This design comes from an exercise in tuning for small area, a short achievable clock period and few clock cycles on the open sky130 flow, not from production work.
At most, simulation tests tie the RTL to the original design; equivalence was not proved.
Some runs may be left out. An edit can pass the tests and still lose a function that they never use.
The RTL of runs 2 to 10 was laid out without a check of its function.

--- design/flow/config.mk ---
export PLATFORM = sky130hd
export DESIGN_NAME = projeto
export DESIGN_NICKNAME = projeto
export VERILOG_FILES = /design/flow/design.v
export SDC_FILE = /design/flow/constraint.sdc
export NUM_CORES = 4
export LEC_CHECK = 0
export CAP_MARGIN = 20
export CORE_MARGIN = 2
export CORE_UTILIZATION = 40
export SLEW_MARGIN = 20
--- design/flow/run.sh ---
#!/bin/bash
# synth_recipe.tcl (not shown) runs the flow's synth.tcl, then flattens the netlist and writes it again
# the make line also repeats each setting of config.mk as NAME=value (left out here)
make -C /OpenROAD-flow-scripts/flow DESIGN_CONFIG=/design/flow/config.mk WORK_HOME=/design/flow/orfs CLKGATE_MAP_FILE= SYNTH_SCRIPT=/design/flow/synth_recipe.tcl finish
--- design/flow/constraint.sdc ---
create_clock -name core_clock -period 9.5 [get_ports {ck}]
set_input_delay 1.9000 -clock core_clock [delete_from_list [all_inputs] [get_ports {ck}]]
set_output_delay 1.9000 -clock core_clock [all_outputs]
set_load 0.01 [all_outputs]
--- design/flow/design.v ---
module mac(
    input [15:0] m,
    input [15:0] x,
    input [15:0] k,
    output [15:0] s,
    output o
);
    reg [20:0] acc;
    reg [15:0] row;
    reg hi;
    integer i;
    always @(*) begin
        acc = {5'd0, k};
        hi = 1'b0;
        for (i = 0; i < 16; i = i + 1) begin
            row = x << i;
            acc = acc + {5'd0, {16{m[i]}} & row};
            if (i > 0) hi = hi | (m[i] & (|(x >> (16 - i))));
        end
    end
    assign s = acc[15:0];
    assign o = hi | (|acc[20:16]);
endmodule
module projeto(
    input ck,
    input inicio,
    input rst,
    input [15:0] X,
    input [15:0] A,
    input [15:0] B,
    input [15:0] C,
    output pronto,
    output overflow,
    output [15:0] resultado
);
    reg busy, pr, ov;
    reg [15:0] r;
    wire [15:0] m = busy ? r : A;
    wire [15:0] k = busy ? C : B;
    wire [15:0] s;
    wire o;
    mac u(.m(m), .x(X), .k(k), .s(s), .o(o));
    always @(posedge ck) begin
        r  <= s;
        ov <= o | (busy & ov);
        if (rst) begin
            busy <= 1'b0;
            pr   <= 1'b0;
        end else begin
            busy <= ~busy & inicio;
            pr   <= busy;
        end
    end
    assign pronto = pr;
    assign resultado = r;
    assign overflow = ov;
endmodule
Figure 1. Placement density heat map (run 1).
12 x 12 tiles, from white (low) to dark blue (high), 0 to 100% covered.
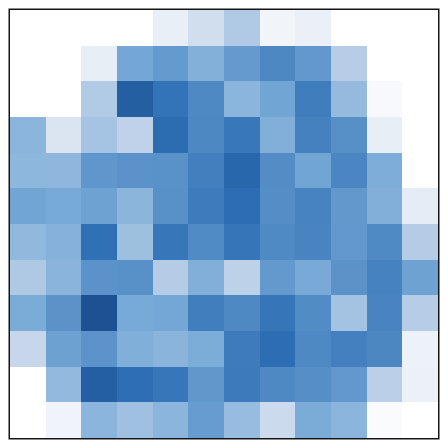
The fullest tile reaches 86%. The emptiest ninth of the die: north-west. 4.9% of the tiles are over 75% full. 13% of the tiles are nearly empty.

Figure 2. I/O pins on the die edge (run 1).
Pins as bars across the die edge, other pins in grey.
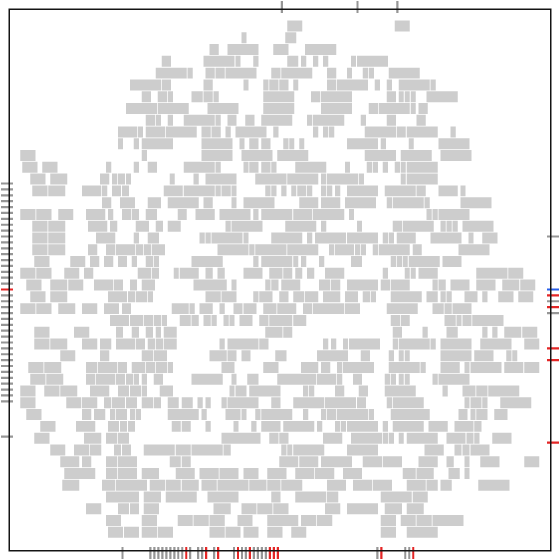
Key: red = resultado [pins 16, direction output, edge 10 south, 5 east, 1 west]; blue = overflow [pins 1, direction output, edge east]

==> flow_metrics.tcl, run 1 <==
set metrics [dict create \
    run_status "no timing/DRC/antenna violations" \
    yosys.area.top_type "fa_1" \
    synth-seq-area-share_pct 6.52 \
    initial_core_util_pct 40.6 \
    final_cell_mix "fa_1, inv_1, clkdlybuf4s50_1, nand2_1, ha_1" \
    cp_slowest_cell "fa_1" \
    die_w_um 125 \
    worstSetupStartpointType "input pin" \
    dominant_cells "multi-input combinational cells" \
    rows 44 \
    final_common_cell "fa_1" \
    ys_top_cells_by_area "fa_1, ha_1, dfxtp_1" \
    drive_above_1_share_pct 7.54 \
    wl_met3_mm 1.07 \
    hold-path-endpoint "r[0]" \
    crit_path_frequent_cell "fa_1" \
    ys_seq_elements 19 \
    vias 4696 \
    drc 0 \
    cts.sinks 19 \
    syn_area_um2 5830 \
    fin_crit_sh_pct 94.3 \
    synth_cells 633 \
    slew_headroom_pct 34.6 \
    final_area_um2 7030 \
    grt_usage_pct 21.0 \
    cp-end-kind "flip-flop" \
    m1WireLength_mm 7.07 \
    setup_viol 0 \
    gp_congestion 0.901 \
    ys_warn_count 2 \
    drv_slew 0 \
    tightest_slew_ps 981 \
    whs_path_depth 3 \
    crit_type "in -> reg" \
    rsz0062_at_grt "no" \
    finalCriticalPeriod_ps 8950 \
    avgRoutedWirePerCell_um 17.8 \
    portBuffers 84 \
    grt_pass1_vias 4935 \
    grt_max_degree 43 \
    routed.top_layer "met4" \
    use_met3_pct 3.09 \
    arrival_ps 9090 \
    nNetsFinal 955 \
    timing.rr.end "ov" \
    hold_viol 0 \
    nFlopsAndLatches 19 \
    synth_edf_count 0 \
    ctsResizeCount 0 \
    multi_input_area_um2 5000 \
    stdcell_count 900 \
    fill_cells 1376 \
    min_from "r[0]" \
    clock_area_share_pct 1.14 \
    clock_latency_ps 260 \
    ctsHoldBuffers 0 \
    pin_count 85 \
    cts.path.max_buffers 2 \
    core_area_um2 14400 \
    multi_input_gates 494 \
    use_met2_pct 36.0 \
    async_reset_ff_share_pct 0 \
    ys.flop_type "dfxtp_1" \
    wl_met2_mm 7.66 \
    postCtsSetupBuffers 0 \
    cts_tree "built" \
    synthToLayoutAreaGrowth_pct 20.5 \
    seq_share_pct 5.43 \
    hold_ws_ps 695 \
    hpwl_mm 13.1 \
    routed_via_density 5.22 \
    cts_buffers 3 \
    cts_root_buffer "clkbuf_16" \
    syn_nets 871 \
    clkTransAtPathRegs_ps 70 \
    path_buf_inv 3 \
    nonClockBufferCount 99 \
    reg2reg_setup_slack_ps 1460 \
    nClkBuffers 3 \
    hold_path_class "reg -> reg" \
    taps 184 \
    r2r_cells 24 \
    max_stage_delay_ps 580 \
    grt_util_met1_pct 28.7 \
    grt_overflow 0 \
    antenna_found_initial 0 \
    dp.cells 896 \
    dieArea_um2 15600 \
    cap_viol_max_count 0 \
    ys_types 48 \
    htreeDepth 1 \
]
Testbench counts for the RTL of run 1, summed over its fixed seeds: cycles 4,800.
Figure 3. Cell classes on the final placement (run 1).
The bar under the picture is 20 µm long. Fill, decap, tap and diode cells in grey.
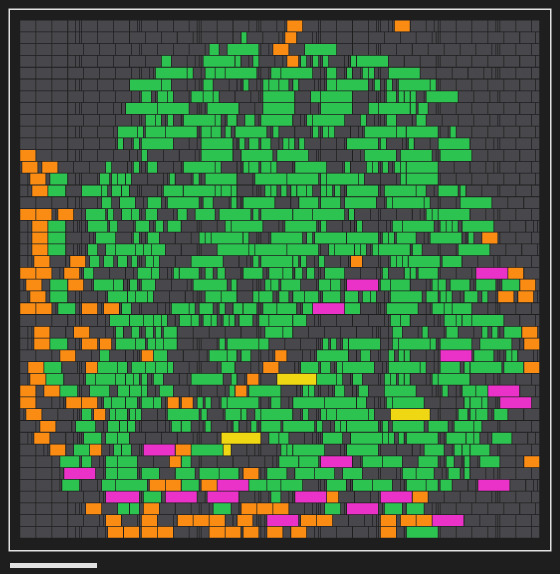
Key: green = all other logic [cells 594, share of their area 79%]; magenta = flops [cells 19, share of their area 5.6%]; orange = other buffers and delay cells [cells 99, share of their area 14%]; yellow = clock drivers and dummy loads [cells 4, share of their area 1.2%]

Figure 4. Met2 routing (run 1).
The bar under the picture is 20 µm long.
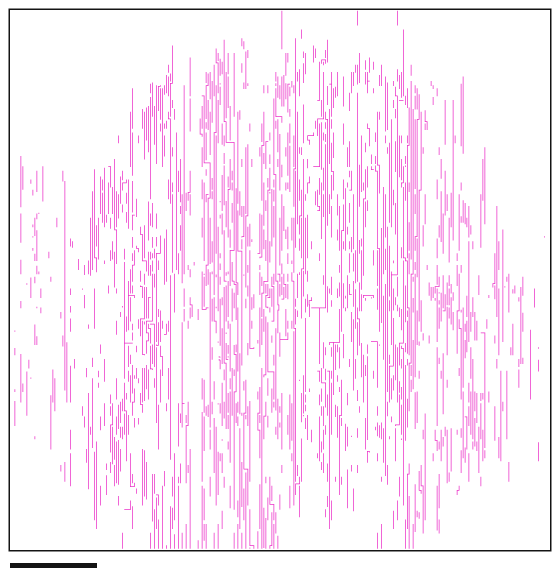
The longest straight run is 48.3 µm. The layer carries 7660 µm of wire.

-- run 1: registers in the layout (all words and copies together), names as in the netlist --
name,cells
ov,1
r,16
busy,1
pr,1
-- run 1: cells in the mapped netlist (15+ instances only) --
library cell and number:
dfxtp_1 19, mux2_2 27, a21oi_1 15, nor2b_1 55
clkbuf_1 15, o21ai_0 17, ha_1 64, nor2_1 27
nand2_1 67, fa_1 107, and2_1 25, inv_1 100
-- run 1: how the worst max path moves through the flow --
stage / from / end / slack (ps) / depth (start not counted)
finish: C[0] / ov / 550 / 25
global route: C[0] / ov / 80 / 25
CTS: C[0] / ov / 420 / 25
detailed placement: C[0] / ov / 150 / 25
global placement: C[0] / ov / 360 / 25
floorplan: A[0] / ov / 510 / 25
-- run 1: metrics by stage --
step	utilization [%]	setup WS [ps]
finish	48.9	546
floorplan	-	509
CTS	48.9	420
global placement	48.3	357
global route	48.9	81.9
detailed placement	48.3	152
-- run 1: logic make-up after synthesis --
logic type	Yosys count	synth area share, %
AOI/OAI and AO/OA	78	9.10
xor gates and xnor gates	16	2.40
adders and majority gates	171	50.5
buffers and inverters	120	7.81
DFF	19	6.52
muxes	33	6.24
and+or+nand+nor	196	17.5
Figure 5. Top view of the die (run 1).
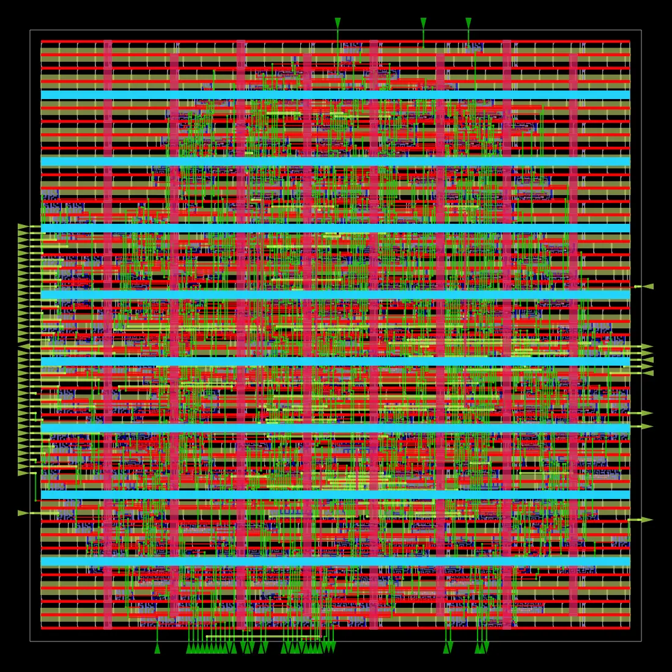

==> run 2: a larger rewrite; changed files in full <==
==> design/flow/design.v <==
module mac(
    input [15:0] m,
    input [15:0] x,
    input [15:0] k,
    output [15:0] s,
    output o
);
    wire pp_0_0 = m[0] & x[0];
    wire pp_0_1 = m[0] & x[1];
    wire pp_0_2 = m[0] & x[2];
    wire pp_0_3 = m[0] & x[3];
    wire pp_0_4 = m[0] & x[4];
    wire pp_0_5 = m[0] & x[5];
    wire pp_0_6 = m[0] & x[6];
    wire pp_0_7 = m[0] & x[7];
    wire pp_0_8 = m[0] & x[8];
    wire pp_0_9 = m[0] & x[9];
    wire pp_0_10 = m[0] & x[10];
    wire pp_0_11 = m[0] & x[11];
    wire pp_0_12 = m[0] & x[12];
    wire pp_0_13 = m[0] & x[13];
    wire pp_0_14 = m[0] & x[14];
    wire pp_0_15 = m[0] & x[15];
    wire pp_1_0 = m[1] & x[0];
    wire pp_1_1 = m[1] & x[1];
    wire pp_1_2 = m[1] & x[2];
    wire pp_1_3 = m[1] & x[3];
    wire pp_1_4 = m[1] & x[4];
    wire pp_1_5 = m[1] & x[5];
    wire pp_1_6 = m[1] & x[6];
    wire pp_1_7 = m[1] & x[7];
    wire pp_1_8 = m[1] & x[8];
    wire pp_1_9 = m[1] & x[9];
    wire pp_1_10 = m[1] & x[10];
    wire pp_1_11 = m[1] & x[11];
    wire pp_1_12 = m[1] & x[12];
    wire pp_1_13 = m[1] & x[13];
    wire pp_1_14 = m[1] & x[14];
    wire pp_2_0 = m[2] & x[0];
    wire pp_2_1 = m[2] & x[1];
    wire pp_2_2 = m[2] & x[2];
    wire pp_2_3 = m[2] & x[3];
    wire pp_2_4 = m[2] & x[4];
    wire pp_2_5 = m[2] & x[5];
    wire pp_2_6 = m[2] & x[6];
    wire pp_2_7 = m[2] & x[7];
    wire pp_2_8 = m[2] & x[8];
    wire pp_2_9 = m[2] & x[9];
    wire pp_2_10 = m[2] & x[10];
    wire pp_2_11 = m[2] & x[11];
    wire pp_2_12 = m[2] & x[12];
    wire pp_2_13 = m[2] & x[13];
    wire pp_3_0 = m[3] & x[0];
    wire pp_3_1 = m[3] & x[1];
    wire pp_3_2 = m[3] & x[2];
    wire pp_3_3 = m[3] & x[3];
    wire pp_3_4 = m[3] & x[4];
    wire pp_3_5 = m[3] & x[5];
    wire pp_3_6 = m[3] & x[6];
    wire pp_3_7 = m[3] & x[7];
    wire pp_3_8 = m[3] & x[8];
    wire pp_3_9 = m[3] & x[9];
    wire pp_3_10 = m[3] & x[10];
    wire pp_3_11 = m[3] & x[11];
    wire pp_3_12 = m[3] & x[12];
    wire pp_4_0 = m[4] & x[0];
    wire pp_4_1 = m[4] & x[1];
    wire pp_4_2 = m[4] & x[2];
    wire pp_4_3 = m[4] & x[3];
    wire pp_4_4 = m[4] & x[4];
    wire pp_4_5 = m[4] & x[5];
    wire pp_4_6 = m[4] & x[6];
    wire pp_4_7 = m[4] & x[7];
    wire pp_4_8 = m[4] & x[8];
    wire pp_4_9 = m[4] & x[9];
    wire pp_4_10 = m[4] & x[10];
    wire pp_4_11 = m[4] & x[11];
    wire pp_5_0 = m[5] & x[0];
    wire pp_5_1 = m[5] & x[1];
    wire pp_5_2 = m[5] & x[2];
    wire pp_5_3 = m[5] & x[3];
    wire pp_5_4 = m[5] & x[4];
    wire pp_5_5 = m[5] & x[5];
    wire pp_5_6 = m[5] & x[6];
    wire pp_5_7 = m[5] & x[7];
    wire pp_5_8 = m[5] & x[8];
    wire pp_5_9 = m[5] & x[9];
    wire pp_5_10 = m[5] & x[10];
    wire pp_6_0 = m[6] & x[0];
    wire pp_6_1 = m[6] & x[1];
    wire pp_6_2 = m[6] & x[2];
    wire pp_6_3 = m[6] & x[3];
    wire pp_6_4 = m[6] & x[4];
    wire pp_6_5 = m[6] & x[5];
    wire pp_6_6 = m[6] & x[6];
    wire pp_6_7 = m[6] & x[7];
    wire pp_6_8 = m[6] & x[8];
    wire pp_6_9 = m[6] & x[9];
    wire pp_7_0 = m[7] & x[0];
    wire pp_7_1 = m[7] & x[1];
    wire pp_7_2 = m[7] & x[2];
    wire pp_7_3 = m[7] & x[3];
    wire pp_7_4 = m[7] & x[4];
    wire pp_7_5 = m[7] & x[5];
    wire pp_7_6 = m[7] & x[6];
    wire pp_7_7 = m[7] & x[7];
    wire pp_7_8 = m[7] & x[8];
    wire pp_8_0 = m[8] & x[0];
    wire pp_8_1 = m[8] & x[1];
    wire pp_8_2 = m[8] & x[2];
    wire pp_8_3 = m[8] & x[3];
    wire pp_8_4 = m[8] & x[4];
    wire pp_8_5 = m[8] & x[5];
    wire pp_8_6 = m[8] & x[6];
    wire pp_8_7 = m[8] & x[7];
    wire pp_9_0 = m[9] & x[0];
    wire pp_9_1 = m[9] & x[1];
    wire pp_9_2 = m[9] & x[2];
    wire pp_9_3 = m[9] & x[3];
    wire pp_9_4 = m[9] & x[4];
    wire pp_9_5 = m[9] & x[5];
    wire pp_9_6 = m[9] & x[6];
    wire pp_10_0 = m[10] & x[0];
    wire pp_10_1 = m[10] & x[1];
    wire pp_10_2 = m[10] & x[2];
    wire pp_10_3 = m[10] & x[3];
    wire pp_10_4 = m[10] & x[4];
    wire pp_10_5 = m[10] & x[5];
    wire pp_11_0 = m[11] & x[0];
    wire pp_11_1 = m[11] & x[1];
    wire pp_11_2 = m[11] & x[2];
    wire pp_11_3 = m[11] & x[3];
    wire pp_11_4 = m[11] & x[4];
    wire pp_12_0 = m[12] & x[0];
    wire pp_12_1 = m[12] & x[1];
    wire pp_12_2 = m[12] & x[2];
    wire pp_12_3 = m[12] & x[3];
    wire pp_13_0 = m[13] & x[0];
    wire pp_13_1 = m[13] & x[1];
    wire pp_13_2 = m[13] & x[2];
    wire pp_14_0 = m[14] & x[0];
    wire pp_14_1 = m[14] & x[1];
    wire pp_15_0 = m[15] & x[0];
    wire s1 = pp_0_12 ^ pp_1_11;
    wire c2 = pp_0_12 & pp_1_11;
    wire s3 = pp_0_13 ^ pp_1_12 ^ pp_2_11;
    wire c4 = (pp_0_13 & pp_1_12) | (pp_0_13 & pp_2_11) | (pp_1_12 & pp_2_11);
    wire s5 = pp_3_10 ^ pp_4_9;
    wire c6 = pp_3_10 & pp_4_9;
    wire s7 = pp_0_14 ^ pp_1_13 ^ pp_2_12;
    wire c8 = (pp_0_14 & pp_1_13) | (pp_0_14 & pp_2_12) | (pp_1_13 & pp_2_12);
    wire s9 = pp_3_11 ^ pp_4_10 ^ pp_5_9;
    wire c10 = (pp_3_11 & pp_4_10) | (pp_3_11 & pp_5_9) | (pp_4_10 & pp_5_9);
    wire s11 = pp_6_8 ^ pp_7_7;
    wire c12 = pp_6_8 & pp_7_7;
    wire s13 = pp_0_15 ^ pp_1_14 ^ pp_2_13;
    wire c14 = (pp_0_15 & pp_1_14) | (pp_0_15 & pp_2_13) | (pp_1_14 & pp_2_13);
    wire s15 = pp_3_12 ^ pp_4_11 ^ pp_5_10;
    wire c16 = (pp_3_12 & pp_4_11) | (pp_3_12 & pp_5_10) | (pp_4_11 & pp_5_10);
    wire s17 = pp_6_9 ^ pp_7_8 ^ pp_8_7;
    wire c18 = (pp_6_9 & pp_7_8) | (pp_6_9 & pp_8_7) | (pp_7_8 & pp_8_7);
    wire s19 = pp_9_6 ^ pp_10_5;
    wire c20 = pp_9_6 & pp_10_5;
    wire s21 = pp_0_8 ^ pp_1_7;
    wire c22 = pp_0_8 & pp_1_7;
    wire s23 = pp_0_9 ^ pp_1_8 ^ pp_2_7;
    wire c24 = (pp_0_9 & pp_1_8) | (pp_0_9 & pp_2_7) | (pp_1_8 & pp_2_7);
    wire s25 = pp_3_6 ^ pp_4_5;
    wire c26 = pp_3_6 & pp_4_5;
    wire s27 = pp_0_10 ^ pp_1_9 ^ pp_2_8;
    wire c28 = (pp_0_10 & pp_1_9) | (pp_0_10 & pp_2_8) | (pp_1_9 & pp_2_8);
    wire s29 = pp_3_7 ^ pp_4_6 ^ pp_5_5;
    wire c30 = (pp_3_7 & pp_4_6) | (pp_3_7 & pp_5_5) | (pp_4_6 & pp_5_5);
    wire s31 = pp_6_4 ^ pp_7_3;
    wire c32 = pp_6_4 & pp_7_3;
    wire s33 = pp_0_11 ^ pp_1_10 ^ pp_2_9;
    wire c34 = (pp_0_11 & pp_1_10) | (pp_0_11 & pp_2_9) | (pp_1_10 & pp_2_9);
    wire s35 = pp_3_8 ^ pp_4_7 ^ pp_5_6;
    wire c36 = (pp_3_8 & pp_4_7) | (pp_3_8 & pp_5_6) | (pp_4_7 & pp_5_6);
    wire s37 = pp_6_5 ^ pp_7_4 ^ pp_8_3;
    wire c38 = (pp_6_5 & pp_7_4) | (pp_6_5 & pp_8_3) | (pp_7_4 & pp_8_3);
    wire s39 = pp_9_2 ^ pp_10_1;
    wire c40 = pp_9_2 & pp_10_1;
    wire s41 = pp_2_10 ^ pp_3_9 ^ pp_4_8;
    wire c42 = (pp_2_10 & pp_3_9) | (pp_2_10 & pp_4_8) | (pp_3_9 & pp_4_8);
    wire s43 = pp_5_7 ^ pp_6_6 ^ pp_7_5;
    wire c44 = (pp_5_7 & pp_6_6) | (pp_5_7 & pp_7_5) | (pp_6_6 & pp_7_5);
    wire s45 = pp_8_4 ^ pp_9_3 ^ pp_10_2;
    wire c46 = (pp_8_4 & pp_9_3) | (pp_8_4 & pp_10_2) | (pp_9_3 & pp_10_2);
    wire s47 = pp_11_1 ^ pp_12_0 ^ k[12];
    wire c48 = (pp_11_1 & pp_12_0) | (pp_11_1 & k[12]) | (pp_12_0 & k[12]);
    wire s49 = pp_5_8 ^ pp_6_7 ^ pp_7_6;
    wire c50 = (pp_5_8 & pp_6_7) | (pp_5_8 & pp_7_6) | (pp_6_7 & pp_7_6);
    wire s51 = pp_8_5 ^ pp_9_4 ^ pp_10_3;
    wire c52 = (pp_8_5 & pp_9_4) | (pp_8_5 & pp_10_3) | (pp_9_4 & pp_10_3);
    wire s53 = pp_11_2 ^ pp_12_1 ^ pp_13_0;
    wire c54 = (pp_11_2 & pp_12_1) | (pp_11_2 & pp_13_0) | (pp_12_1 & pp_13_0);
    wire s55 = k[13] ^ s3 ^ s5;
    wire c56 = (k[13] & s3) | (k[13] & s5) | (s3 & s5);
    wire s57 = pp_8_6 ^ pp_9_5 ^ pp_10_4;
    wire c58 = (pp_8_6 & pp_9_5) | (pp_8_6 & pp_10_4) | (pp_9_5 & pp_10_4);
    wire s59 = pp_11_3 ^ pp_12_2 ^ pp_13_1;
    wire c60 = (pp_11_3 & pp_12_2) | (pp_11_3 & pp_13_1) | (pp_12_2 & pp_13_1);
    wire s61 = pp_14_0 ^ k[14] ^ s7;
    wire c62 = (pp_14_0 & k[14]) | (pp_14_0 & s7) | (k[14] & s7);
    wire s63 = s9 ^ s11 ^ c4;
    wire c64 = (s9 & s11) | (s9 & c4) | (s11 & c4);
    wire s65 = pp_11_4 ^ pp_12_3 ^ pp_13_2;
    wire c66 = (pp_11_4 & pp_12_3) | (pp_11_4 & pp_13_2) | (pp_12_3 & pp_13_2);
    wire s67 = pp_14_1 ^ pp_15_0 ^ k[15];
    wire c68 = (pp_14_1 & pp_15_0) | (pp_14_1 & k[15]) | (pp_15_0 & k[15]);
    wire s69 = s13 ^ s15 ^ s17;
    wire c70 = (s13 & s15) | (s13 & s17) | (s15 & s17);
    wire s71 = s19 ^ c8 ^ c10;
    wire c72 = (s19 & c8) | (s19 & c10) | (c8 & c10);
    wire s73 = pp_0_5 ^ pp_1_4;
    wire c74 = pp_0_5 & pp_1_4;
    wire s75 = pp_0_6 ^ pp_1_5 ^ pp_2_4;
    wire c76 = (pp_0_6 & pp_1_5) | (pp_0_6 & pp_2_4) | (pp_1_5 & pp_2_4);
    wire s77 = pp_3_3 ^ pp_4_2;
    wire c78 = pp_3_3 & pp_4_2;
    wire s79 = pp_0_7 ^ pp_1_6 ^ pp_2_5;
    wire c80 = (pp_0_7 & pp_1_6) | (pp_0_7 & pp_2_5) | (pp_1_6 & pp_2_5);
    wire s81 = pp_3_4 ^ pp_4_3 ^ pp_5_2;
    wire c82 = (pp_3_4 & pp_4_3) | (pp_3_4 & pp_5_2) | (pp_4_3 & pp_5_2);
    wire s83 = pp_6_1 ^ pp_7_0;
    wire c84 = pp_6_1 & pp_7_0;
    wire s85 = pp_2_6 ^ pp_3_5 ^ pp_4_4;
    wire c86 = (pp_2_6 & pp_3_5) | (pp_2_6 & pp_4_4) | (pp_3_5 & pp_4_4);
    wire s87 = pp_5_3 ^ pp_6_2 ^ pp_7_1;
    wire c88 = (pp_5_3 & pp_6_2) | (pp_5_3 & pp_7_1) | (pp_6_2 & pp_7_1);
    wire s89 = pp_8_0 ^ k[8] ^ s21;
    wire c90 = (pp_8_0 & k[8]) | (pp_8_0 & s21) | (k[8] & s21);
    wire s91 = pp_5_4 ^ pp_6_3 ^ pp_7_2;
    wire c92 = (pp_5_4 & pp_6_3) | (pp_5_4 & pp_7_2) | (pp_6_3 & pp_7_2);
    wire s93 = pp_8_1 ^ pp_9_0 ^ k[9];
    wire c94 = (pp_8_1 & pp_9_0) | (pp_8_1 & k[9]) | (pp_9_0 & k[9]);
    wire s95 = s23 ^ s25 ^ c22;
    wire c96 = (s23 & s25) | (s23 & c22) | (s25 & c22);
    wire s97 = pp_8_2 ^ pp_9_1 ^ pp_10_0;
    wire c98 = (pp_8_2 & pp_9_1) | (pp_8_2 & pp_10_0) | (pp_9_1 & pp_10_0);
    wire s99 = k[10] ^ s27 ^ s29;
    wire c100 = (k[10] & s27) | (k[10] & s29) | (s27 & s29);
    wire s101 = s31 ^ c24 ^ c26;
    wire c102 = (s31 & c24) | (s31 & c26) | (c24 & c26);
    wire s103 = pp_11_0 ^ k[11] ^ s33;
    wire c104 = (pp_11_0 & k[11]) | (pp_11_0 & s33) | (k[11] & s33);
    wire s105 = s35 ^ s37 ^ s39;
    wire c106 = (s35 & s37) | (s35 & s39) | (s37 & s39);
    wire s107 = c28 ^ c30 ^ c32;
    wire c108 = (c28 & c30) | (c28 & c32) | (c30 & c32);
    wire s109 = s1 ^ s41 ^ s43;
    wire c110 = (s1 & s41) | (s1 & s43) | (s41 & s43);
    wire s111 = s45 ^ s47 ^ c34;
    wire c112 = (s45 & s47) | (s45 & c34) | (s47 & c34);
    wire s113 = c36 ^ c38 ^ c40;
    wire c114 = (c36 & c38) | (c36 & c40) | (c38 & c40);
    wire s115 = c2 ^ s49 ^ s51;
    wire c116 = (c2 & s49) | (c2 & s51) | (s49 & s51);
    wire s117 = s53 ^ s55 ^ c42;
    wire c118 = (s53 & s55) | (s53 & c42) | (s55 & c42);
    wire s119 = c44 ^ c46 ^ c48;
    wire c120 = (c44 & c46) | (c44 & c48) | (c46 & c48);
    wire s121 = c6 ^ s57 ^ s59;
    wire c122 = (c6 & s57) | (c6 & s59) | (s57 & s59);
    wire s123 = s61 ^ s63 ^ c50;
    wire c124 = (s61 & s63) | (s61 & c50) | (s63 & c50);
    wire s125 = c52 ^ c54 ^ c56;
    wire c126 = (c52 & c54) | (c52 & c56) | (c54 & c56);
    wire s127 = c12 ^ s65 ^ s67;
    wire c128 = (c12 & s65) | (c12 & s67) | (s65 & s67);
    wire s129 = s69 ^ s71 ^ c58;
    wire c130 = (s69 & s71) | (s69 & c58) | (s71 & c58);
    wire s131 = c60 ^ c62 ^ c64;
    wire c132 = (c60 & c62) | (c60 & c64) | (c62 & c64);
    wire s133 = pp_0_3 ^ pp_1_2;
    wire c134 = pp_0_3 & pp_1_2;
    wire s135 = pp_0_4 ^ pp_1_3 ^ pp_2_2;
    wire c136 = (pp_0_4 & pp_1_3) | (pp_0_4 & pp_2_2) | (pp_1_3 & pp_2_2);
    wire s137 = pp_3_1 ^ pp_4_0;
    wire c138 = pp_3_1 & pp_4_0;
    wire s139 = pp_2_3 ^ pp_3_2 ^ pp_4_1;
    wire c140 = (pp_2_3 & pp_3_2) | (pp_2_3 & pp_4_1) | (pp_3_2 & pp_4_1);
    wire s141 = pp_5_0 ^ k[5] ^ s73;
    wire c142 = (pp_5_0 & k[5]) | (pp_5_0 & s73) | (k[5] & s73);
    wire s143 = pp_5_1 ^ pp_6_0 ^ k[6];
    wire c144 = (pp_5_1 & pp_6_0) | (pp_5_1 & k[6]) | (pp_6_0 & k[6]);
    wire s145 = s75 ^ s77 ^ c74;
    wire c146 = (s75 & s77) | (s75 & c74) | (s77 & c74);
    wire s147 = k[7] ^ s79 ^ s81;
    wire c148 = (k[7] & s79) | (k[7] & s81) | (s79 & s81);
    wire s149 = s83 ^ c76 ^ c78;
    wire c150 = (s83 & c76) | (s83 & c78) | (c76 & c78);
    wire s151 = s85 ^ s87 ^ s89;
    wire c152 = (s85 & s87) | (s85 & s89) | (s87 & s89);
    wire s153 = c80 ^ c82 ^ c84;
    wire c154 = (c80 & c82) | (c80 & c84) | (c82 & c84);
    wire s155 = s91 ^ s93 ^ s95;
    wire c156 = (s91 & s93) | (s91 & s95) | (s93 & s95);
    wire s157 = c86 ^ c88 ^ c90;
    wire c158 = (c86 & c88) | (c86 & c90) | (c88 & c90);
    wire s159 = s97 ^ s99 ^ s101;
    wire c160 = (s97 & s99) | (s97 & s101) | (s99 & s101);
    wire s161 = c92 ^ c94 ^ c96;
    wire c162 = (c92 & c94) | (c92 & c96) | (c94 & c96);
    wire s163 = s103 ^ s105 ^ s107;
    wire c164 = (s103 & s105) | (s103 & s107) | (s105 & s107);
    wire s165 = c98 ^ c100 ^ c102;
    wire c166 = (c98 & c100) | (c98 & c102) | (c100 & c102);
    wire s167 = s109 ^ s111 ^ s113;
    wire c168 = (s109 & s111) | (s109 & s113) | (s111 & s113);
    wire s169 = c104 ^ c106 ^ c108;
    wire c170 = (c104 & c106) | (c104 & c108) | (c106 & c108);
    wire s171 = s115 ^ s117 ^ s119;
    wire c172 = (s115 & s117) | (s115 & s119) | (s117 & s119);
    wire s173 = c110 ^ c112 ^ c114;
    wire c174 = (c110 & c112) | (c110 & c114) | (c112 & c114);
    wire s175 = s121 ^ s123 ^ s125;
    wire c176 = (s121 & s123) | (s121 & s125) | (s123 & s125);
    wire s177 = c116 ^ c118 ^ c120;
    wire c178 = (c116 & c118) | (c116 & c120) | (c118 & c120);
    wire s179 = s127 ^ s129 ^ s131;
    wire c180 = (s127 & s129) | (s127 & s131) | (s129 & s131);
    wire s181 = c122 ^ c124 ^ c126;
    wire c182 = (c122 & c124) | (c122 & c126) | (c124 & c126);
    wire s183 = pp_0_2 ^ pp_1_1;
    wire c184 = pp_0_2 & pp_1_1;
    wire s185 = pp_2_1 ^ pp_3_0 ^ k[3];
    wire c186 = (pp_2_1 & pp_3_0) | (pp_2_1 & k[3]) | (pp_3_0 & k[3]);
    wire s187 = k[4] ^ s135 ^ s137;
    wire c188 = (k[4] & s135) | (k[4] & s137) | (s135 & s137);
    wire s189 = s139 ^ s141 ^ c136;
    wire c190 = (s139 & s141) | (s139 & c136) | (s141 & c136);
    wire s191 = s143 ^ s145 ^ c140;
    wire c192 = (s143 & s145) | (s143 & c140) | (s145 & c140);
    wire s193 = s147 ^ s149 ^ c144;
    wire c194 = (s147 & s149) | (s147 & c144) | (s149 & c144);
    wire s195 = s151 ^ s153 ^ c148;
    wire c196 = (s151 & s153) | (s151 & c148) | (s153 & c148);
    wire s197 = s155 ^ s157 ^ c152;
    wire c198 = (s155 & s157) | (s155 & c152) | (s157 & c152);
    wire s199 = s159 ^ s161 ^ c156;
    wire c200 = (s159 & s161) | (s159 & c156) | (s161 & c156);
    wire s201 = s163 ^ s165 ^ c160;
    wire c202 = (s163 & s165) | (s163 & c160) | (s165 & c160);
    wire s203 = s167 ^ s169 ^ c164;
    wire c204 = (s167 & s169) | (s167 & c164) | (s169 & c164);
    wire s205 = s171 ^ s173 ^ c168;
    wire c206 = (s171 & s173) | (s171 & c168) | (s173 & c168);
    wire s207 = s175 ^ s177 ^ c172;
    wire c208 = (s175 & s177) | (s175 & c172) | (s177 & c172);
    wire s209 = s179 ^ s181 ^ c176;
    wire c210 = (s179 & s181) | (s179 & c176) | (s181 & c176);
    wire s211 = pp_0_1 ^ pp_1_0;
    wire c212 = pp_0_1 & pp_1_0;
    wire s213 = pp_2_0 ^ k[2] ^ s183;
    wire c214 = (pp_2_0 & k[2]) | (pp_2_0 & s183) | (k[2] & s183);
    wire s215 = s133 ^ s185 ^ c184;
    wire c216 = (s133 & s185) | (s133 & c184) | (s185 & c184);
    wire s217 = c134 ^ s187 ^ c186;
    wire c218 = (c134 & s187) | (c134 & c186) | (s187 & c186);
    wire s219 = c138 ^ s189 ^ c188;
    wire c220 = (c138 & s189) | (c138 & c188) | (s189 & c188);
    wire s221 = c142 ^ s191 ^ c190;
    wire c222 = (c142 & s191) | (c142 & c190) | (s191 & c190);
    wire s223 = c146 ^ s193 ^ c192;
    wire c224 = (c146 & s193) | (c146 & c192) | (s193 & c192);
    wire s225 = c150 ^ s195 ^ c194;
    wire c226 = (c150 & s195) | (c150 & c194) | (s195 & c194);
    wire s227 = c154 ^ s197 ^ c196;
    wire c228 = (c154 & s197) | (c154 & c196) | (s197 & c196);
    wire s229 = c158 ^ s199 ^ c198;
    wire c230 = (c158 & s199) | (c158 & c198) | (s199 & c198);
    wire s231 = c162 ^ s201 ^ c200;
    wire c232 = (c162 & s201) | (c162 & c200) | (s201 & c200);
    wire s233 = c166 ^ s203 ^ c202;
    wire c234 = (c166 & s203) | (c166 & c202) | (s203 & c202);
    wire s235 = c170 ^ s205 ^ c204;
    wire c236 = (c170 & s205) | (c170 & c204) | (s205 & c204);
    wire s237 = c174 ^ s207 ^ c206;
    wire c238 = (c174 & s207) | (c174 & c206) | (s207 & c206);
    wire s239 = c178 ^ s209 ^ c208;
    wire c240 = (c178 & s209) | (c178 & c208) | (s209 & c208);
    wire [15:0] ra = {s239, s237, s235, s233, s231, s229, s227, s225, s223, s221, s219, s217, s215, s213, k[1], pp_0_0};
    wire [15:0] rb = {c238, c236, c234, c232, c230, c228, c226, c224, c222, c220, c218, c216, c214, c212, s211, k[0]};
    wire [16:0] sum = ra + rb;
    assign s = sum[15:0];
    wire hi = (m[1] & (|x[15:15])) | (m[2] & (|x[15:14])) | (m[3] & (|x[15:13])) | (m[4] & (|x[15:12])) | (m[5] & (|x[15:11])) | (m[6] & (|x[15:10])) | (m[7] & (|x[15:9])) | (m[8] & (|x[15:8])) | (m[9] & (|x[15:7])) | (m[10] & (|x[15:6])) | (m[11] & (|x[15:5])) | (m[12] & (|x[15:4])) | (m[13] & (|x[15:3])) | (m[14] & (|x[15:2])) | (m[15] & (|x[15:1]));
    assign o = hi | sum[16] | c14 | c16 | c18 | c20 | c66 | c68 | c70 | c72 | c128 | c130 | c132 | c180 | c182 | c210 | c240;
endmodule
module projeto(
    input ck,
    input inicio,
    input rst,
    input [15:0] X,
    input [15:0] A,
    input [15:0] B,
    input [15:0] C,
    output pronto,
    output overflow,
    output [15:0] resultado
);
    reg busy, pr, ov;
    reg [15:0] r;
    wire [15:0] m = busy ? r : A;
    wire [15:0] k = busy ? C : B;
    wire [15:0] s;
    wire o;
    mac u(.m(m), .x(X), .k(k), .s(s), .o(o));
    always @(posedge ck) begin
        r  <= s;
        ov <= o | (busy & ov);
        if (rst) begin
            busy <= 1'b0;
            pr   <= 1'b0;
        end else begin
            busy <= ~busy & inicio;
            pr   <= busy;
        end
    end
    assign pronto = pr;
    assign resultado = r;
    assign overflow = ov;
endmodule
Figure 6. Top view of the die (run 2).
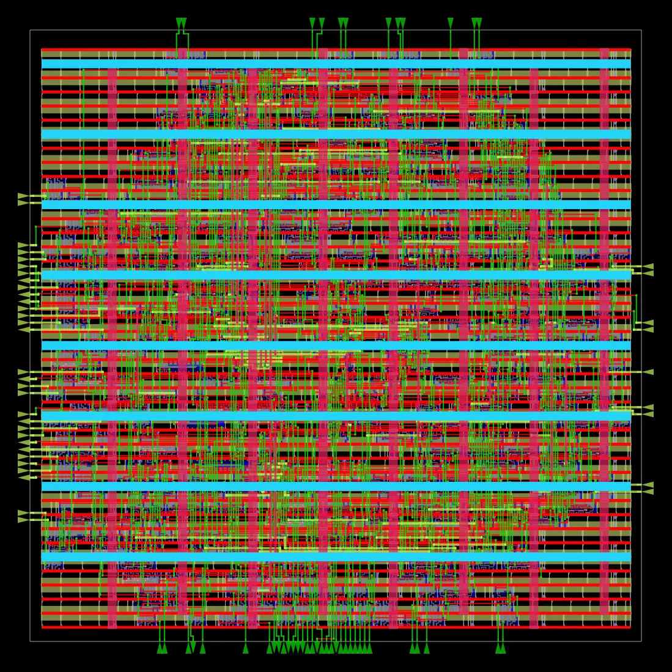
Vert. Die Dim: 118 µm
Finished Cell Area: 6290 µm²
final WL: 15.9 mm
Cell Rows: 41
Final Util: 49.6%

==> flow_metrics.tcl, run 2 <==
set metrics [dict create \
    path_buf_inv 5 \
    drive_above_1_share_pct 5.47 \
    ys.flop_type "dfxtp_1" \
    grt_max_degree 25 \
    max_stage_delay_ps 640 \
    cp-end-kind "flip-flop" \
    async_reset_ff_share_pct 0 \
    hpwl_mm 12.1 \
    tightest_slew_ps 844 \
    avgRoutedWirePerCell_um 19.6 \
    yosys.area_share.adder_pct 48.2 \
    gp_congestion 0.919 \
    clkTransAtPathRegs_ps 60 \
    slew_headroom_pct 42.1 \
    cts_root_buffer "clkbuf_16" \
    final_cell_mix "fa_1, inv_1, clkdlybuf4s50_1, nand2_1, and2_1" \
    synth_top_family_by_area "adder cells" \
    cts_tree "built" \
    synth.most_common_cell "fa_1" \
    synth_simple_gate_area_share_pct 19.3 \
    core_area_um2 12700 \
    hold_ws_ps 780 \
    drv_slew 0 \
    dp_slack_ps 1470 \
    finalCriticalPeriod_ps 7740 \
    dp.cells 808 \
    top_register "r" \
    grt_overflow 0 \
    antenna_found_initial 0 \
    pin_count 85 \
    fin_crit_sh_pct 81.5 \
    synth_edf_count 0 \
    cts.sinks 19 \
    hold_viol 0 \
    ctsResizeCount 0 \
    synth.top_cells.by_count "fa_1, inv_1, nand2_1, and2_1, nor2b_1" \
    reg2reg_setup_slack_ps 2480 \
    run_status "no timing/DRC/antenna violations" \
    ys_top_cells_by_area "fa_1, ha_1, inv_1" \
    cts_buffers 3 \
    portBuffers 84 \
    ys_warn_count 1 \
    crit_path_frequent_cell "fa_1" \
    dieArea_um2 13900 \
    largest_reg_flops 16 \
    setup_viol 0 \
    stdcell_count 812 \
    drc 0 \
    worstSetupStartpointType "input pin" \
    cts.path.max_buffers 2 \
    hold_path_class "reg -> reg" \
    synth-compound-area-share_pct 6.66 \
    grt_pass1_vias 4580 \
    synth-seq-area-share_pct 7.31 \
    routed_via_density 5.32 \
    initial_core_util_pct 41.1 \
    ys_seq_elements 19 \
    syn_nets 769 \
    grt_usage_pct 23.6 \
    yosys.area.top_type "fa_1" \
    cp_slowest_cell "mux2i_1" \
    final_common_cell "fa_1" \
    synth-xor-area-share_pct 2.02 \
    synth.area.mux_share_pct 7.34 \
    ctsHoldBuffers 0 \
    vias 4320 \
]
Figure 7. Cell classes on the final placement (run 2).
The bar under the picture is 20 µm long. Fill, decap, tap and diode cells in grey.
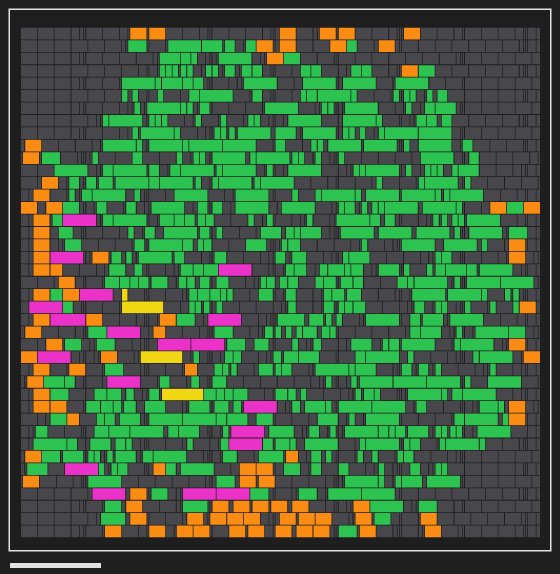
Key: yellow = clock drivers and dummy loads [cells 4, share of their area 1.3%]; orange = other buffers and delay cells [cells 90, share of their area 15%]; magenta = flops [cells 19, share of their area 6.3%]; green = all other logic [cells 527, share of their area 78%]

## run 2: cell count changes after synthesis, sizes merged, moves of 6 or more
cell	change
ha	-33
nor2b	-23
and2	+16
nand2	-11
o21ai	-11
nand2b	+9
a211oi	-8
mux2i	+7
mux2	-6
## run 2: routing by layer
metal,up-vias,part of all wire (%),routed length [µm],GRT usage [%]
met5,-,0,0,0
met2,178,47,7530,38.4
li1,1920,-,-,-
met3,40,5.9,932,2.13
met4,0,3.2,505,7.53
met1,2182,44,6950,33.2
## run 2: area by class of cell
| cell class | count | area [µm²] |
|---|---|---|
| Clock buffer | 4 | 78.8 |
| Inverter | 102 | 383 |
| Sequential cell | 19 | 382 |
| Multi-Input combinational cell | 425 | 4350 |
| Tap cell | 172 | 215 |
| Timing Repair Buffer | 90 | 886 |
| Fill cell | 1244 | 6380 |
## run 2: path summary, 6_finish.rpt
kind,startpoint,end,cells after the start
min,ov,ov,5
max reg2reg,busy,ov,19
min reg2reg,ov,ov,5
max,A[0],ov,19
Figure 8. Met2 routing (run 2).
The bar under the picture is 20 µm long.
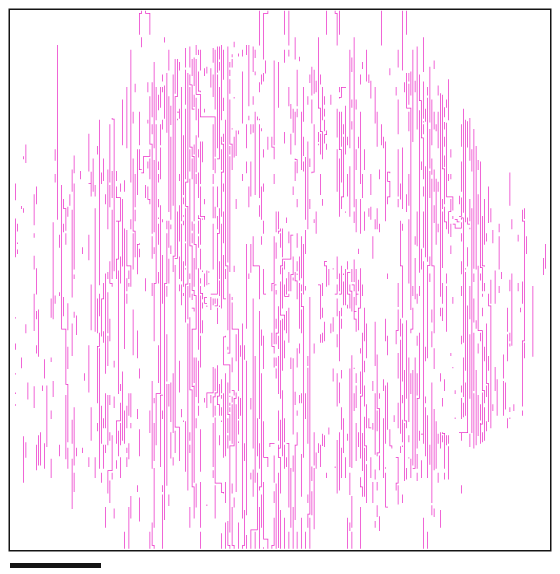

==> run 3: changes to the inputs <==
--- a/design/flow/config.mk
+++ b/design/flow/config.mk
@@ -7,2 +7,3 @@
 export LEC_CHECK = 0
+export ABC_CLOCK_PERIOD_IN_PS = 5500
 export CAP_MARGIN = 20
@@ -10,2 +11,3 @@
 export CORE_UTILIZATION = 40
+export SETUP_SLACK_MARGIN = 3.5
 export SLEW_MARGIN = 20
Figure 9. Met2 routing (run 3).
The bar under the picture is 20 µm long.
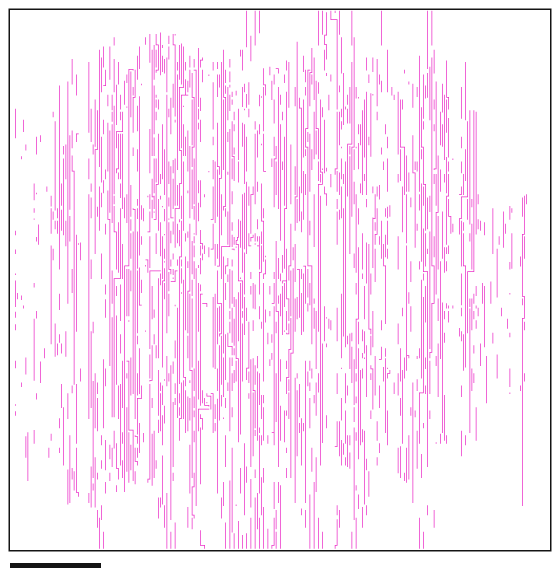
The wires run mostly vertical. The longest straight run is 58.8 µm. The layer holds 48% of the routed length. The layer carries 8170 µm of wire.

==> flow_metrics.tcl, run 3 <==
set metrics [dict create \
    slew_headroom_pct 51.6 \
    stdcell_count 860 \
    cts_tree "built" \
    nNetsFinal 893 \
    synthToLayoutAreaGrowth_pct 36.2 \
    antenna_found_initial 0 \
    routed_via_density 5.26 \
    async_reset_ff_share_pct 0 \
    rows 41 \
    pin_count 85 \
    synth_top_family_by_area "adder cells" \
    crit_path_frequent_cell "inv_2" \
    cp_slowest_cell "fa_2" \
    synth_simple_gate_area_share_pct 19.3 \
    yosys.area_share.adder_pct 48.2 \
    wl_mm 17.1 \
    grt_overflow 0 \
    drive_above_1_share_pct 25.4 \
    postCtsSetupBuffers 44 \
    ys_top_cells_by_area "fa_1, ha_1, inv_1" \
    syn_area_um2 5200 \
    synth_cells 565 \
    cts.path.max_buffers 2 \
    ctsHoldBuffers 0 \
    finalCriticalPeriod_ps 6870 \
    dieArea_um2 13900 \
    drc 0 \
    max_stage_delay_ps 570 \
    run_status "no timing/DRC/antenna violations" \
    final_common_cell "fa_1" \
    clock_latency_ps 250 \
    hold_path_class "reg -> reg" \
    cap_viol_max_count 0 \
    drv_slew 0 \
    htreeDepth 1 \
    ys_seq_elements 19 \
    fin_crit_sh_pct 72.4 \
    grt_pass1_vias 4899 \
    final_cell_mix "fa_1, inv_1, clkdlybuf4s50_1, nand2_1, buf_4" \
    worstSetupStartpointType "input pin" \
]
Figure 10. I/O pins on the die edge (run 3).
Pins as bars across the die edge, other pins in grey.
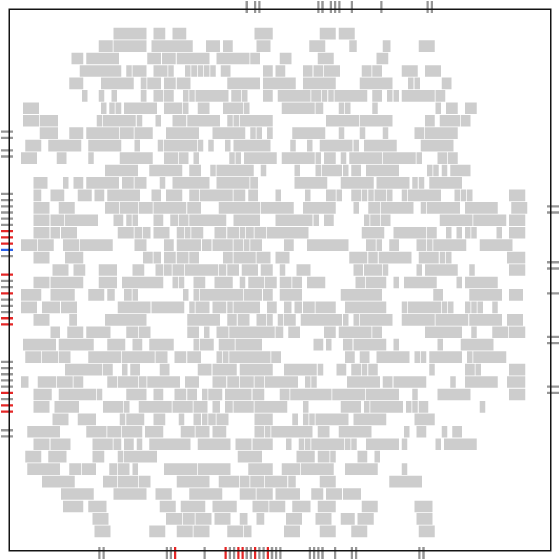
Die Wd: 118 µm
PortBufs: 84

[run 3: cell counts after synthesis]
Identical to the previous run, type by type.
[run 3: cell type report]
type                            count  area share [%]
Tap cell                          172            3.04
Inverter                          102            5.44
Timing Repair Buffer              138            17.9
Multi-Input combinational cell    425            67.1
Clock buffer                        4            1.11
Sequential cell                    19            5.38
[run 3: cells by family after synthesis]
| logic type | after synthesis |
|---|---|
| and+or+nand+nor | 192 |
| AOI/OAI and AO/OA | 50 |
| adders and majority gates | 137 |
| xor gates and xnor gates | 12 |
| DFF | 19 |
| muxes | 34 |
| buffers and inverters | 121 |
[run 3: per-stage QoR]
step                hold slack [ps]  area [µm²]
finish                          789        7090
global route                    809        7090
CTS                             775        6990
detailed placement              750        6330
global placement                740        6330
floorplan                       724        5400
[run 3: worst paths after layout]
kind	endpoint	cells after the start	slack [ps]	from
max	ov	19	2630	A[2]
min reg2reg	ov	5	790	ov
max reg2reg	ov	15	3140	busy
min	ov	5	790	ov
[run 3: metal layers]
layer  part of all wire [%]  global-route usage [%]
met5                      0                       0
met4                    4.2                    9.79
met3                    7.0                    2.86
met2                     48                    42.6
met1                     41                    33.3
Figure 11. Cell classes on the final placement (run 3).
The bar under the picture is 20 µm long. Fill, decap, tap and diode cells in grey.
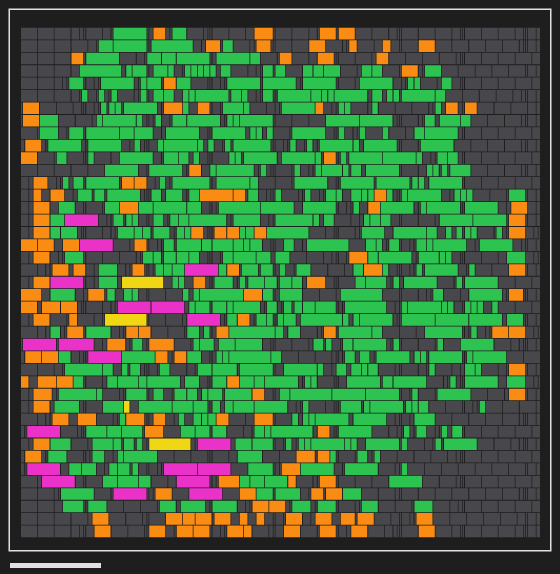

==> run 4: changes to the inputs <==
==> design/flow/flow/run.sh (new file) <==
#!/bin/bash
# Standard ORFS layout with two changes: Yosys's early "abc -fast" is skipped so the
# explicit adder tree in the RTL maps straight onto full-adder cells, and port buffers
# use the smallest buffer.
set -euo pipefail
export SYNTH_ARGS="-noabc"
export BUFFER_PORTS_ARGS="-buffer_cell sky130_fd_sc_hd__buf_1"
bash standard.sh > standard.log 2>&1
==> design/flow/standard.sh (new file) <==
#!/bin/bash
# synth_recipe.tcl (not shown) runs the flow's synth.tcl, then flattens the netlist and writes it again
# the make line also repeats each setting of config.mk as NAME=value (left out here)
make -C /OpenROAD-flow-scripts/flow DESIGN_CONFIG=/design/flow/config.mk WORK_HOME=/design/flow/orfs CLKGATE_MAP_FILE= SYNTH_SCRIPT=/design/flow/synth_recipe.tcl "${@:-finish}"
--- a/design/flow/config.mk
+++ b/design/flow/config.mk
@@ -7,3 +7,2 @@
 export LEC_CHECK = 0
-export ABC_CLOCK_PERIOD_IN_PS = 5500
 export CAP_MARGIN = 20
@@ -11,3 +10,2 @@
 export CORE_UTILIZATION = 40
-export SETUP_SLACK_MARGIN = 3.5
 export SLEW_MARGIN = 20
removed: design/flow/run.sh
Figure 12. Cell classes on the final placement (run 4).
The bar under the picture is 20 µm long. Fill, decap, tap and diode cells in grey.
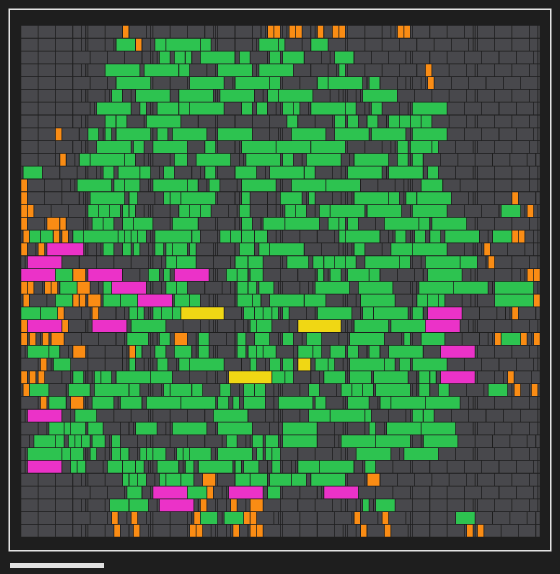
Key: green = all other logic [cells 429, share of their area 84%]; orange = other buffers and delay cells [cells 95, share of their area 7.5%]; magenta = flops [cells 19, share of their area 7.2%]; yellow = clock drivers and dummy loads [cells 4, share of their area 1.6%]

Figure 13. Met2 routing (run 4).
The bar under the picture is 20 µm long.
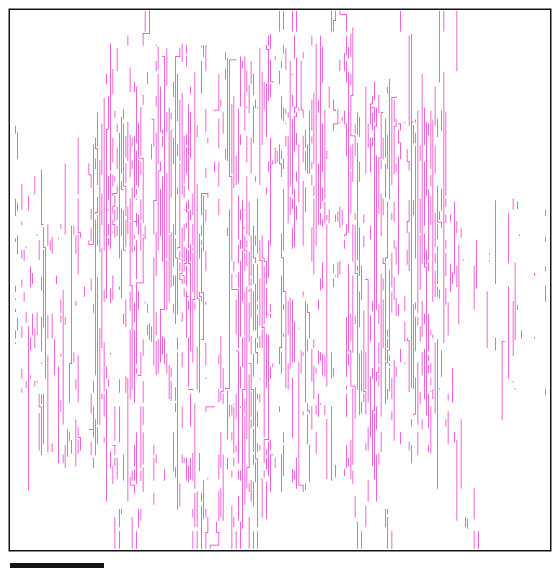
The wires run mostly vertical. The longest straight run is 75.1 µm. 652 nets have wire on it. The layer carries 6780 µm of wire. The layer holds 48% of the routed length.

==> flow_metrics.tcl, run 4 <==
set metrics [dict create \
    grt_usage_pct 22.7 \
    syn_area_um2 4910 \
    nNetsFinal 752 \
    antenna_found_initial 0 \
    run_status "no timing/DRC/antenna violations" \
    use_met2_pct 36.5 \
    synth-seq-area-share_pct 7.75 \
    ys_warn_count 1 \
    ctsResizeCount 0 \
    vias 3824 \
    cts_root_buffer "clkbuf_16" \
    initial_core_util_pct 40.9 \
    synthToLayoutAreaGrowth_pct 11.7 \
    portBuffers 84 \
    slew_headroom_pct 40.4 \
    dp_slack_ps 2440 \
    rsz0062_at_grt "no" \
    ys_top_cells_by_area "fa_1, nor2b_1, ha_1" \
    setup_ws_ps 2700 \
    fin_crit_sh_pct 71.6 \
    m1WireLength_mm 6.04 \
    use_met3_pct 3.95 \
    synth.top_cells.by_count "nor2b_1, fa_1, nor2_1, ha_1" \
    synth_edf_count 0 \
    hpwl_mm 11.0 \
    drive_above_1_share_pct 4.02 \
    drv_slew 0 \
    routed_via_density 5.51 \
    grt_overflow 0 \
    max_stage_delay_ps 560 \
    final_core_util_pct 45.7 \
    syn_nets 675 \
    grt_pass1_vias 4178 \
    postCtsSetupBuffers 0 \
    pin_count 85 \
    cts.path.max_buffers 2 \
    busiest_layer "met2" \
    rows 40 \
    avgRoutedWirePerCell_um 20.3 \
    hold_path_class "reg -> reg" \
    largest_reg_flops 16 \
    cp-end-kind "flip-flop" \
    worstSetupStartpointType "input pin" \
    final_cell_mix "nor2b_1, fa_1, buf_1, nor2_1, ha_1" \
    arrival_ps 6930 \
    wl_met3_um 984 \
    yosys.area.top_type "fa_1" \
    tightest_slew_ps 894 \
    hold_viol 0 \
    drc 0 \
    cap_viol_max_count 0 \
]
## run 4: cell count changes after synthesis, sizes merged, moves of 3 or more
cell / delta
nand2b: -11
nor2: +14
and2: -41
mux2: -5
mux2i: +3
o2111ai: +3
a21oi: +4
nor2b: +89
nand4: -3
nor3: -5
nand2: -45
inv: -96
## run 4: cell type report
cell class	instances	area, µm²
fill	1177	6530
tap	147	184
multi-input combinational	423	4420
timing repair buffer	95	398
sequential	19	382
clock inverter	1	7.51
inverter	6	22.5
clock buffer	3	75.1
## run 4: cells by family (layout without fill, tap and decap cells)
| family | count (synthesis) | in the layout | synth area share, % |
|---|---|---|---|
| muxes | 32 | 32 | 7.52 |
| and+or+nand+nor | 192 | 192 | 22.5 |
| adders and majority gates | 137 | 137 | 51.1 |
| xor gates and xnor gates | 12 | 12 | 2.14 |
| AOI/OAI and AO/OA | 50 | 50 | 6.65 |
| buffers and inverters | 29 | 105 | 2.32 |
| DFF | 19 | 19 | 7.75 |
## run 4: final timing paths
kind	startpoint	end	slack [ps]	cells past startpoint
setup / recovery	X[4]	r[13]	2700	12
hold reg to reg	busy	busy	580	1
hold / removal	busy	busy	580	1
setup reg to reg	busy	ov	3370	16
Figure 14. Top view of the die (run 4).
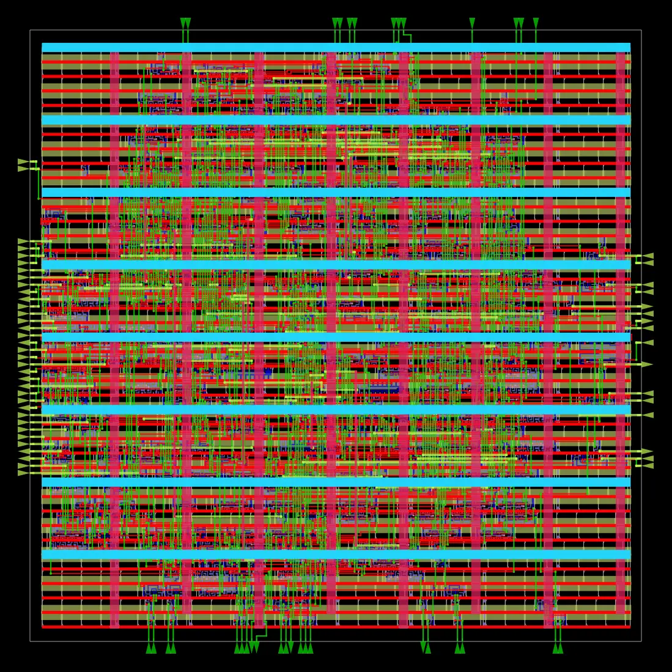

==> run 5: changes to the inputs <==
--- a/design/flow/config.mk
+++ b/design/flow/config.mk
@@ -10,2 +10,3 @@
 export CORE_UTILIZATION = 40
+export SETUP_SLACK_MARGIN = 3.2
 export SLEW_MARGIN = 20
Figure 15. Top view of the die (run 5).
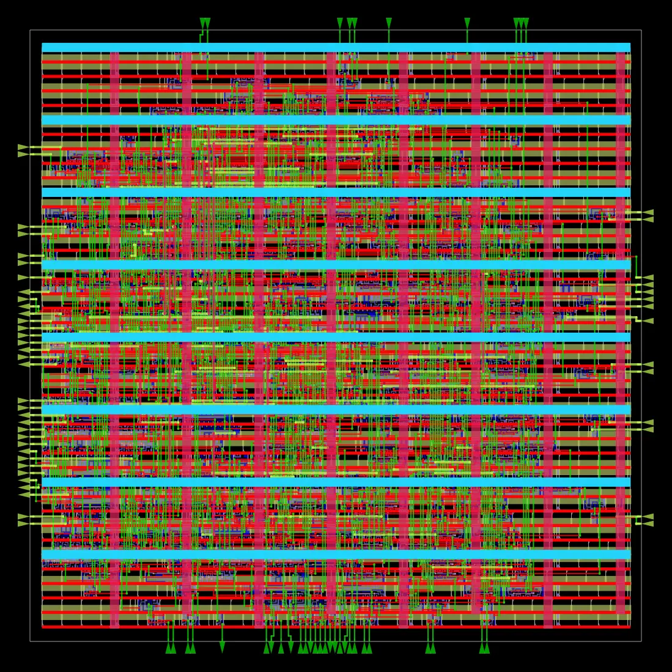
IO Pins: 85
Cell Rows: 40
Die Wd: 115 µm
Finished Cell Area: 6020 µm²

Figure 16. Met2 routing (run 5).
The bar under the picture is 20 µm long.
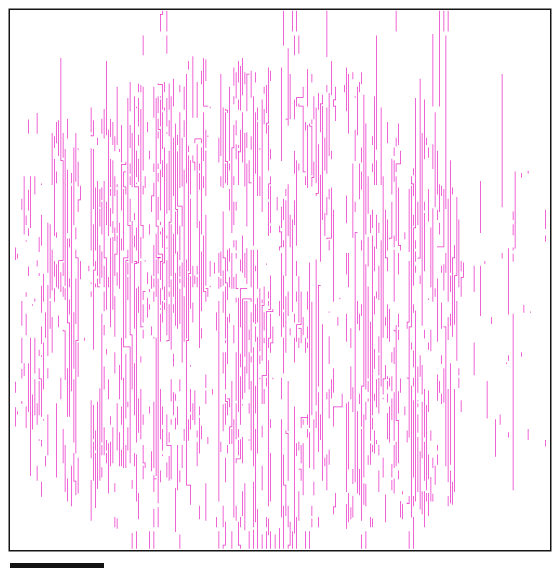
690 nets have wire on it. The wires run mostly vertical. The longest straight run is 61.9 µm. The layer holds 48% of the routed length. The layer carries 7340 µm of wire.

==> flow_metrics.tcl, run 5 <==
set metrics [dict create \
    worstSetupStartpointType "input pin" \
    routed.top_layer "met4" \
    postCtsSetupBuffers 23 \
    drive_above_1_share_pct 15.4 \
    max_stage_delay_ps 580 \
    cp_slowest_cell "fa_1" \
    grt_usage_pct 24.2 \
    ys_warn_count 1 \
    cp-end-kind "flip-flop" \
    wl_met3_um 960 \
    cts_buffers 3 \
    fin_crit_sh_pct 67.1 \
    top_register "r" \
    antenna_found_initial 0 \
    cts.path.max_buffers 2 \
    slew_headroom_pct 51.4 \
    vias 3960 \
    crit_cells 14 \
    yosys.area.top_type "fa_1" \
    endpoint "ov" \
    wl_mm 15.2 \
    setup_viol 0 \
    r2r_cells 15 \
    drv_slew 0 \
    dp_slack_ps 2410 \
    dpl_cell_area_um2 5480 \
    synth-seq-area-share_pct 7.75 \
    finalCriticalPeriod_ps 6370 \
    dieArea_um2 13200 \
    gp_congestion 0.865 \
    initial_core_util_pct 40.9 \
    clkTransAtPathRegs_ps 60 \
    synth.most_common_cell "nor2b_1" \
    htreeDepth 1 \
    cap_viol_max_count 0 \
    final_common_cell "nor2b_1" \
    nNetsFinal 782 \
    clock_latency_ps 250 \
    synthToLayoutAreaGrowth_pct 22.5 \
    dp.cells 685 \
    setup_ws_ps 3130 \
    core_area_um2 12000 \
    ys_seq_elements 19 \
    hold_ws_ps 422 \
    cts.sinks 19 \
    avgRoutedWirePerCell_um 21.0 \
    drc 0 \
    final_cell_mix "nor2b_1, fa_1, buf_1, nor2_1, buf_4" \
    tightest_slew_ps 728 \
    run_status "no timing/DRC/antenna violations" \
    ctsHoldBuffers 0 \
    synth_edf_count 0 \
    synth_cells 471 \
    hold_viol 0 \
    stdcell_count 724 \
    crit_start "X[7]" \
    ys.flop_type "dfxtp_1" \
]
## run 5: cell counts after synthesis
Identical to the previous run, type by type.
## run 5: kinds of logic after synthesis
family	after synthesis	synth area share (%)
DFF	19	7.75
xor gates and xnor gates	12	2.14
adders and majority gates	137	51.1
buffers and inverters	29	2.32
muxes	32	7.52
and+or+nand+nor	192	22.5
AOI/OAI and AO/OA	50	6.65
## run 5: layout make-up
class | instances | area, µm²
repair buffers | 125 | 699
multi-input cells | 423 | 4650
clock buffers | 4 | 78.8
flip-flops and latches | 19 | 382
fillers | 1129 | 5990
well taps | 147 | 184
inverters | 6 | 26.3
## run 5: worst min-delay path by stage
stage,to,startpoint,cells after the start
after global routing,busy,busy,1
after global placement,busy,busy,1
final,busy,busy,1
after detailed placement,busy,busy,1
after floorplan,ov,ov,3
after CTS,busy,busy,1
## run 5: per-layer routing
layer  track usage (%)  up-vias
li1                  -     1782
met1              33.7     1995
met2              40.9      159
met3              2.85       24
met4              5.38        0
met5                 0        -
Figure 17. Cell classes on the final placement (run 5).
The bar under the picture is 20 µm long. Fill, decap, tap and diode cells in grey.
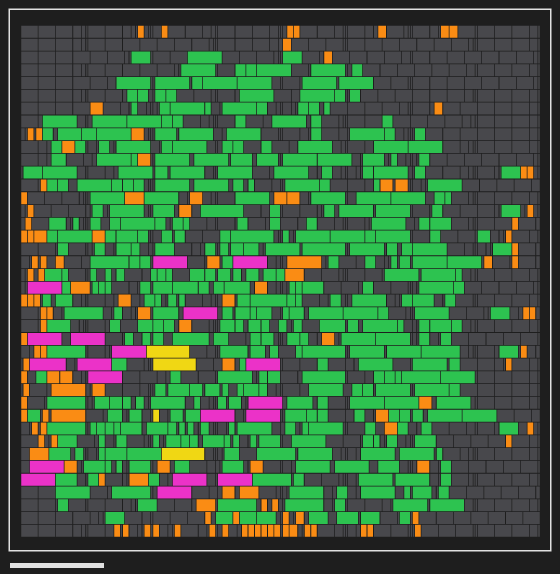

==> run 6: a larger rewrite; changed files in full <==
==> design/flow/design.v <==
module mac(
    input [15:0] m,
    input [15:0] x,
    input [15:0] k,
    output [15:0] ra,
    output [15:0] rb,
    output [15:0] rc,
    output hi,
    output po,
    output [3:0] pl
);
    wire pp_0_0 = m[0] & x[0];
    wire pp_0_1 = m[0] & x[1];
    wire pp_0_2 = m[0] & x[2];
    wire pp_0_3 = m[0] & x[3];
    wire pp_0_4 = m[0] & x[4];
    wire pp_0_5 = m[0] & x[5];
    wire pp_0_6 = m[0] & x[6];
    wire pp_0_7 = m[0] & x[7];
    wire pp_0_8 = m[0] & x[8];
    wire pp_0_9 = m[0] & x[9];
    wire pp_0_10 = m[0] & x[10];
    wire pp_0_11 = m[0] & x[11];
    wire pp_0_12 = m[0] & x[12];
    wire pp_0_13 = m[0] & x[13];
    wire pp_0_14 = m[0] & x[14];
    wire pp_0_15 = m[0] & x[15];
    wire pp_1_0 = m[1] & x[0];
    wire pp_1_1 = m[1] & x[1];
    wire pp_1_2 = m[1] & x[2];
    wire pp_1_3 = m[1] & x[3];
    wire pp_1_4 = m[1] & x[4];
    wire pp_1_5 = m[1] & x[5];
    wire pp_1_6 = m[1] & x[6];
    wire pp_1_7 = m[1] & x[7];
    wire pp_1_8 = m[1] & x[8];
    wire pp_1_9 = m[1] & x[9];
    wire pp_1_10 = m[1] & x[10];
    wire pp_1_11 = m[1] & x[11];
    wire pp_1_12 = m[1] & x[12];
    wire pp_1_13 = m[1] & x[13];
    wire pp_1_14 = m[1] & x[14];
    wire pp_2_0 = m[2] & x[0];
    wire pp_2_1 = m[2] & x[1];
    wire pp_2_2 = m[2] & x[2];
    wire pp_2_3 = m[2] & x[3];
    wire pp_2_4 = m[2] & x[4];
    wire pp_2_5 = m[2] & x[5];
    wire pp_2_6 = m[2] & x[6];
    wire pp_2_7 = m[2] & x[7];
    wire pp_2_8 = m[2] & x[8];
    wire pp_2_9 = m[2] & x[9];
    wire pp_2_10 = m[2] & x[10];
    wire pp_2_11 = m[2] & x[11];
    wire pp_2_12 = m[2] & x[12];
    wire pp_2_13 = m[2] & x[13];
    wire pp_3_0 = m[3] & x[0];
    wire pp_3_1 = m[3] & x[1];
    wire pp_3_2 = m[3] & x[2];
    wire pp_3_3 = m[3] & x[3];
    wire pp_3_4 = m[3] & x[4];
    wire pp_3_5 = m[3] & x[5];
    wire pp_3_6 = m[3] & x[6];
    wire pp_3_7 = m[3] & x[7];
    wire pp_3_8 = m[3] & x[8];
    wire pp_3_9 = m[3] & x[9];
    wire pp_3_10 = m[3] & x[10];
    wire pp_3_11 = m[3] & x[11];
    wire pp_3_12 = m[3] & x[12];
    wire pp_4_0 = m[4] & x[0];
    wire pp_4_1 = m[4] & x[1];
    wire pp_4_2 = m[4] & x[2];
    wire pp_4_3 = m[4] & x[3];
    wire pp_4_4 = m[4] & x[4];
    wire pp_4_5 = m[4] & x[5];
    wire pp_4_6 = m[4] & x[6];
    wire pp_4_7 = m[4] & x[7];
    wire pp_4_8 = m[4] & x[8];
    wire pp_4_9 = m[4] & x[9];
    wire pp_4_10 = m[4] & x[10];
    wire pp_4_11 = m[4] & x[11];
    wire pp_5_0 = m[5] & x[0];
    wire pp_5_1 = m[5] & x[1];
    wire pp_5_2 = m[5] & x[2];
    wire pp_5_3 = m[5] & x[3];
    wire pp_5_4 = m[5] & x[4];
    wire pp_5_5 = m[5] & x[5];
    wire pp_5_6 = m[5] & x[6];
    wire pp_5_7 = m[5] & x[7];
    wire pp_5_8 = m[5] & x[8];
    wire pp_5_9 = m[5] & x[9];
    wire pp_5_10 = m[5] & x[10];
    wire pp_6_0 = m[6] & x[0];
    wire pp_6_1 = m[6] & x[1];
    wire pp_6_2 = m[6] & x[2];
    wire pp_6_3 = m[6] & x[3];
    wire pp_6_4 = m[6] & x[4];
    wire pp_6_5 = m[6] & x[5];
    wire pp_6_6 = m[6] & x[6];
    wire pp_6_7 = m[6] & x[7];
    wire pp_6_8 = m[6] & x[8];
    wire pp_6_9 = m[6] & x[9];
    wire pp_7_0 = m[7] & x[0];
    wire pp_7_1 = m[7] & x[1];
    wire pp_7_2 = m[7] & x[2];
    wire pp_7_3 = m[7] & x[3];
    wire pp_7_4 = m[7] & x[4];
    wire pp_7_5 = m[7] & x[5];
    wire pp_7_6 = m[7] & x[6];
    wire pp_7_7 = m[7] & x[7];
    wire pp_7_8 = m[7] & x[8];
    wire pp_8_0 = m[8] & x[0];
    wire pp_8_1 = m[8] & x[1];
    wire pp_8_2 = m[8] & x[2];
    wire pp_8_3 = m[8] & x[3];
    wire pp_8_4 = m[8] & x[4];
    wire pp_8_5 = m[8] & x[5];
    wire pp_8_6 = m[8] & x[6];
    wire pp_8_7 = m[8] & x[7];
    wire pp_9_0 = m[9] & x[0];
    wire pp_9_1 = m[9] & x[1];
    wire pp_9_2 = m[9] & x[2];
    wire pp_9_3 = m[9] & x[3];
    wire pp_9_4 = m[9] & x[4];
    wire pp_9_5 = m[9] & x[5];
    wire pp_9_6 = m[9] & x[6];
    wire pp_10_0 = m[10] & x[0];
    wire pp_10_1 = m[10] & x[1];
    wire pp_10_2 = m[10] & x[2];
    wire pp_10_3 = m[10] & x[3];
    wire pp_10_4 = m[10] & x[4];
    wire pp_10_5 = m[10] & x[5];
    wire pp_11_0 = m[11] & x[0];
    wire pp_11_1 = m[11] & x[1];
    wire pp_11_2 = m[11] & x[2];
    wire pp_11_3 = m[11] & x[3];
    wire pp_11_4 = m[11] & x[4];
    wire pp_12_0 = m[12] & x[0];
    wire pp_12_1 = m[12] & x[1];
    wire pp_12_2 = m[12] & x[2];
    wire pp_12_3 = m[12] & x[3];
    wire pp_13_0 = m[13] & x[0];
    wire pp_13_1 = m[13] & x[1];
    wire pp_13_2 = m[13] & x[2];
    wire pp_14_0 = m[14] & x[0];
    wire pp_14_1 = m[14] & x[1];
    wire pp_15_0 = m[15] & x[0];
    wire s1 = k[1] ^ pp_0_1 ^ pp_1_0;
    wire c2 = (k[1] & pp_0_1) | (k[1] & pp_1_0) | (pp_0_1 & pp_1_0);
    wire s3 = k[2] ^ pp_0_2 ^ pp_1_1;
    wire c4 = (k[2] & pp_0_2) | (k[2] & pp_1_1) | (pp_0_2 & pp_1_1);
    wire s5 = pp_2_0 ^ c2 ^ s3;
    wire c6 = (pp_2_0 & c2) | (pp_2_0 & s3) | (c2 & s3);
    wire s7 = k[3] ^ pp_0_3 ^ pp_1_2;
    wire c8 = (k[3] & pp_0_3) | (k[3] & pp_1_2) | (pp_0_3 & pp_1_2);
    wire s9 = pp_2_1 ^ pp_3_0 ^ c4;
    wire c10 = (pp_2_1 & pp_3_0) | (pp_2_1 & c4) | (pp_3_0 & c4);
    wire s11 = s7 ^ c6 ^ s9;
    wire c12 = (s7 & c6) | (s7 & s9) | (c6 & s9);
    wire s13 = k[4] ^ pp_0_4 ^ pp_1_3;
    wire c14 = (k[4] & pp_0_4) | (k[4] & pp_1_3) | (pp_0_4 & pp_1_3);
    wire s15 = pp_2_2 ^ pp_3_1 ^ pp_4_0;
    wire c16 = (pp_2_2 & pp_3_1) | (pp_2_2 & pp_4_0) | (pp_3_1 & pp_4_0);
    wire s17 = c8 ^ s13 ^ s15;
    wire c18 = (c8 & s13) | (c8 & s15) | (s13 & s15);
    wire s19 = c10 ^ s17 ^ c12;
    wire c20 = (c10 & s17) | (c10 & c12) | (s17 & c12);
    wire s21 = k[5] ^ pp_0_5 ^ pp_1_4;
    wire c22 = (k[5] & pp_0_5) | (k[5] & pp_1_4) | (pp_0_5 & pp_1_4);
    wire s23 = pp_2_3 ^ pp_3_2 ^ pp_4_1;
    wire c24 = (pp_2_3 & pp_3_2) | (pp_2_3 & pp_4_1) | (pp_3_2 & pp_4_1);
    wire s25 = pp_5_0 ^ c14 ^ c16;
    wire c26 = (pp_5_0 & c14) | (pp_5_0 & c16) | (c14 & c16);
    wire s27 = s21 ^ s23 ^ c18;
    wire c28 = (s21 & s23) | (s21 & c18) | (s23 & c18);
    wire s29 = s25 ^ s27 ^ c20;
    wire c30 = (s25 & s27) | (s25 & c20) | (s27 & c20);
    wire s31 = k[6] ^ pp_0_6 ^ pp_1_5;
    wire c32 = (k[6] & pp_0_6) | (k[6] & pp_1_5) | (pp_0_6 & pp_1_5);
    wire s33 = pp_2_4 ^ pp_3_3 ^ pp_4_2;
    wire c34 = (pp_2_4 & pp_3_3) | (pp_2_4 & pp_4_2) | (pp_3_3 & pp_4_2);
    wire s35 = pp_5_1 ^ pp_6_0 ^ c22;
    wire c36 = (pp_5_1 & pp_6_0) | (pp_5_1 & c22) | (pp_6_0 & c22);
    wire s37 = c24 ^ s31 ^ s33;
    wire c38 = (c24 & s31) | (c24 & s33) | (s31 & s33);
    wire s39 = c26 ^ s35 ^ s37;
    wire c40 = (c26 & s35) | (c26 & s37) | (s35 & s37);
    wire s41 = c28 ^ s39;
    wire c42 = c28 & s39;
    wire s43 = k[7] ^ pp_0_7 ^ pp_1_6;
    wire c44 = (k[7] & pp_0_7) | (k[7] & pp_1_6) | (pp_0_7 & pp_1_6);
    wire s45 = pp_2_5 ^ pp_3_4 ^ pp_4_3;
    wire c46 = (pp_2_5 & pp_3_4) | (pp_2_5 & pp_4_3) | (pp_3_4 & pp_4_3);
    wire s47 = pp_5_2 ^ pp_6_1 ^ pp_7_0;
    wire c48 = (pp_5_2 & pp_6_1) | (pp_5_2 & pp_7_0) | (pp_6_1 & pp_7_0);
    wire s49 = c32 ^ c34 ^ s43;
    wire c50 = (c32 & c34) | (c32 & s43) | (c34 & s43);
    wire s51 = s45 ^ s47 ^ c36;
    wire c52 = (s45 & s47) | (s45 & c36) | (s47 & c36);
    wire s53 = c38 ^ s49 ^ s51;
    wire c54 = (c38 & s49) | (c38 & s51) | (s49 & s51);
    wire s55 = c40 ^ c42 ^ s53;
    wire c56 = (c40 & c42) | (c40 & s53) | (c42 & s53);
    wire s57 = k[8] ^ pp_0_8 ^ pp_1_7;
    wire c58 = (k[8] & pp_0_8) | (k[8] & pp_1_7) | (pp_0_8 & pp_1_7);
    wire s59 = pp_2_6 ^ pp_3_5 ^ pp_4_4;
    wire c60 = (pp_2_6 & pp_3_5) | (pp_2_6 & pp_4_4) | (pp_3_5 & pp_4_4);
    wire s61 = pp_5_3 ^ pp_6_2 ^ pp_7_1;
    wire c62 = (pp_5_3 & pp_6_2) | (pp_5_3 & pp_7_1) | (pp_6_2 & pp_7_1);
    wire s63 = c44 ^ c46 ^ c48;
    wire c64 = (c44 & c46) | (c44 & c48) | (c46 & c48);
    wire s65 = pp_8_0 ^ s57 ^ s59;
    wire c66 = (pp_8_0 & s57) | (pp_8_0 & s59) | (s57 & s59);
    wire s67 = s61 ^ c50 ^ s63;
    wire c68 = (s61 & c50) | (s61 & s63) | (c50 & s63);
    wire s69 = s65 ^ c52 ^ s67;
    wire c70 = (s65 & c52) | (s65 & s67) | (c52 & s67);
    wire s71 = k[9] ^ pp_0_9 ^ pp_1_8;
    wire c72 = (k[9] & pp_0_9) | (k[9] & pp_1_8) | (pp_0_9 & pp_1_8);
    wire s73 = pp_2_7 ^ pp_3_6 ^ pp_4_5;
    wire c74 = (pp_2_7 & pp_3_6) | (pp_2_7 & pp_4_5) | (pp_3_6 & pp_4_5);
    wire s75 = pp_5_4 ^ pp_6_3 ^ pp_7_2;
    wire c76 = (pp_5_4 & pp_6_3) | (pp_5_4 & pp_7_2) | (pp_6_3 & pp_7_2);
    wire s77 = c58 ^ c60 ^ c62;
    wire c78 = (c58 & c60) | (c58 & c62) | (c60 & c62);
    wire s79 = pp_8_1 ^ pp_9_0 ^ s71;
    wire c80 = (pp_8_1 & pp_9_0) | (pp_8_1 & s71) | (pp_9_0 & s71);
    wire s81 = s73 ^ s75 ^ c64;
    wire c82 = (s73 & s75) | (s73 & c64) | (s75 & c64);
    wire s83 = c66 ^ s77 ^ s79;
    wire c84 = (c66 & s77) | (c66 & s79) | (s77 & s79);
    wire s85 = c68 ^ s81 ^ s83;
    wire c86 = (c68 & s81) | (c68 & s83) | (s81 & s83);
    wire s87 = k[10] ^ pp_0_10 ^ pp_1_9;
    wire c88 = (k[10] & pp_0_10) | (k[10] & pp_1_9) | (pp_0_10 & pp_1_9);
    wire s89 = pp_2_8 ^ pp_3_7 ^ pp_4_6;
    wire c90 = (pp_2_8 & pp_3_7) | (pp_2_8 & pp_4_6) | (pp_3_7 & pp_4_6);
    wire s91 = pp_5_5 ^ pp_6_4 ^ pp_7_3;
    wire c92 = (pp_5_5 & pp_6_4) | (pp_5_5 & pp_7_3) | (pp_6_4 & pp_7_3);
    wire s93 = c72 ^ c74 ^ c76;
    wire c94 = (c72 & c74) | (c72 & c76) | (c74 & c76);
    wire s95 = pp_10_0 ^ pp_8_2 ^ pp_9_1;
    wire c96 = (pp_10_0 & pp_8_2) | (pp_10_0 & pp_9_1) | (pp_8_2 & pp_9_1);
    wire s97 = s87 ^ s89 ^ s91;
    wire c98 = (s87 & s89) | (s87 & s91) | (s89 & s91);
    wire s99 = c78 ^ c80 ^ s93;
    wire c100 = (c78 & c80) | (c78 & s93) | (c80 & s93);
    wire s101 = s95 ^ s97 ^ c82;
    wire c102 = (s95 & s97) | (s95 & c82) | (s97 & c82);
    wire s103 = c84 ^ s99 ^ s101;
    wire c104 = (c84 & s99) | (c84 & s101) | (s99 & s101);
    wire s105 = k[11] ^ pp_0_11 ^ pp_1_10;
    wire c106 = (k[11] & pp_0_11) | (k[11] & pp_1_10) | (pp_0_11 & pp_1_10);
    wire s107 = pp_2_9 ^ pp_3_8 ^ pp_4_7;
    wire c108 = (pp_2_9 & pp_3_8) | (pp_2_9 & pp_4_7) | (pp_3_8 & pp_4_7);
    wire s109 = pp_5_6 ^ pp_6_5 ^ pp_7_4;
    wire c110 = (pp_5_6 & pp_6_5) | (pp_5_6 & pp_7_4) | (pp_6_5 & pp_7_4);
    wire s111 = c88 ^ c90 ^ c92;
    wire c112 = (c88 & c90) | (c88 & c92) | (c90 & c92);
    wire s113 = pp_10_1 ^ pp_11_0 ^ pp_8_3;
    wire c114 = (pp_10_1 & pp_11_0) | (pp_10_1 & pp_8_3) | (pp_11_0 & pp_8_3);
    wire s115 = pp_9_2 ^ s105 ^ s107;
    wire c116 = (pp_9_2 & s105) | (pp_9_2 & s107) | (s105 & s107);
    wire s117 = s109 ^ c94 ^ c96;
    wire c118 = (s109 & c94) | (s109 & c96) | (c94 & c96);
    wire s119 = c98 ^ s111 ^ s113;
    wire c120 = (c98 & s111) | (c98 & s113) | (s111 & s113);
    wire s121 = s115 ^ c100 ^ s117;
    wire c122 = (s115 & c100) | (s115 & s117) | (c100 & s117);
    wire s123 = s119 ^ c102 ^ s121;
    wire c124 = (s119 & c102) | (s119 & s121) | (c102 & s121);
    wire s125 = k[12] ^ pp_0_12 ^ pp_1_11;
    wire c126 = (k[12] & pp_0_12) | (k[12] & pp_1_11) | (pp_0_12 & pp_1_11);
    wire s127 = pp_2_10 ^ pp_3_9 ^ pp_4_8;
    wire c128 = (pp_2_10 & pp_3_9) | (pp_2_10 & pp_4_8) | (pp_3_9 & pp_4_8);
    wire s129 = pp_5_7 ^ pp_6_6 ^ pp_7_5;
    wire c130 = (pp_5_7 & pp_6_6) | (pp_5_7 & pp_7_5) | (pp_6_6 & pp_7_5);
    wire s131 = c106 ^ c108 ^ c110;
    wire c132 = (c106 & c108) | (c106 & c110) | (c108 & c110);
    wire s133 = pp_10_2 ^ pp_11_1 ^ pp_12_0;
    wire c134 = (pp_10_2 & pp_11_1) | (pp_10_2 & pp_12_0) | (pp_11_1 & pp_12_0);
    wire s135 = pp_8_4 ^ pp_9_3 ^ s125;
    wire c136 = (pp_8_4 & pp_9_3) | (pp_8_4 & s125) | (pp_9_3 & s125);
    wire s137 = s127 ^ s129 ^ c112;
    wire c138 = (s127 & s129) | (s127 & c112) | (s129 & c112);
    wire s139 = c114 ^ c116 ^ s131;
    wire c140 = (c114 & c116) | (c114 & s131) | (c116 & s131);
    wire s141 = s133 ^ s135 ^ c118;
    wire c142 = (s133 & s135) | (s133 & c118) | (s135 & c118);
    wire s143 = s137 ^ c120 ^ s139;
    wire c144 = (s137 & c120) | (s137 & s139) | (c120 & s139);
    wire s145 = c122 ^ s141 ^ s143;
    wire c146 = (c122 & s141) | (c122 & s143) | (s141 & s143);
    wire s147 = k[13] ^ pp_0_13 ^ pp_1_12;
    wire c148 = (k[13] & pp_0_13) | (k[13] & pp_1_12) | (pp_0_13 & pp_1_12);
    wire s149 = pp_2_11 ^ pp_3_10 ^ pp_4_9;
    wire c150 = (pp_2_11 & pp_3_10) | (pp_2_11 & pp_4_9) | (pp_3_10 & pp_4_9);
    wire s151 = pp_5_8 ^ pp_6_7 ^ pp_7_6;
    wire c152 = (pp_5_8 & pp_6_7) | (pp_5_8 & pp_7_6) | (pp_6_7 & pp_7_6);
    wire s153 = c126 ^ c128 ^ c130;
    wire c154 = (c126 & c128) | (c126 & c130) | (c128 & c130);
    wire s155 = pp_10_3 ^ pp_11_2 ^ pp_12_1;
    wire c156 = (pp_10_3 & pp_11_2) | (pp_10_3 & pp_12_1) | (pp_11_2 & pp_12_1);
    wire s157 = pp_13_0 ^ pp_8_5 ^ pp_9_4;
    wire c158 = (pp_13_0 & pp_8_5) | (pp_13_0 & pp_9_4) | (pp_8_5 & pp_9_4);
    wire s159 = s147 ^ s149 ^ s151;
    wire c160 = (s147 & s149) | (s147 & s151) | (s149 & s151);
    wire s161 = c132 ^ c134 ^ c136;
    wire c162 = (c132 & c134) | (c132 & c136) | (c134 & c136);
    wire s163 = s153 ^ s155 ^ s157;
    wire c164 = (s153 & s155) | (s153 & s157) | (s155 & s157);
    wire s165 = s159 ^ c138 ^ c140;
    wire c166 = (s159 & c138) | (s159 & c140) | (c138 & c140);
    wire s167 = s161 ^ s163 ^ c142;
    wire c168 = (s161 & s163) | (s161 & c142) | (s163 & c142);
    wire s169 = c144 ^ s165 ^ s167;
    wire c170 = (c144 & s165) | (c144 & s167) | (s165 & s167);
    wire s171 = k[14] ^ pp_0_14 ^ pp_1_13;
    wire c172 = (k[14] & pp_0_14) | (k[14] & pp_1_13) | (pp_0_14 & pp_1_13);
    wire s173 = pp_2_12 ^ pp_3_11 ^ pp_4_10;
    wire c174 = (pp_2_12 & pp_3_11) | (pp_2_12 & pp_4_10) | (pp_3_11 & pp_4_10);
    wire s175 = pp_5_9 ^ pp_6_8 ^ pp_7_7;
    wire c176 = (pp_5_9 & pp_6_8) | (pp_5_9 & pp_7_7) | (pp_6_8 & pp_7_7);
    wire s177 = c148 ^ c150 ^ c152;
    wire c178 = (c148 & c150) | (c148 & c152) | (c150 & c152);
    wire s179 = pp_10_4 ^ pp_11_3 ^ pp_12_2;
    wire c180 = (pp_10_4 & pp_11_3) | (pp_10_4 & pp_12_2) | (pp_11_3 & pp_12_2);
    wire s181 = pp_13_1 ^ pp_14_0 ^ pp_8_6;
    wire c182 = (pp_13_1 & pp_14_0) | (pp_13_1 & pp_8_6) | (pp_14_0 & pp_8_6);
    wire s183 = pp_9_5 ^ s171 ^ s173;
    wire c184 = (pp_9_5 & s171) | (pp_9_5 & s173) | (s171 & s173);
    wire s185 = s175 ^ c154 ^ c156;
    wire c186 = (s175 & c154) | (s175 & c156) | (c154 & c156);
    wire s187 = c158 ^ c160 ^ s177;
    wire c188 = (c158 & c160) | (c158 & s177) | (c160 & s177);
    wire s189 = s179 ^ s181 ^ s183;
    wire c190 = (s179 & s181) | (s179 & s183) | (s181 & s183);
    wire s191 = c162 ^ c164 ^ s185;
    wire c192 = (c162 & c164) | (c162 & s185) | (c164 & s185);
    wire s193 = s187 ^ s189 ^ c166;
    wire c194 = (s187 & s189) | (s187 & c166) | (s189 & c166);
    wire s195 = s191 ^ c168 ^ s193;
    wire c196 = (s191 & c168) | (s191 & s193) | (c168 & s193);
    wire s197 = k[15] ^ pp_0_15 ^ pp_1_14;
    wire c198 = (k[15] & pp_0_15) | (k[15] & pp_1_14) | (pp_0_15 & pp_1_14);
    wire s199 = pp_2_13 ^ pp_3_12 ^ pp_4_11;
    wire c200 = (pp_2_13 & pp_3_12) | (pp_2_13 & pp_4_11) | (pp_3_12 & pp_4_11);
    wire s201 = pp_5_10 ^ pp_6_9 ^ pp_7_8;
    wire c202 = (pp_5_10 & pp_6_9) | (pp_5_10 & pp_7_8) | (pp_6_9 & pp_7_8);
    wire s203 = c172 ^ c174 ^ c176;
    wire c204 = (c172 & c174) | (c172 & c176) | (c174 & c176);
    wire s205 = pp_10_5 ^ pp_11_4 ^ pp_12_3;
    wire c206 = (pp_10_5 & pp_11_4) | (pp_10_5 & pp_12_3) | (pp_11_4 & pp_12_3);
    wire s207 = pp_13_2 ^ pp_14_1 ^ pp_15_0;
    wire c208 = (pp_13_2 & pp_14_1) | (pp_13_2 & pp_15_0) | (pp_14_1 & pp_15_0);
    wire s209 = pp_8_7 ^ pp_9_6 ^ s197;
    wire c210 = (pp_8_7 & pp_9_6) | (pp_8_7 & s197) | (pp_9_6 & s197);
    wire s211 = s199 ^ s201 ^ c178;
    wire c212 = (s199 & s201) | (s199 & c178) | (s201 & c178);
    wire s213 = c180 ^ c182 ^ c184;
    wire c214 = (c180 & c182) | (c180 & c184) | (c182 & c184);
    wire s215 = s203 ^ s205 ^ s207;
    wire c216 = (s203 & s205) | (s203 & s207) | (s205 & s207);
    wire s217 = s209 ^ c186 ^ c188;
    wire c218 = (s209 & c186) | (s209 & c188) | (c186 & c188);
    wire s219 = s211 ^ c190 ^ s213;
    wire c220 = (s211 & c190) | (s211 & s213) | (c190 & s213);
    wire s221 = s215 ^ c192 ^ s217;
    wire c222 = (s215 & c192) | (s215 & s217) | (c192 & s217);
    wire s223 = s219 ^ c194 ^ s221;
    wire c224 = (s219 & c194) | (s219 & s221) | (c194 & s221);
    assign ra = {c196, c170, c146, c124, c104, c86, c70, c54, s55, s41, s29, s19, s11, s5, s1, k[0]};
    assign rb = {s223, s195, s169, s145, s123, s103, s85, s69, 1'b0, c30, 1'b0, 1'b0, 1'b0, 1'b0, 1'b0, pp_0_0};
    assign rc = {1'b0, 1'b0, 1'b0, 1'b0, 1'b0, 1'b0, 1'b0, c56, 1'b0, 1'b0, 1'b0, 1'b0, 1'b0, 1'b0, 1'b0, 1'b0};
    assign hi = (m[1] & (|x[15:15])) | (m[2] & (|x[15:14])) | (m[3] & (|x[15:13])) | (m[4] & (|x[15:12])) | (m[5] & (|x[15:11])) | (m[6] & (|x[15:10])) | (m[7] & (|x[15:9])) | (m[8] & (|x[15:8])) | (m[9] & (|x[15:7])) | (m[10] & (|x[15:6])) | (m[11] & (|x[15:5])) | (m[12] & (|x[15:4])) | (m[13] & (|x[15:3])) | (m[14] & (|x[15:2])) | (m[15] & (|x[15:1]));
    assign po = c198 | c200 | c202 | c204 | c206 | c208 | c210 | c212;
    assign pl = {c214 | c216, c218 | c220, c222, c224};
endmodule
module projeto(
    input ck,
    input inicio,
    input rst,
    input [15:0] X,
    input [15:0] A,
    input [15:0] B,
    input [15:0] C,
    output pronto,
    output overflow,
    output [15:0] resultado
);
    reg busy, pr, ov, qh;
    reg [15:0] qa, qb, qc;
    reg [3:0] ql;
    wire [16:0] v = qa + qb + qc;
    wire vo = ov | qh | (|ql) | v[16];
    wire [15:0] m = busy ? v[15:0] : A;
    wire [15:0] k = busy ? C : B;
    wire [15:0] ra, rb, rc;
    wire [3:0] pl;
    wire hi, po;
    mac u(.m(m), .x(X), .k(k), .ra(ra), .rb(rb), .rc(rc), .hi(hi), .po(po), .pl(pl));
    always @(posedge ck) begin
        qa <= ra;
        qb <= rb;
        qc <= rc;
        qh <= hi;
        ql <= pl;
        ov <= po | (busy & vo);
        if (rst) begin
            busy <= 1'b0;
            pr   <= 1'b0;
        end else begin
            busy <= ~busy & inicio;
            pr   <= busy;
        end
    end
    assign pronto = pr;
    assign resultado = v[15:0];
    assign overflow = vo;
endmodule
==> design/flow/config.mk <==
export PLATFORM = sky130hd
export DESIGN_NAME = projeto
export DESIGN_NICKNAME = projeto
export VERILOG_FILES = /design/flow/design.v
export SDC_FILE = /design/flow/constraint.sdc
export NUM_CORES = 4
export LEC_CHECK = 0
export CAP_MARGIN = 20
export CORE_MARGIN = 2
export CORE_UTILIZATION = 40
export SETUP_SLACK_MARGIN = 3.8
export SLEW_MARGIN = 20
Figure 18. Cell classes on the final placement (run 6).
The bar under the picture is 20 µm long. Fill, decap, tap and diode cells in grey.
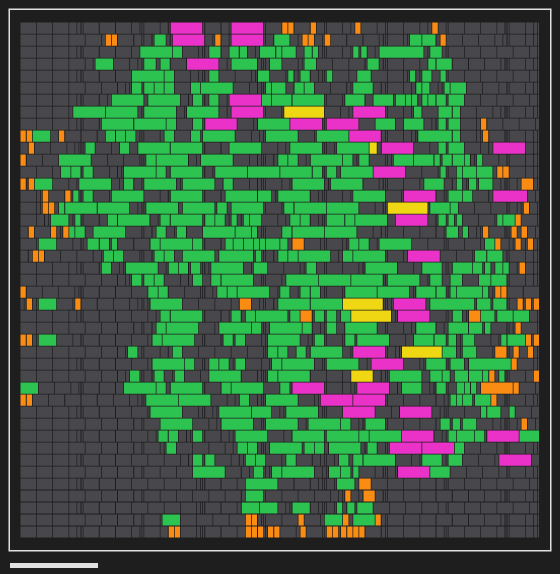
Final Util: 44.7%
Seq/total area: 11.4%
Finished Cell Area: 6160 µm²
Cell Rows: 43
Placeable Area: 13800 µm²

Figure 19. Register map, names as in the netlist (run 6).
The bar under the picture is 20 µm long. Other sequential cells in the stronger grey, the rest of the logic in the fainter grey.
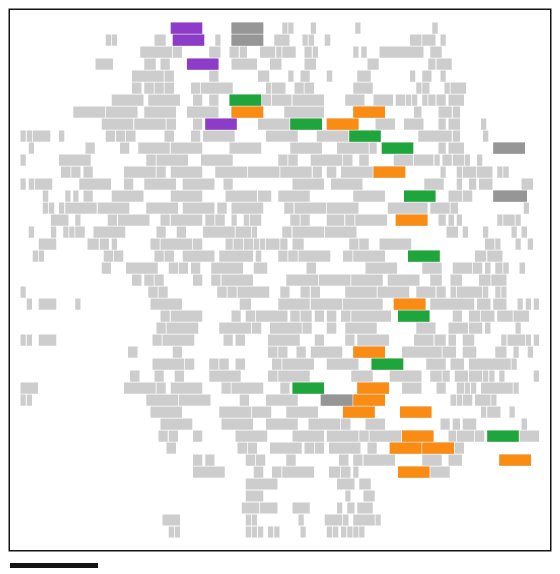
Key: purple = ql [placed flops 4]; orange = qa [placed flops 16]; green = qb [placed flops 10]
Another 5 sequential cells are not coloured.

==> flow_metrics.tcl, run 6 <==
set metrics [dict create \
    run_status "no timing/DRC/antenna violations" \
    antenna_found_initial 0 \
    largest_reg_flops 16 \
    drive_above_1_share_pct 9.28 \
    die_h_um 122 \
    hpwl_mm 11.5 \
    ys_top_cells_by_area "fa_1, nor2b_1, dfxtp_1" \
    synth_cells 525 \
    slew_headroom_pct 39.5 \
    final_cell_mix "nor2b_1, fa_1, buf_1, dfxtp_1, nor2_1" \
    drc 0 \
    dp_slack_ps 3370 \
    hold_ws_ps 737 \
    avgRoutedWirePerCell_um 18.9 \
    yosys.area_share.adder_pct 44.4 \
    ctsHoldBuffers 0 \
    tightest_slew_ps 904 \
    synth.most_common_cell "nor2b_1" \
    pin_count 85 \
    ys_warn_count 1 \
    whs_path_depth 3 \
    synth_edf_count 0 \
    synth.top_cells.by_count "nor2b_1, fa_1, dfxtp_1, nor2_1, ha_1" \
    grt_overflow 0 \
    syn_area_um2 5610 \
    cp_slowest_cell "fa_1" \
    busiest_layer "met2" \
    multi_input_area_um2 4650 \
    synthToLayoutAreaGrowth_pct 9.70 \
    reg2reg_setup_slack_ps 4420 \
    nNetsFinal 781 \
    synth-xor-area-share_pct 1.72 \
    hold_viol 0 \
    fill_cells 1348 \
    synth_top_family_by_area "adder cells" \
    ctsResizeCount 1 \
    hold_path_class "reg -> reg" \
    dp.cells 752 \
    grt_max_degree 47 \
    final-seq-area_um2 702 \
    cap_viol_max_count 0 \
    ys.flop_type "dfxtp_1" \
    setup_ws_ps 4080 \
    crit_path_frequent_cell "fa_1" \
    routed_via_density 5.35 \
    m1WireLength_mm 6.63 \
    portBuffers 84 \
    largestRegisters "qa: 16 flops, qb: 10 flops, ql: 4 flops" \
    hold-path-endpoint "ov" \
    finalCriticalPeriod_ps 5420 \
    max_stage_delay_ps 520 \
    htreeDepth 2 \
    syn_nets 724 \
    yosys.area.top_type "fa_1" \
    synth-seq-area-share_pct 12.5 \
    timing.rr.end "qb[15]" \
    cts_buffers 5 \
    r2r_cells 14 \
    top_register "qa" \
    cts_tree "built" \
    postCtsSetupBuffers 0 \
    grt_pass1_vias 4310 \
    use_met3_pct 2.14 \
    worstSetupStartpointType "input pin" \
    rsz0062_at_grt "no" \
    cts_root_buffer "clkbuf_16" \
    synth_simple_gate_area_share_pct 23.6 \
    wl_met3_um 781 \
    crit_type "in -> reg" \
    ys_seq_elements 35 \
    wl_met2_mm 6.71 \
    ys_types 60 \
    drv_slew 0 \
    path_buf_inv 1 \
    synth-compound-area-share_pct 8.58 \
    grt_util_met1_pct 28.7 \
    use_met2_pct 33.6 \
    synth.area.mux_share_pct 4.28 \
    reg2reg_from "qa[0]" \
    grt_usage_pct 20.4 \
    dieArea_um2 15000 \
    clock_latency_ps 280 \
    clkTransAtPathRegs_ps 50 \
    async_reset_ff_share_pct 0 \
    initial_core_util_pct 40.7 \
    wl_mm 14.4 \
]
[run 6: how the worst max path moves through the flow]
stage | from | end | slack [ps] | depth (start not counted)
floorplan | A[5] | qb[15] | 3910 | 10
global route | A[3] | qb[15] | 3940 | 10
finish | A[3] | qb[15] | 4080 | 10
CTS | A[7] | qb[15] | 3890 | 9
detailed placement | A[7] | qb[15] | 3370 | 9
global placement | A[7] | qb[15] | 3400 | 9
[run 6: cell type report]
| cell class | count | share of cell area [%] |
|---|---|---|
| Clock buffer | 6 | 2.26 |
| Inverter | 10 | 0.610 |
| Clock inverter | 1 | 0.0813 |
| Multi-Input combinational cell | 437 | 75.6 |
| Sequential cell | 35 | 11.4 |
| Tap cell | 180 | 3.66 |
| Timing Repair Buffer | 93 | 6.42 |
[run 6: through the flow]
step	util [%]	instance area, µm²
after global routing	44.7	6160
after floorplan	-	5610
after global placement	43.3	5970
after CTS	44.4	6120
final	44.7	6160
after detailed placement	43.3	5970
Figure 20. Top view of the die (run 6).
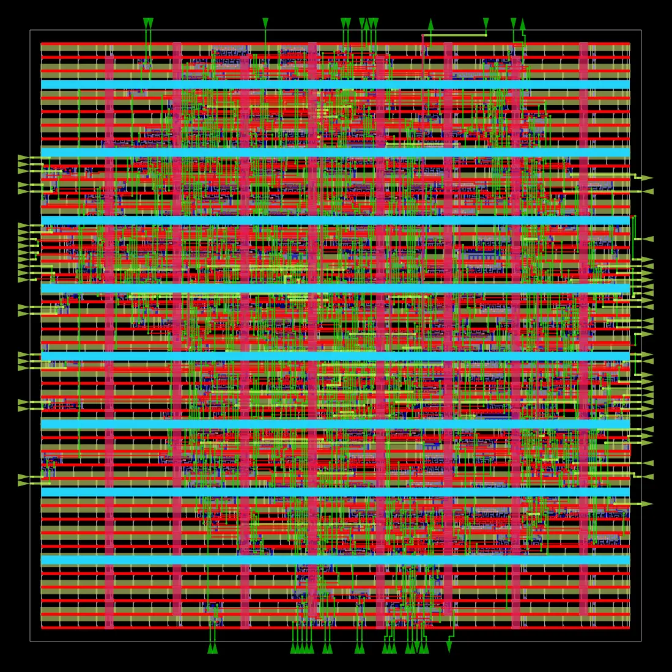

## Run 7: large edit since run 6, in outline
design/flow/design.v: 420 -> 424 lines; modules unchanged: 0
  mac: edited, 378 -> 390 lines
  projeto: edited, 42 -> 34 lines
==> module projeto as of run 7 <==
module projeto(
    input ck,
    input inicio,
    input rst,
    input [15:0] X,
    input [15:0] A,
    input [15:0] B,
    input [15:0] C,
    output pronto,
    output overflow,
    output [15:0] resultado
);
    reg busy, pr, ov;
    reg [15:0] r;
    wire [15:0] m = busy ? r : A;
    wire [15:0] k = busy ? C : B;
    wire [15:0] s;
    wire o;
    mac u(.m(m), .x(X), .k(k), .s(s), .o(o));
    always @(posedge ck) begin
        r  <= s;
        ov <= o | (busy & ov);
        if (rst) begin
            busy <= 1'b0;
            pr   <= 1'b0;
        end else begin
            busy <= ~busy & inicio;
            pr   <= busy;
        end
    end
    assign pronto = pr;
    assign resultado = r;
    assign overflow = ov;
endmodule
--- a/design/flow/config.mk
+++ b/design/flow/config.mk
@@ -9,4 +9,3 @@
 export CORE_MARGIN = 2
 export CORE_UTILIZATION = 40
-export SETUP_SLACK_MARGIN = 3.8
 export SLEW_MARGIN = 20
Figure 21. Top view of the die (run 7).
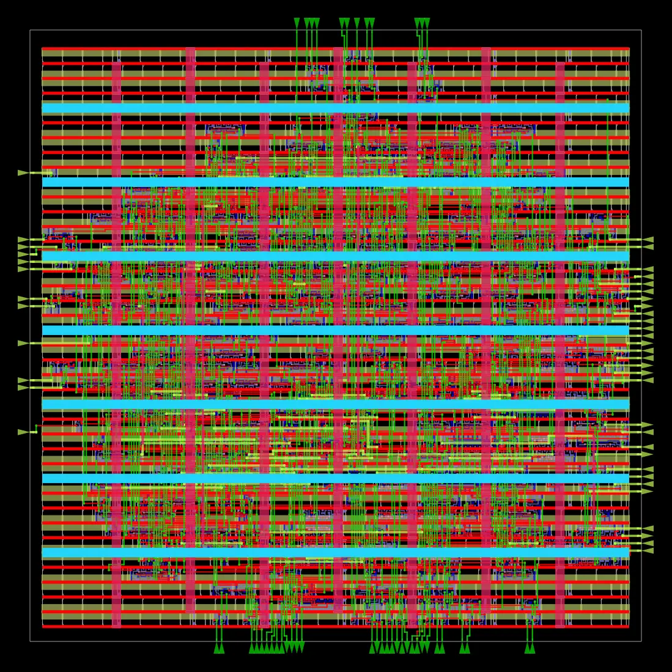
Die Wd: 112 µm
fin cells: 644

==> flow_metrics.tcl, run 7 <==
set metrics [dict create \
    htreeDepth 1 \
    synth_edf_count 0 \
    final_cell_mix "fa_1, nor2b_1, buf_1, nor2_1, dfxtp_1" \
    cts_buffers 3 \
    core_area_um2 11400 \
    ys_top_cells_by_area "fa_1, nor2b_1, dfxtp_1" \
    vias 3514 \
    yosys.area.top_type "fa_1" \
    largest_reg_flops 16 \
    drive_above_1_share_pct 7.78 \
    fin_crit_sh_pct 72.8 \
    rows 39 \
    grt_usage_pct 21.8 \
    rsz0062_at_grt "no" \
    hold_ws_ps 688 \
    ys_types 47 \
    run_status "no timing/DRC/antenna violations" \
    hold_path_class "reg -> reg" \
    setup_viol 0 \
    arrival_ps 7050 \
    top_register "r" \
    dieArea_um2 12600 \
    setup_ws_ps 2590 \
    dp.cells 640 \
    nNetsFinal 695 \
    tightest_slew_ps 950 \
    synth.area.mux_share_pct 7.53 \
    dpl_cell_area_um2 5140 \
    routed_via_density 5.46 \
    max_stage_delay_ps 740 \
    ys_seq_elements 19 \
    slew_headroom_pct 34.8 \
    cts.sinks 19 \
    synthToLayoutAreaGrowth_pct 11.4 \
    clock_latency_ps 250 \
    synth.most_common_cell "fa_1" \
    async_reset_ff_share_pct 0 \
    ctsResizeCount 0 \
    ctsHoldBuffers 0 \
    synth-compound-area-share_pct 4.70 \
    wl_mm 13.0 \
    dp_slack_ps 2340 \
    path_buf_inv 1 \
    postCtsSetupBuffers 0 \
    hold_viol 0 \
    drv_slew 0 \
    avgRoutedWirePerCell_um 20.2 \
    cp-end-kind "flip-flop" \
]
Figure 22. Placement density heat map (run 7).
11 x 11 tiles, from white (low) to dark blue (high), 0 to 100% covered.
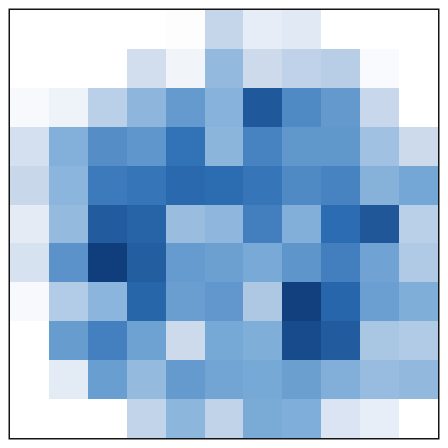
Initial Util: 41.0%
Final Util: 45.7%

## run 7: cell types whose count changed in the layout (fill, tap and decap cells not counted), sizes merged, moves of 6 or more
cell   previous run  this run
nand2            17         6
and2             13         2
mux2i             6        16
dfxtp            35        19
nor2b           121        97
inv              10         4
nor2             24        46
ha               20        10
## run 7: worst paths after layout
path,start,endpoint,slack [ps],cells after the start
setup / recovery,A[5],ov,2590,14
hold / removal,ov,ov,690,4
setup reg to reg,busy,ov,3340,14
hold reg to reg,ov,ov,690,4
## run 7: layer usage
metal  share of wire [%]  wire (µm)  vias to the layer above  track usage (%)
li1                    -          -                     1537                -
met1                  42       5400                     1817             30.5
met2                  50       6520                      147             37.1
met3                 6.6        851                       13             2.32
met4                 1.6        210                        0             4.23
met5                   0          0                        -                0
## run 7: layout make-up
class / count / area (µm²)
fill: 1125 / 6200
multi-input combinational: 379 / 4170
tap: 143 / 179
sequential: 19 / 382
clock buffer: 3 / 75.1
timing repair buffer: 94 / 390
clock inverter: 1 / 7.51
inverter: 5 / 18.8
## run 7: cells by family after synthesis
group           count (synthesis)
compound gates                 29
xor+xnor                       14
fa+ha+maj                     126
buf+inv                        27
flops                          19
mux                            32
simple gates                  178
==> run 8: changes to the inputs <==
--- a/design/flow/config.mk
+++ b/design/flow/config.mk
@@ -10,2 +10,3 @@
 export CORE_UTILIZATION = 40
+export SETUP_SLACK_MARGIN = 2.0
 export SLEW_MARGIN = 20
Figure 23. Cell classes on the final placement (run 8).
The bar under the picture is 20 µm long. Fill, decap, tap and diode cells in grey.
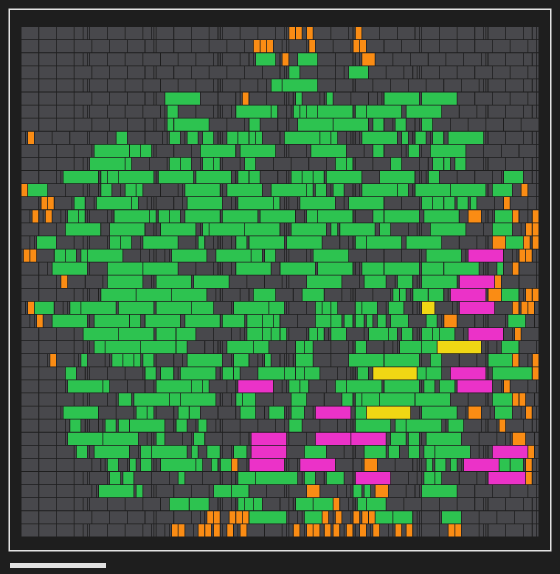
Placeable Area: 11400 µm²
Cell Rows: 39
Seq/total area: 7.31%
Finished Cell Area: 5220 µm²

Figure 24. I/O pins on the die edge (run 8).
Pins as bars across the die edge, other pins in grey.
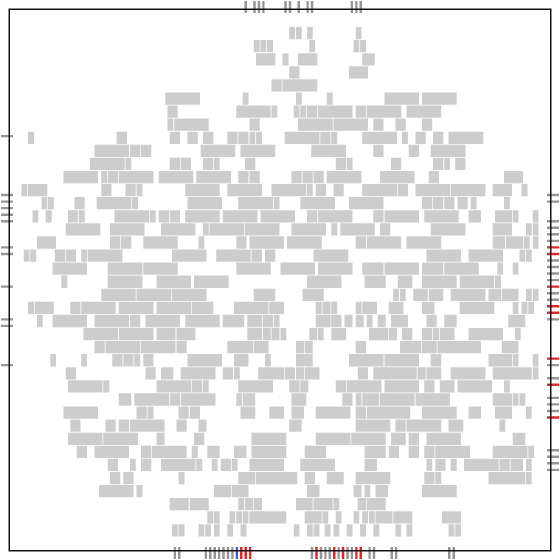
Key: blue = overflow [pins 1, direction output, edge south]; red = resultado [pins 16, direction output, edge 8 south, 8 east]
All pins by edge: 31 south, 30 east, 12 north, 12 west.

==> flow_metrics.tcl, run 8 <==
set metrics [dict create \
    ctsHoldBuffers 0 \
    use_met3_pct 2.32 \
    wl_met2_mm 6.52 \
    routed_via_density 5.46 \
    wl_mm 13.0 \
    m1WireLength_mm 5.40 \
    path_buf_inv 1 \
    final_cell_mix "fa_1, nor2b_1, buf_1, nor2_1, dfxtp_1" \
    setup_ws_ps 2590 \
    avgRoutedWirePerCell_um 20.2 \
    antenna_found_initial 0 \
    hpwl_mm 9.96 \
    run_status "no timing/DRC/antenna violations" \
    async_reset_ff_share_pct 0 \
    cts_buffers 3 \
    clkTransAtPathRegs_ps 60 \
    synthToLayoutAreaGrowth_pct 11.4 \
    timing.rr.end "ov" \
    ys_seq_elements 19 \
    crit_type "in -> reg" \
    gp_congestion 0.879 \
    max_stage_delay_ps 740 \
    drc 0 \
    top_register "r" \
    grt_pass1_vias 3909 \
    final_common_cell "fa_1" \
    syn_area_um2 4690 \
    cp-end-kind "flip-flop" \
    grt_max_degree 42 \
    initial_core_util_pct 41.0 \
    setup_viol 0 \
    dp.cells 640 \
    synth-seq-area-share_pct 8.12 \
    ys_warn_count 1 \
    reg2reg_setup_slack_ps 3340 \
    wl_met3_um 851 \
    r2r_cells 14 \
    busiest_layer "met2" \
    yosys.area.top_type "fa_1" \
    grt_usage_pct 21.8 \
    stdcell_count 644 \
    ys_top_cells_by_area "fa_1, nor2b_1, dfxtp_1" \
    yosysTopAreaCellShare_pct 49.5 \
    tightest_slew_ps 950 \
    clock_latency_ps 250 \
    syn_nets 618 \
    arrival_ps 7050 \
    ys.flop_type "dfxtp_1" \
    worstSetupStartpointType "input pin" \
    pin_count 85 \
    cp_slowest_cell "mux2i_2" \
    htreeDepth 1 \
    min_from "ov" \
    synth_cells 425 \
    vias 3514 \
    cts_tree "built" \
    ys_types 47 \
    largest_reg_flops 16 \
    dpl_cell_area_um2 5140 \
    drive_above_1_share_pct 7.78 \
    cts.sinks 19 \
    dp_slack_ps 2340 \
    drv_slew 0 \
    synth.top_cells.by_count "fa_1, nor2b_1, nor2_1, dfxtp_1, mux2_2" \
    crit_path_frequent_cell "fa_1" \
    routed.top_layer "met4" \
    portBuffers 84 \
    diodes 0 \
    postCtsSetupBuffers 0 \
    die_w_um 112 \
    nNetsFinal 695 \
    hold-path-endpoint "ov" \
    cts_root_buffer "clkbuf_16" \
    grt_util_met1_pct 30.5 \
    fin_crit_sh_pct 72.8 \
    finalCriticalPeriod_ps 6910 \
    cts.path.max_buffers 2 \
    slew_headroom_pct 34.8 \
    antenna_left 0 \
    synth.most_common_cell "fa_1" \
    drtPass1Iterations 4 \
    dieArea_um2 12600 \
    use_met2_pct 37.1 \
    hold_ws_ps 688 \
    skew_ps 9.67 \
    hold_path_class "reg -> reg" \
    reg2reg_from "busy" \
    ctsResizeCount 0 \
    synth_edf_count 0 \
    hold_viol 0 \
    grt_overflow 0 \
    whs_path_depth 4 \
    rsz0062_at_grt "no" \
    cap_viol_max_count 0 \
    die_h_um 112 \
    final_core_util_pct 45.7 \
]
run 8: cell type report:
type                            count  area [µm²]
Clock buffer                        3        75.1
Clock inverter                      1        7.51
Fill cell                        1125        6200
Inverter                            5        18.8
Multi-Input combinational cell    379        4170
Sequential cell                    19         382
Tap cell                          143         179
Timing Repair Buffer               94         390
run 8: cells by family (layout without fill, tap and decap cells):
group                      after synthesis  count (layout)  synth area share (%)
AOI/OAI and AO/OA                       29              29                  4.70
xor gates and xnor gates                14              14                  2.62
adders and majority gates              126             126                  52.2
buffers and inverters                   27             103                  2.99
DFF                                     19              19                  8.12
muxes                                   32              32                  7.53
and+or+nand+nor                        178             178                  21.8
run 8: how the worst max path moves through the flow:
stage / start / to / slack [ps] / cells past startpoint
after floorplan: A[2] / ov / 2740 / 14
after global placement: A[5] / ov / 2400 / 14
after detailed placement: A[5] / ov / 2340 / 14
after CTS: A[5] / ov / 2590 / 14
after global routing: A[5] / ov / 2290 / 14
final: A[5] / ov / 2590 / 14
Figure 25. Met2 routing (run 8).
The bar under the picture is 20 µm long.
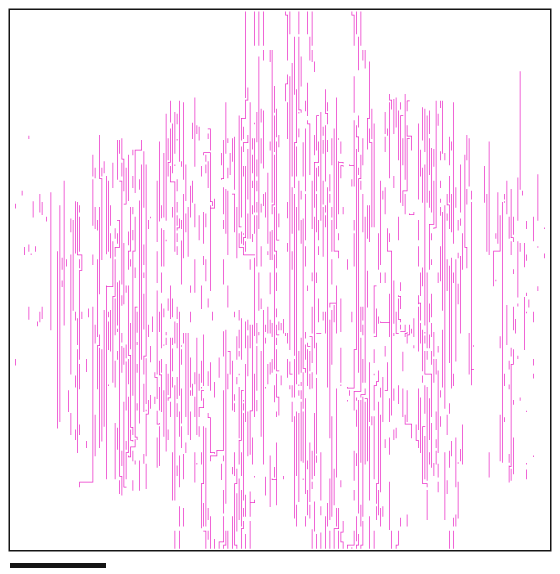

==> run 9: changes to the inputs <==
--- a/design/flow/config.mk
+++ b/design/flow/config.mk
@@ -10,3 +10,3 @@
 export CORE_UTILIZATION = 40
-export SETUP_SLACK_MARGIN = 2.0
+export SETUP_SLACK_MARGIN = 2.7
 export SLEW_MARGIN = 20
Figure 26. Met2 routing (run 9).
The bar under the picture is 20 µm long.
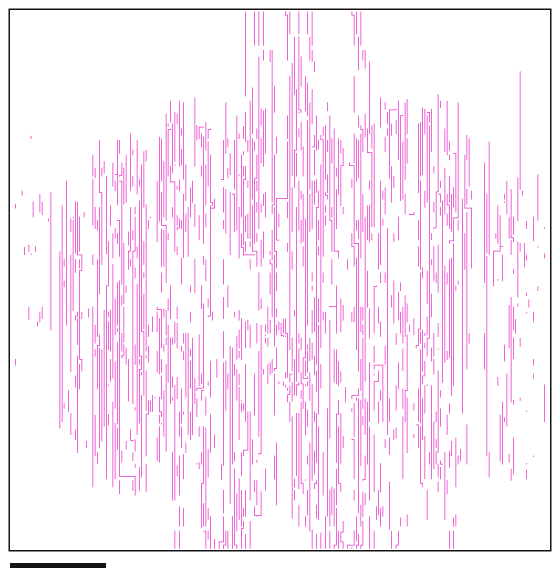
met2 Usage GRT: 37.2%
Vias: 3503

Figure 27. Top view of the die (run 9).
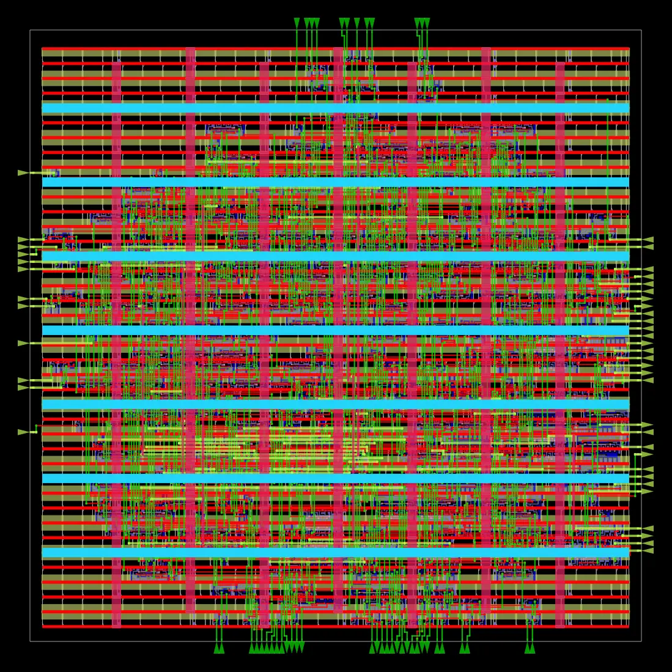
Vert. Die Dim: 112 µm
final WL: 13.1 mm
Die Area: 12600 µm²
Finished Cell Area: 5400 µm²

==> flow_metrics.tcl, run 9 <==
set metrics [dict create \
    synth.top_cells.by_count "fa_1, nor2b_1, nor2_1, dfxtp_1, mux2_2" \
    grt_overflow 0 \
    synth_simple_gate_area_share_pct 21.8 \
    final_common_cell "fa_1" \
    slew_headroom_pct 42.5 \
    grt_pass1_vias 3938 \
    synth-xor-area-share_pct 2.62 \
    endpoint "ov" \
    core_area_um2 11400 \
    hold-path-endpoint "ov" \
    die_w_um 112 \
    multi_input_gates 379 \
    min_from "ov" \
    taps 143 \
    nClkBuffers 3 \
    nonClockBufferCount 103 \
    dpl_cell_area_um2 5140 \
    multi_input_area_share_pct 78.2 \
    antenna_left 0 \
    htreeDepth 1 \
    cp-end-kind "flip-flop" \
    seq_share_pct 7.07 \
    antenna_found_initial 0 \
    reg2reg_setup_slack_ps 3610 \
    synth_edf_count 0 \
    cts_tree "built" \
    dp.cells 640 \
    hold_viol 0 \
    grt_max_degree 42 \
    synth.avg_cell_area_um2 11.0 \
    avgRoutedWirePerCell_um 20.1 \
    dominant_cells "multi-input combinational cells" \
    cts_root_buffer "clkbuf_16" \
    ctsResizeCount 4 \
    dp_slack_ps 2340 \
    timing.rr.end "ov" \
    syn_nets 618 \
    nonClkBufAreaFrac_pct 9.43 \
    synth.most_common_cell "fa_1" \
    drv_slew 0 \
    async_reset_ff_share_pct 0 \
    ys_types 47 \
    clkTransAtPathRegs_ps 60 \
    setup_tns_ps 0 \
    r2r_cells 14 \
    cap_viol_max_count 0 \
    synth_top_family_by_area "adder cells" \
    whs_path_depth 4 \
    drc 0 \
    run_status "no timing/DRC/antenna violations" \
    synth-compound-area-share_pct 4.70 \
    syn_area_um2 4690 \
    synthToLayoutAreaGrowth_pct 15.2 \
    nNetsFinal 704 \
    setup_ws_ps 2910 \
    grt_usage_pct 22.0 \
    hpwl_mm 9.96 \
    nFlopsAndLatches 19 \
    crit_start "X[9]" \
    postCtsSetupBuffers 3 \
    gp_congestion 0.879 \
    inv_count 5 \
    ys_top_cells_by_area "fa_1, nor2b_1, dfxtp_1" \
    ys_warn_count 1 \
    fill_cells 1099 \
    final_cell_mix "fa_1, nor2b_1, buf_1, nor2_1, dfxtp_1" \
    synth-seq-area-share_pct 8.12 \
    rows 39 \
    reg2reg_from "busy" \
    rsz0062_at_grt "no" \
    fin_crit_sh_pct 69.4 \
    yosys.area_share.adder_pct 52.2 \
    arrival_ps 6720 \
    hold_ws_ps 685 \
    finalCriticalPeriod_ps 6590 \
    yosysTopAreaCellShare_pct 49.5 \
    synth_cells 425 \
    multi_input_area_um2 4220 \
    drive_above_1_share_pct 11.4 \
    skew_ps 8.12 \
    hold_path_class "reg -> reg" \
    ctsHoldBuffers 0 \
    cts_buffers 3 \
    tightest_slew_ps 855 \
    clock_area_share_pct 1.53 \
    cts.path.max_buffers 2 \
    routed_via_density 5.36 \
    ys.flop_type "dfxtp_1" \
    cts.sinks 19 \
    ys_seq_elements 19 \
    final-seq-area_um2 382 \
    crit_type "in -> reg" \
    stdcell_count 653 \
    final_core_util_pct 47.3 \
    largest_reg_flops 16 \
    worstSetupStartpointType "input pin" \
    clock_latency_ps 250 \
]
[run 9: worst max-delay path, cell delays in order]
cell	delay [ps]
buf_1	90
inv_1	350
nor2_1	130
fa_1	510
fa_1	470
fa_1	460
fa_1	400
fa_1	470
fa_1	510
fa_1	570
a221oi_2	270
o2111ai_1	160
a2111oi_2	340
nand2_1	90
[run 9: cells by family (layout without fill, tap and decap cells)]
kind of cell | Yosys count | in the layout
mux | 32 | 32
simple gates | 178 | 178
buf+inv | 27 | 112
fa+ha+maj | 126 | 126
flops | 19 | 19
compound gates | 29 | 29
xor+xnor | 14 | 14
[run 9: per-layer routing]
layer / wire (µm) / up-vias / track usage (%)
li1: - / 1554 / -
met1: 5410 / 1798 / 30.9
met2: 6520 / 135 / 37.2
met3: 915 / 16 / 2.43
met4: 252 / 0 / 4.55
met5: 0 / - / 0
Figure 28. Placement density heat map (run 9).
11 x 11 tiles, from white (low) to dark blue (high), 0 to 100% covered.
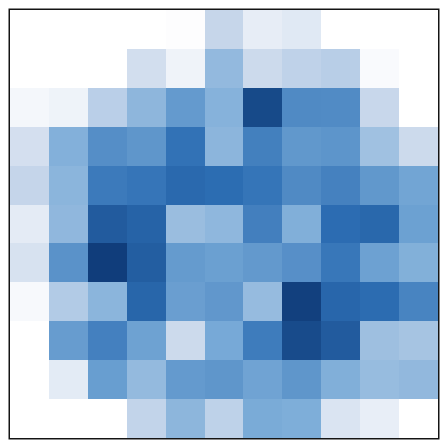

==> run 10: changes to the inputs <==
--- a/design/flow/config.mk
+++ b/design/flow/config.mk
@@ -10,3 +10,3 @@
 export CORE_UTILIZATION = 40
-export SETUP_SLACK_MARGIN = 2.7
+export SETUP_SLACK_MARGIN = 3.2
 export SLEW_MARGIN = 20
Figure 29. Placement density heat map (run 10).
11 x 11 tiles, from white (low) to dark blue (high), 0 to 100% covered.
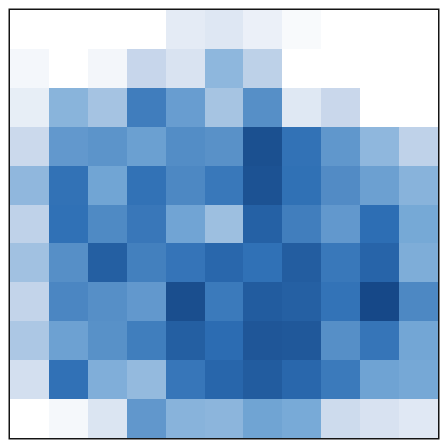
16% of the tiles are over 75% full. 12% of the tiles are nearly empty. The fullest tile reaches 90%.

==> flow_metrics.tcl, run 10 <==
set metrics [dict create \
    synthToLayoutAreaGrowth_pct 30.6 \
    dp.cells 631 \
    fin_crit_sh_pct 66.5 \
    final_area_um2 6120 \
    synth-compound-area-share_pct 4.70 \
    gp_congestion 0.901 \
    htreeDepth 1 \
    synth_simple_gate_area_share_pct 21.8 \
    yosys.area_share.adder_pct 52.2 \
    cap_viol_max_count 0 \
    max_stage_delay_ps 570 \
    die_w_um 112 \
    final_cell_mix "nor2b_1, fa_1, buf_1, nor2_1, buf_4" \
    initial_core_util_pct 41.0 \
    synth_cells 425 \
    synth-xor-area-share_pct 2.62 \
    vias 3789 \
    grt_pass1_vias 4143 \
    syn_area_um2 4690 \
    run_status "no timing/DRC/antenna violations" \
    drive_above_1_share_pct 31.2 \
    use_met2_pct 41.8 \
    wl_met3_um 822 \
    routed.top_layer "met4" \
    final_core_util_pct 53.6 \
    clkTransAtPathRegs_ps 60 \
    crit_type "in -> reg" \
    setup_ws_ps 3180 \
    hpwl_mm 10.3 \
    synth_edf_count 0 \
    async_reset_ff_share_pct 0 \
    hold_ws_ps 728 \
    synth.avg_cell_area_um2 11.0 \
    cts.sinks 19 \
    cp_slowest_cell "fa_1" \
    ys_top_cells_by_area "fa_1, nor2b_1, dfxtp_1" \
    wl_met2_mm 7.89 \
    setup_tns_ps 0 \
    cts_buffers 3 \
    multi_input_area_um2 4540 \
    ys_warn_count 1 \
    largest_reg_flops 16 \
    antenna_found_initial 1 \
    use_met3_pct 2.00 \
    cts.path.max_buffers 2 \
    pin_count 85 \
    worstSetupStartpointType "input pin" \
    stdcell_count 688 \
    finalCriticalPeriod_ps 6320 \
    drtPass1Iterations 5 \
    cts_tree "built" \
    fill_cells 1036 \
    top_register "r" \
    grt_overflow 0 \
    cp-end-kind "flip-flop" \
    crit_chain "buf_6 > mux2i_4 > buf_6 > clkbuf_16 > nor2_4 > fa_1 > fa_2 > fa_1 > fa_1 > fa_1 > ha_2 > fa_2 > a221oi_2 > o2111ai_2 > a2111oi_2 > nand2_1" \
    grt_usage_pct 23.9 \
    drv_slew 0 \
    cp_top_family "adder cells" \
    synth.area.mux_share_pct 7.53 \
    yosys.area.top_type "fa_1" \
    grt_max_degree 35 \
    portBuffers 84 \
    hold_path_class "reg -> reg" \
    die_h_um 112 \
    ctsHoldBuffers 0 \
    ys.flop_type "dfxtp_1" \
    rows 39 \
    final-seq-area_um2 382 \
    synth.most_common_cell "fa_1" \
    diodes 0 \
    ys_types 47 \
    clock_latency_ps 260 \
    hold_viol 0 \
    synth_top_family_by_area "adder cells" \
    final_common_cell "nor2b_1" \
    slew_headroom_pct 50.4 \
    busiest_layer "met2" \
    synth-seq-area-share_pct 8.12 \
    core_area_um2 11400 \
    tightest_slew_ps 737 \
    antenna_left 0 \
    dp_slack_ps 2190 \
    skew_ps 3.18 \
    dpl_cell_area_um2 5170 \
    yosysTopAreaCellShare_pct 49.5 \
    path_buf_inv 3 \
    avgRoutedWirePerCell_um 22.2 \
    drc 0 \
]
Figure 30. Cell classes on the final placement (run 10).
The bar under the picture is 20 µm long. Fill, decap, tap and diode cells in grey.
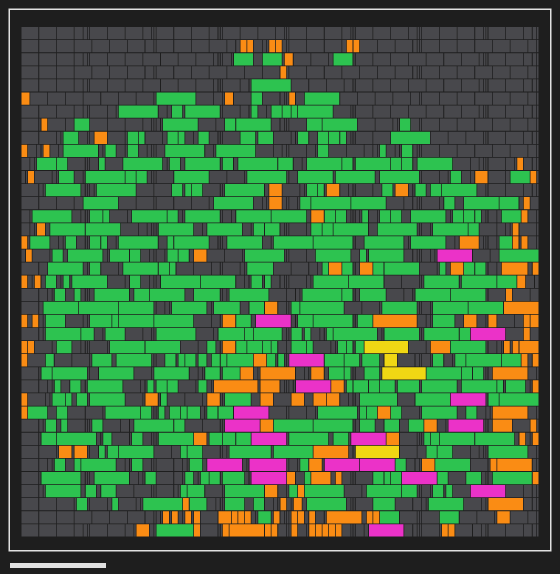
Key: magenta = flops [cells 19, share of their area 6.4%]; yellow = clock drivers and dummy loads [cells 4, share of their area 1.4%]; orange = other buffers and delay cells [cells 138, share of their area 15%]; green = all other logic [cells 384, share of their area 77%]

==> run 10: cell counts after synthesis <==
Identical to the previous run, type by type.
==> run 10: cell type report <==
| type | count | area share (%) |
|---|---|---|
| flip-flops and latches | 19 | 6.23 |
| clock buffers | 3 | 1.23 |
| well taps | 143 | 2.92 |
| inverters | 5 | 0.388 |
| repair buffers | 138 | 15.0 |
| multi-input cells | 379 | 74.1 |
| clock inverters | 1 | 0.123 |
==> run 10: path summary, 6_finish.rpt <==
path	start	slack, ps	cells after the start	to
worst min register to register	ov	730	4	ov
worst max-delay path	A[4]	3180	16	ov
worst min-delay path	ov	730	4	ov
worst max register to register	busy	3500	16	ov
==> run 10: repair_timing <==
| action | in CTS | in global routing |
|---|---|---|
| resized for setup | 27 | 67 |
| pin swaps | 3 | 51 |
| setup endpoints to repair | 6 | 6 |
| setup buffers | 35 | 16 |
| cloned | 0 | 2 |
==> run 10: worst min-delay path: stages, from the launching register on <==
cell       delay, ps
dfxtp_1          420
a221oi_2          90
o2111ai_2         80
a2111oi_2         50
nand2_1           60

## separate check: timing with driven ports
Ports are ideal in the flow. The routed layouts listed here were re-timed in OpenROAD. Step 1 sets driving cells, clkbuf_16 on the clock port and buf_2 on the other inputs (assumed; they add their load-dependent delay and slew). Step 2 times the ports against the registers' clock, not the clock port: input delays grow and output delays shrink by t, the midpoint of the rising clock arrivals with the driver on. Three values: ideal ports, drivers, drivers and shift; two values: the first two.
| run | shift t [ns] | setup slack, ns | worst setup path at the end | latest minus earliest clock arrival (ns) |
|---|---|---|---|---|
| run 1 | 0.291 | 0.546 / 0.541 / 0.250 | input to register | 0.010 / 0.010 |
| run 2 | 0.281 | 1.756 / 1.766 / 1.484 | input to register | 0.005 / 0.005 |
| run 3 | 0.278 | 2.625 / 2.619 / 2.342 | input to register | 0.002 / 0.003 |
| run 4 | 0.289 | 2.702 / 2.709 / 2.419 | input to register | 0.003 / 0.003 |
| run 5 | 0.283 | 3.130 / 3.140 / 2.856 | input to register | 0.003 / 0.003 |
| run 6 | 0.310 | 4.083 / 4.097 / 3.787 | input to register | 0.004 / 0.004 |
| run 7 | 0.279 | 2.588 / 2.599 / 2.320 | input to register | 0.009 / 0.010 |
| run 8 | 0.279 | 2.588 / 2.599 / 2.320 | input to register | 0.009 / 0.010 |
| run 9 | 0.279 | 2.908 / 2.919 / 2.640 | input to register | 0.008 / 0.008 |
| run 10 | 0.293 | 3.180 / 3.177 / 2.884 | input to register | 0.004 / 0.004 |
After both steps setup and hold are still met in every run listed.
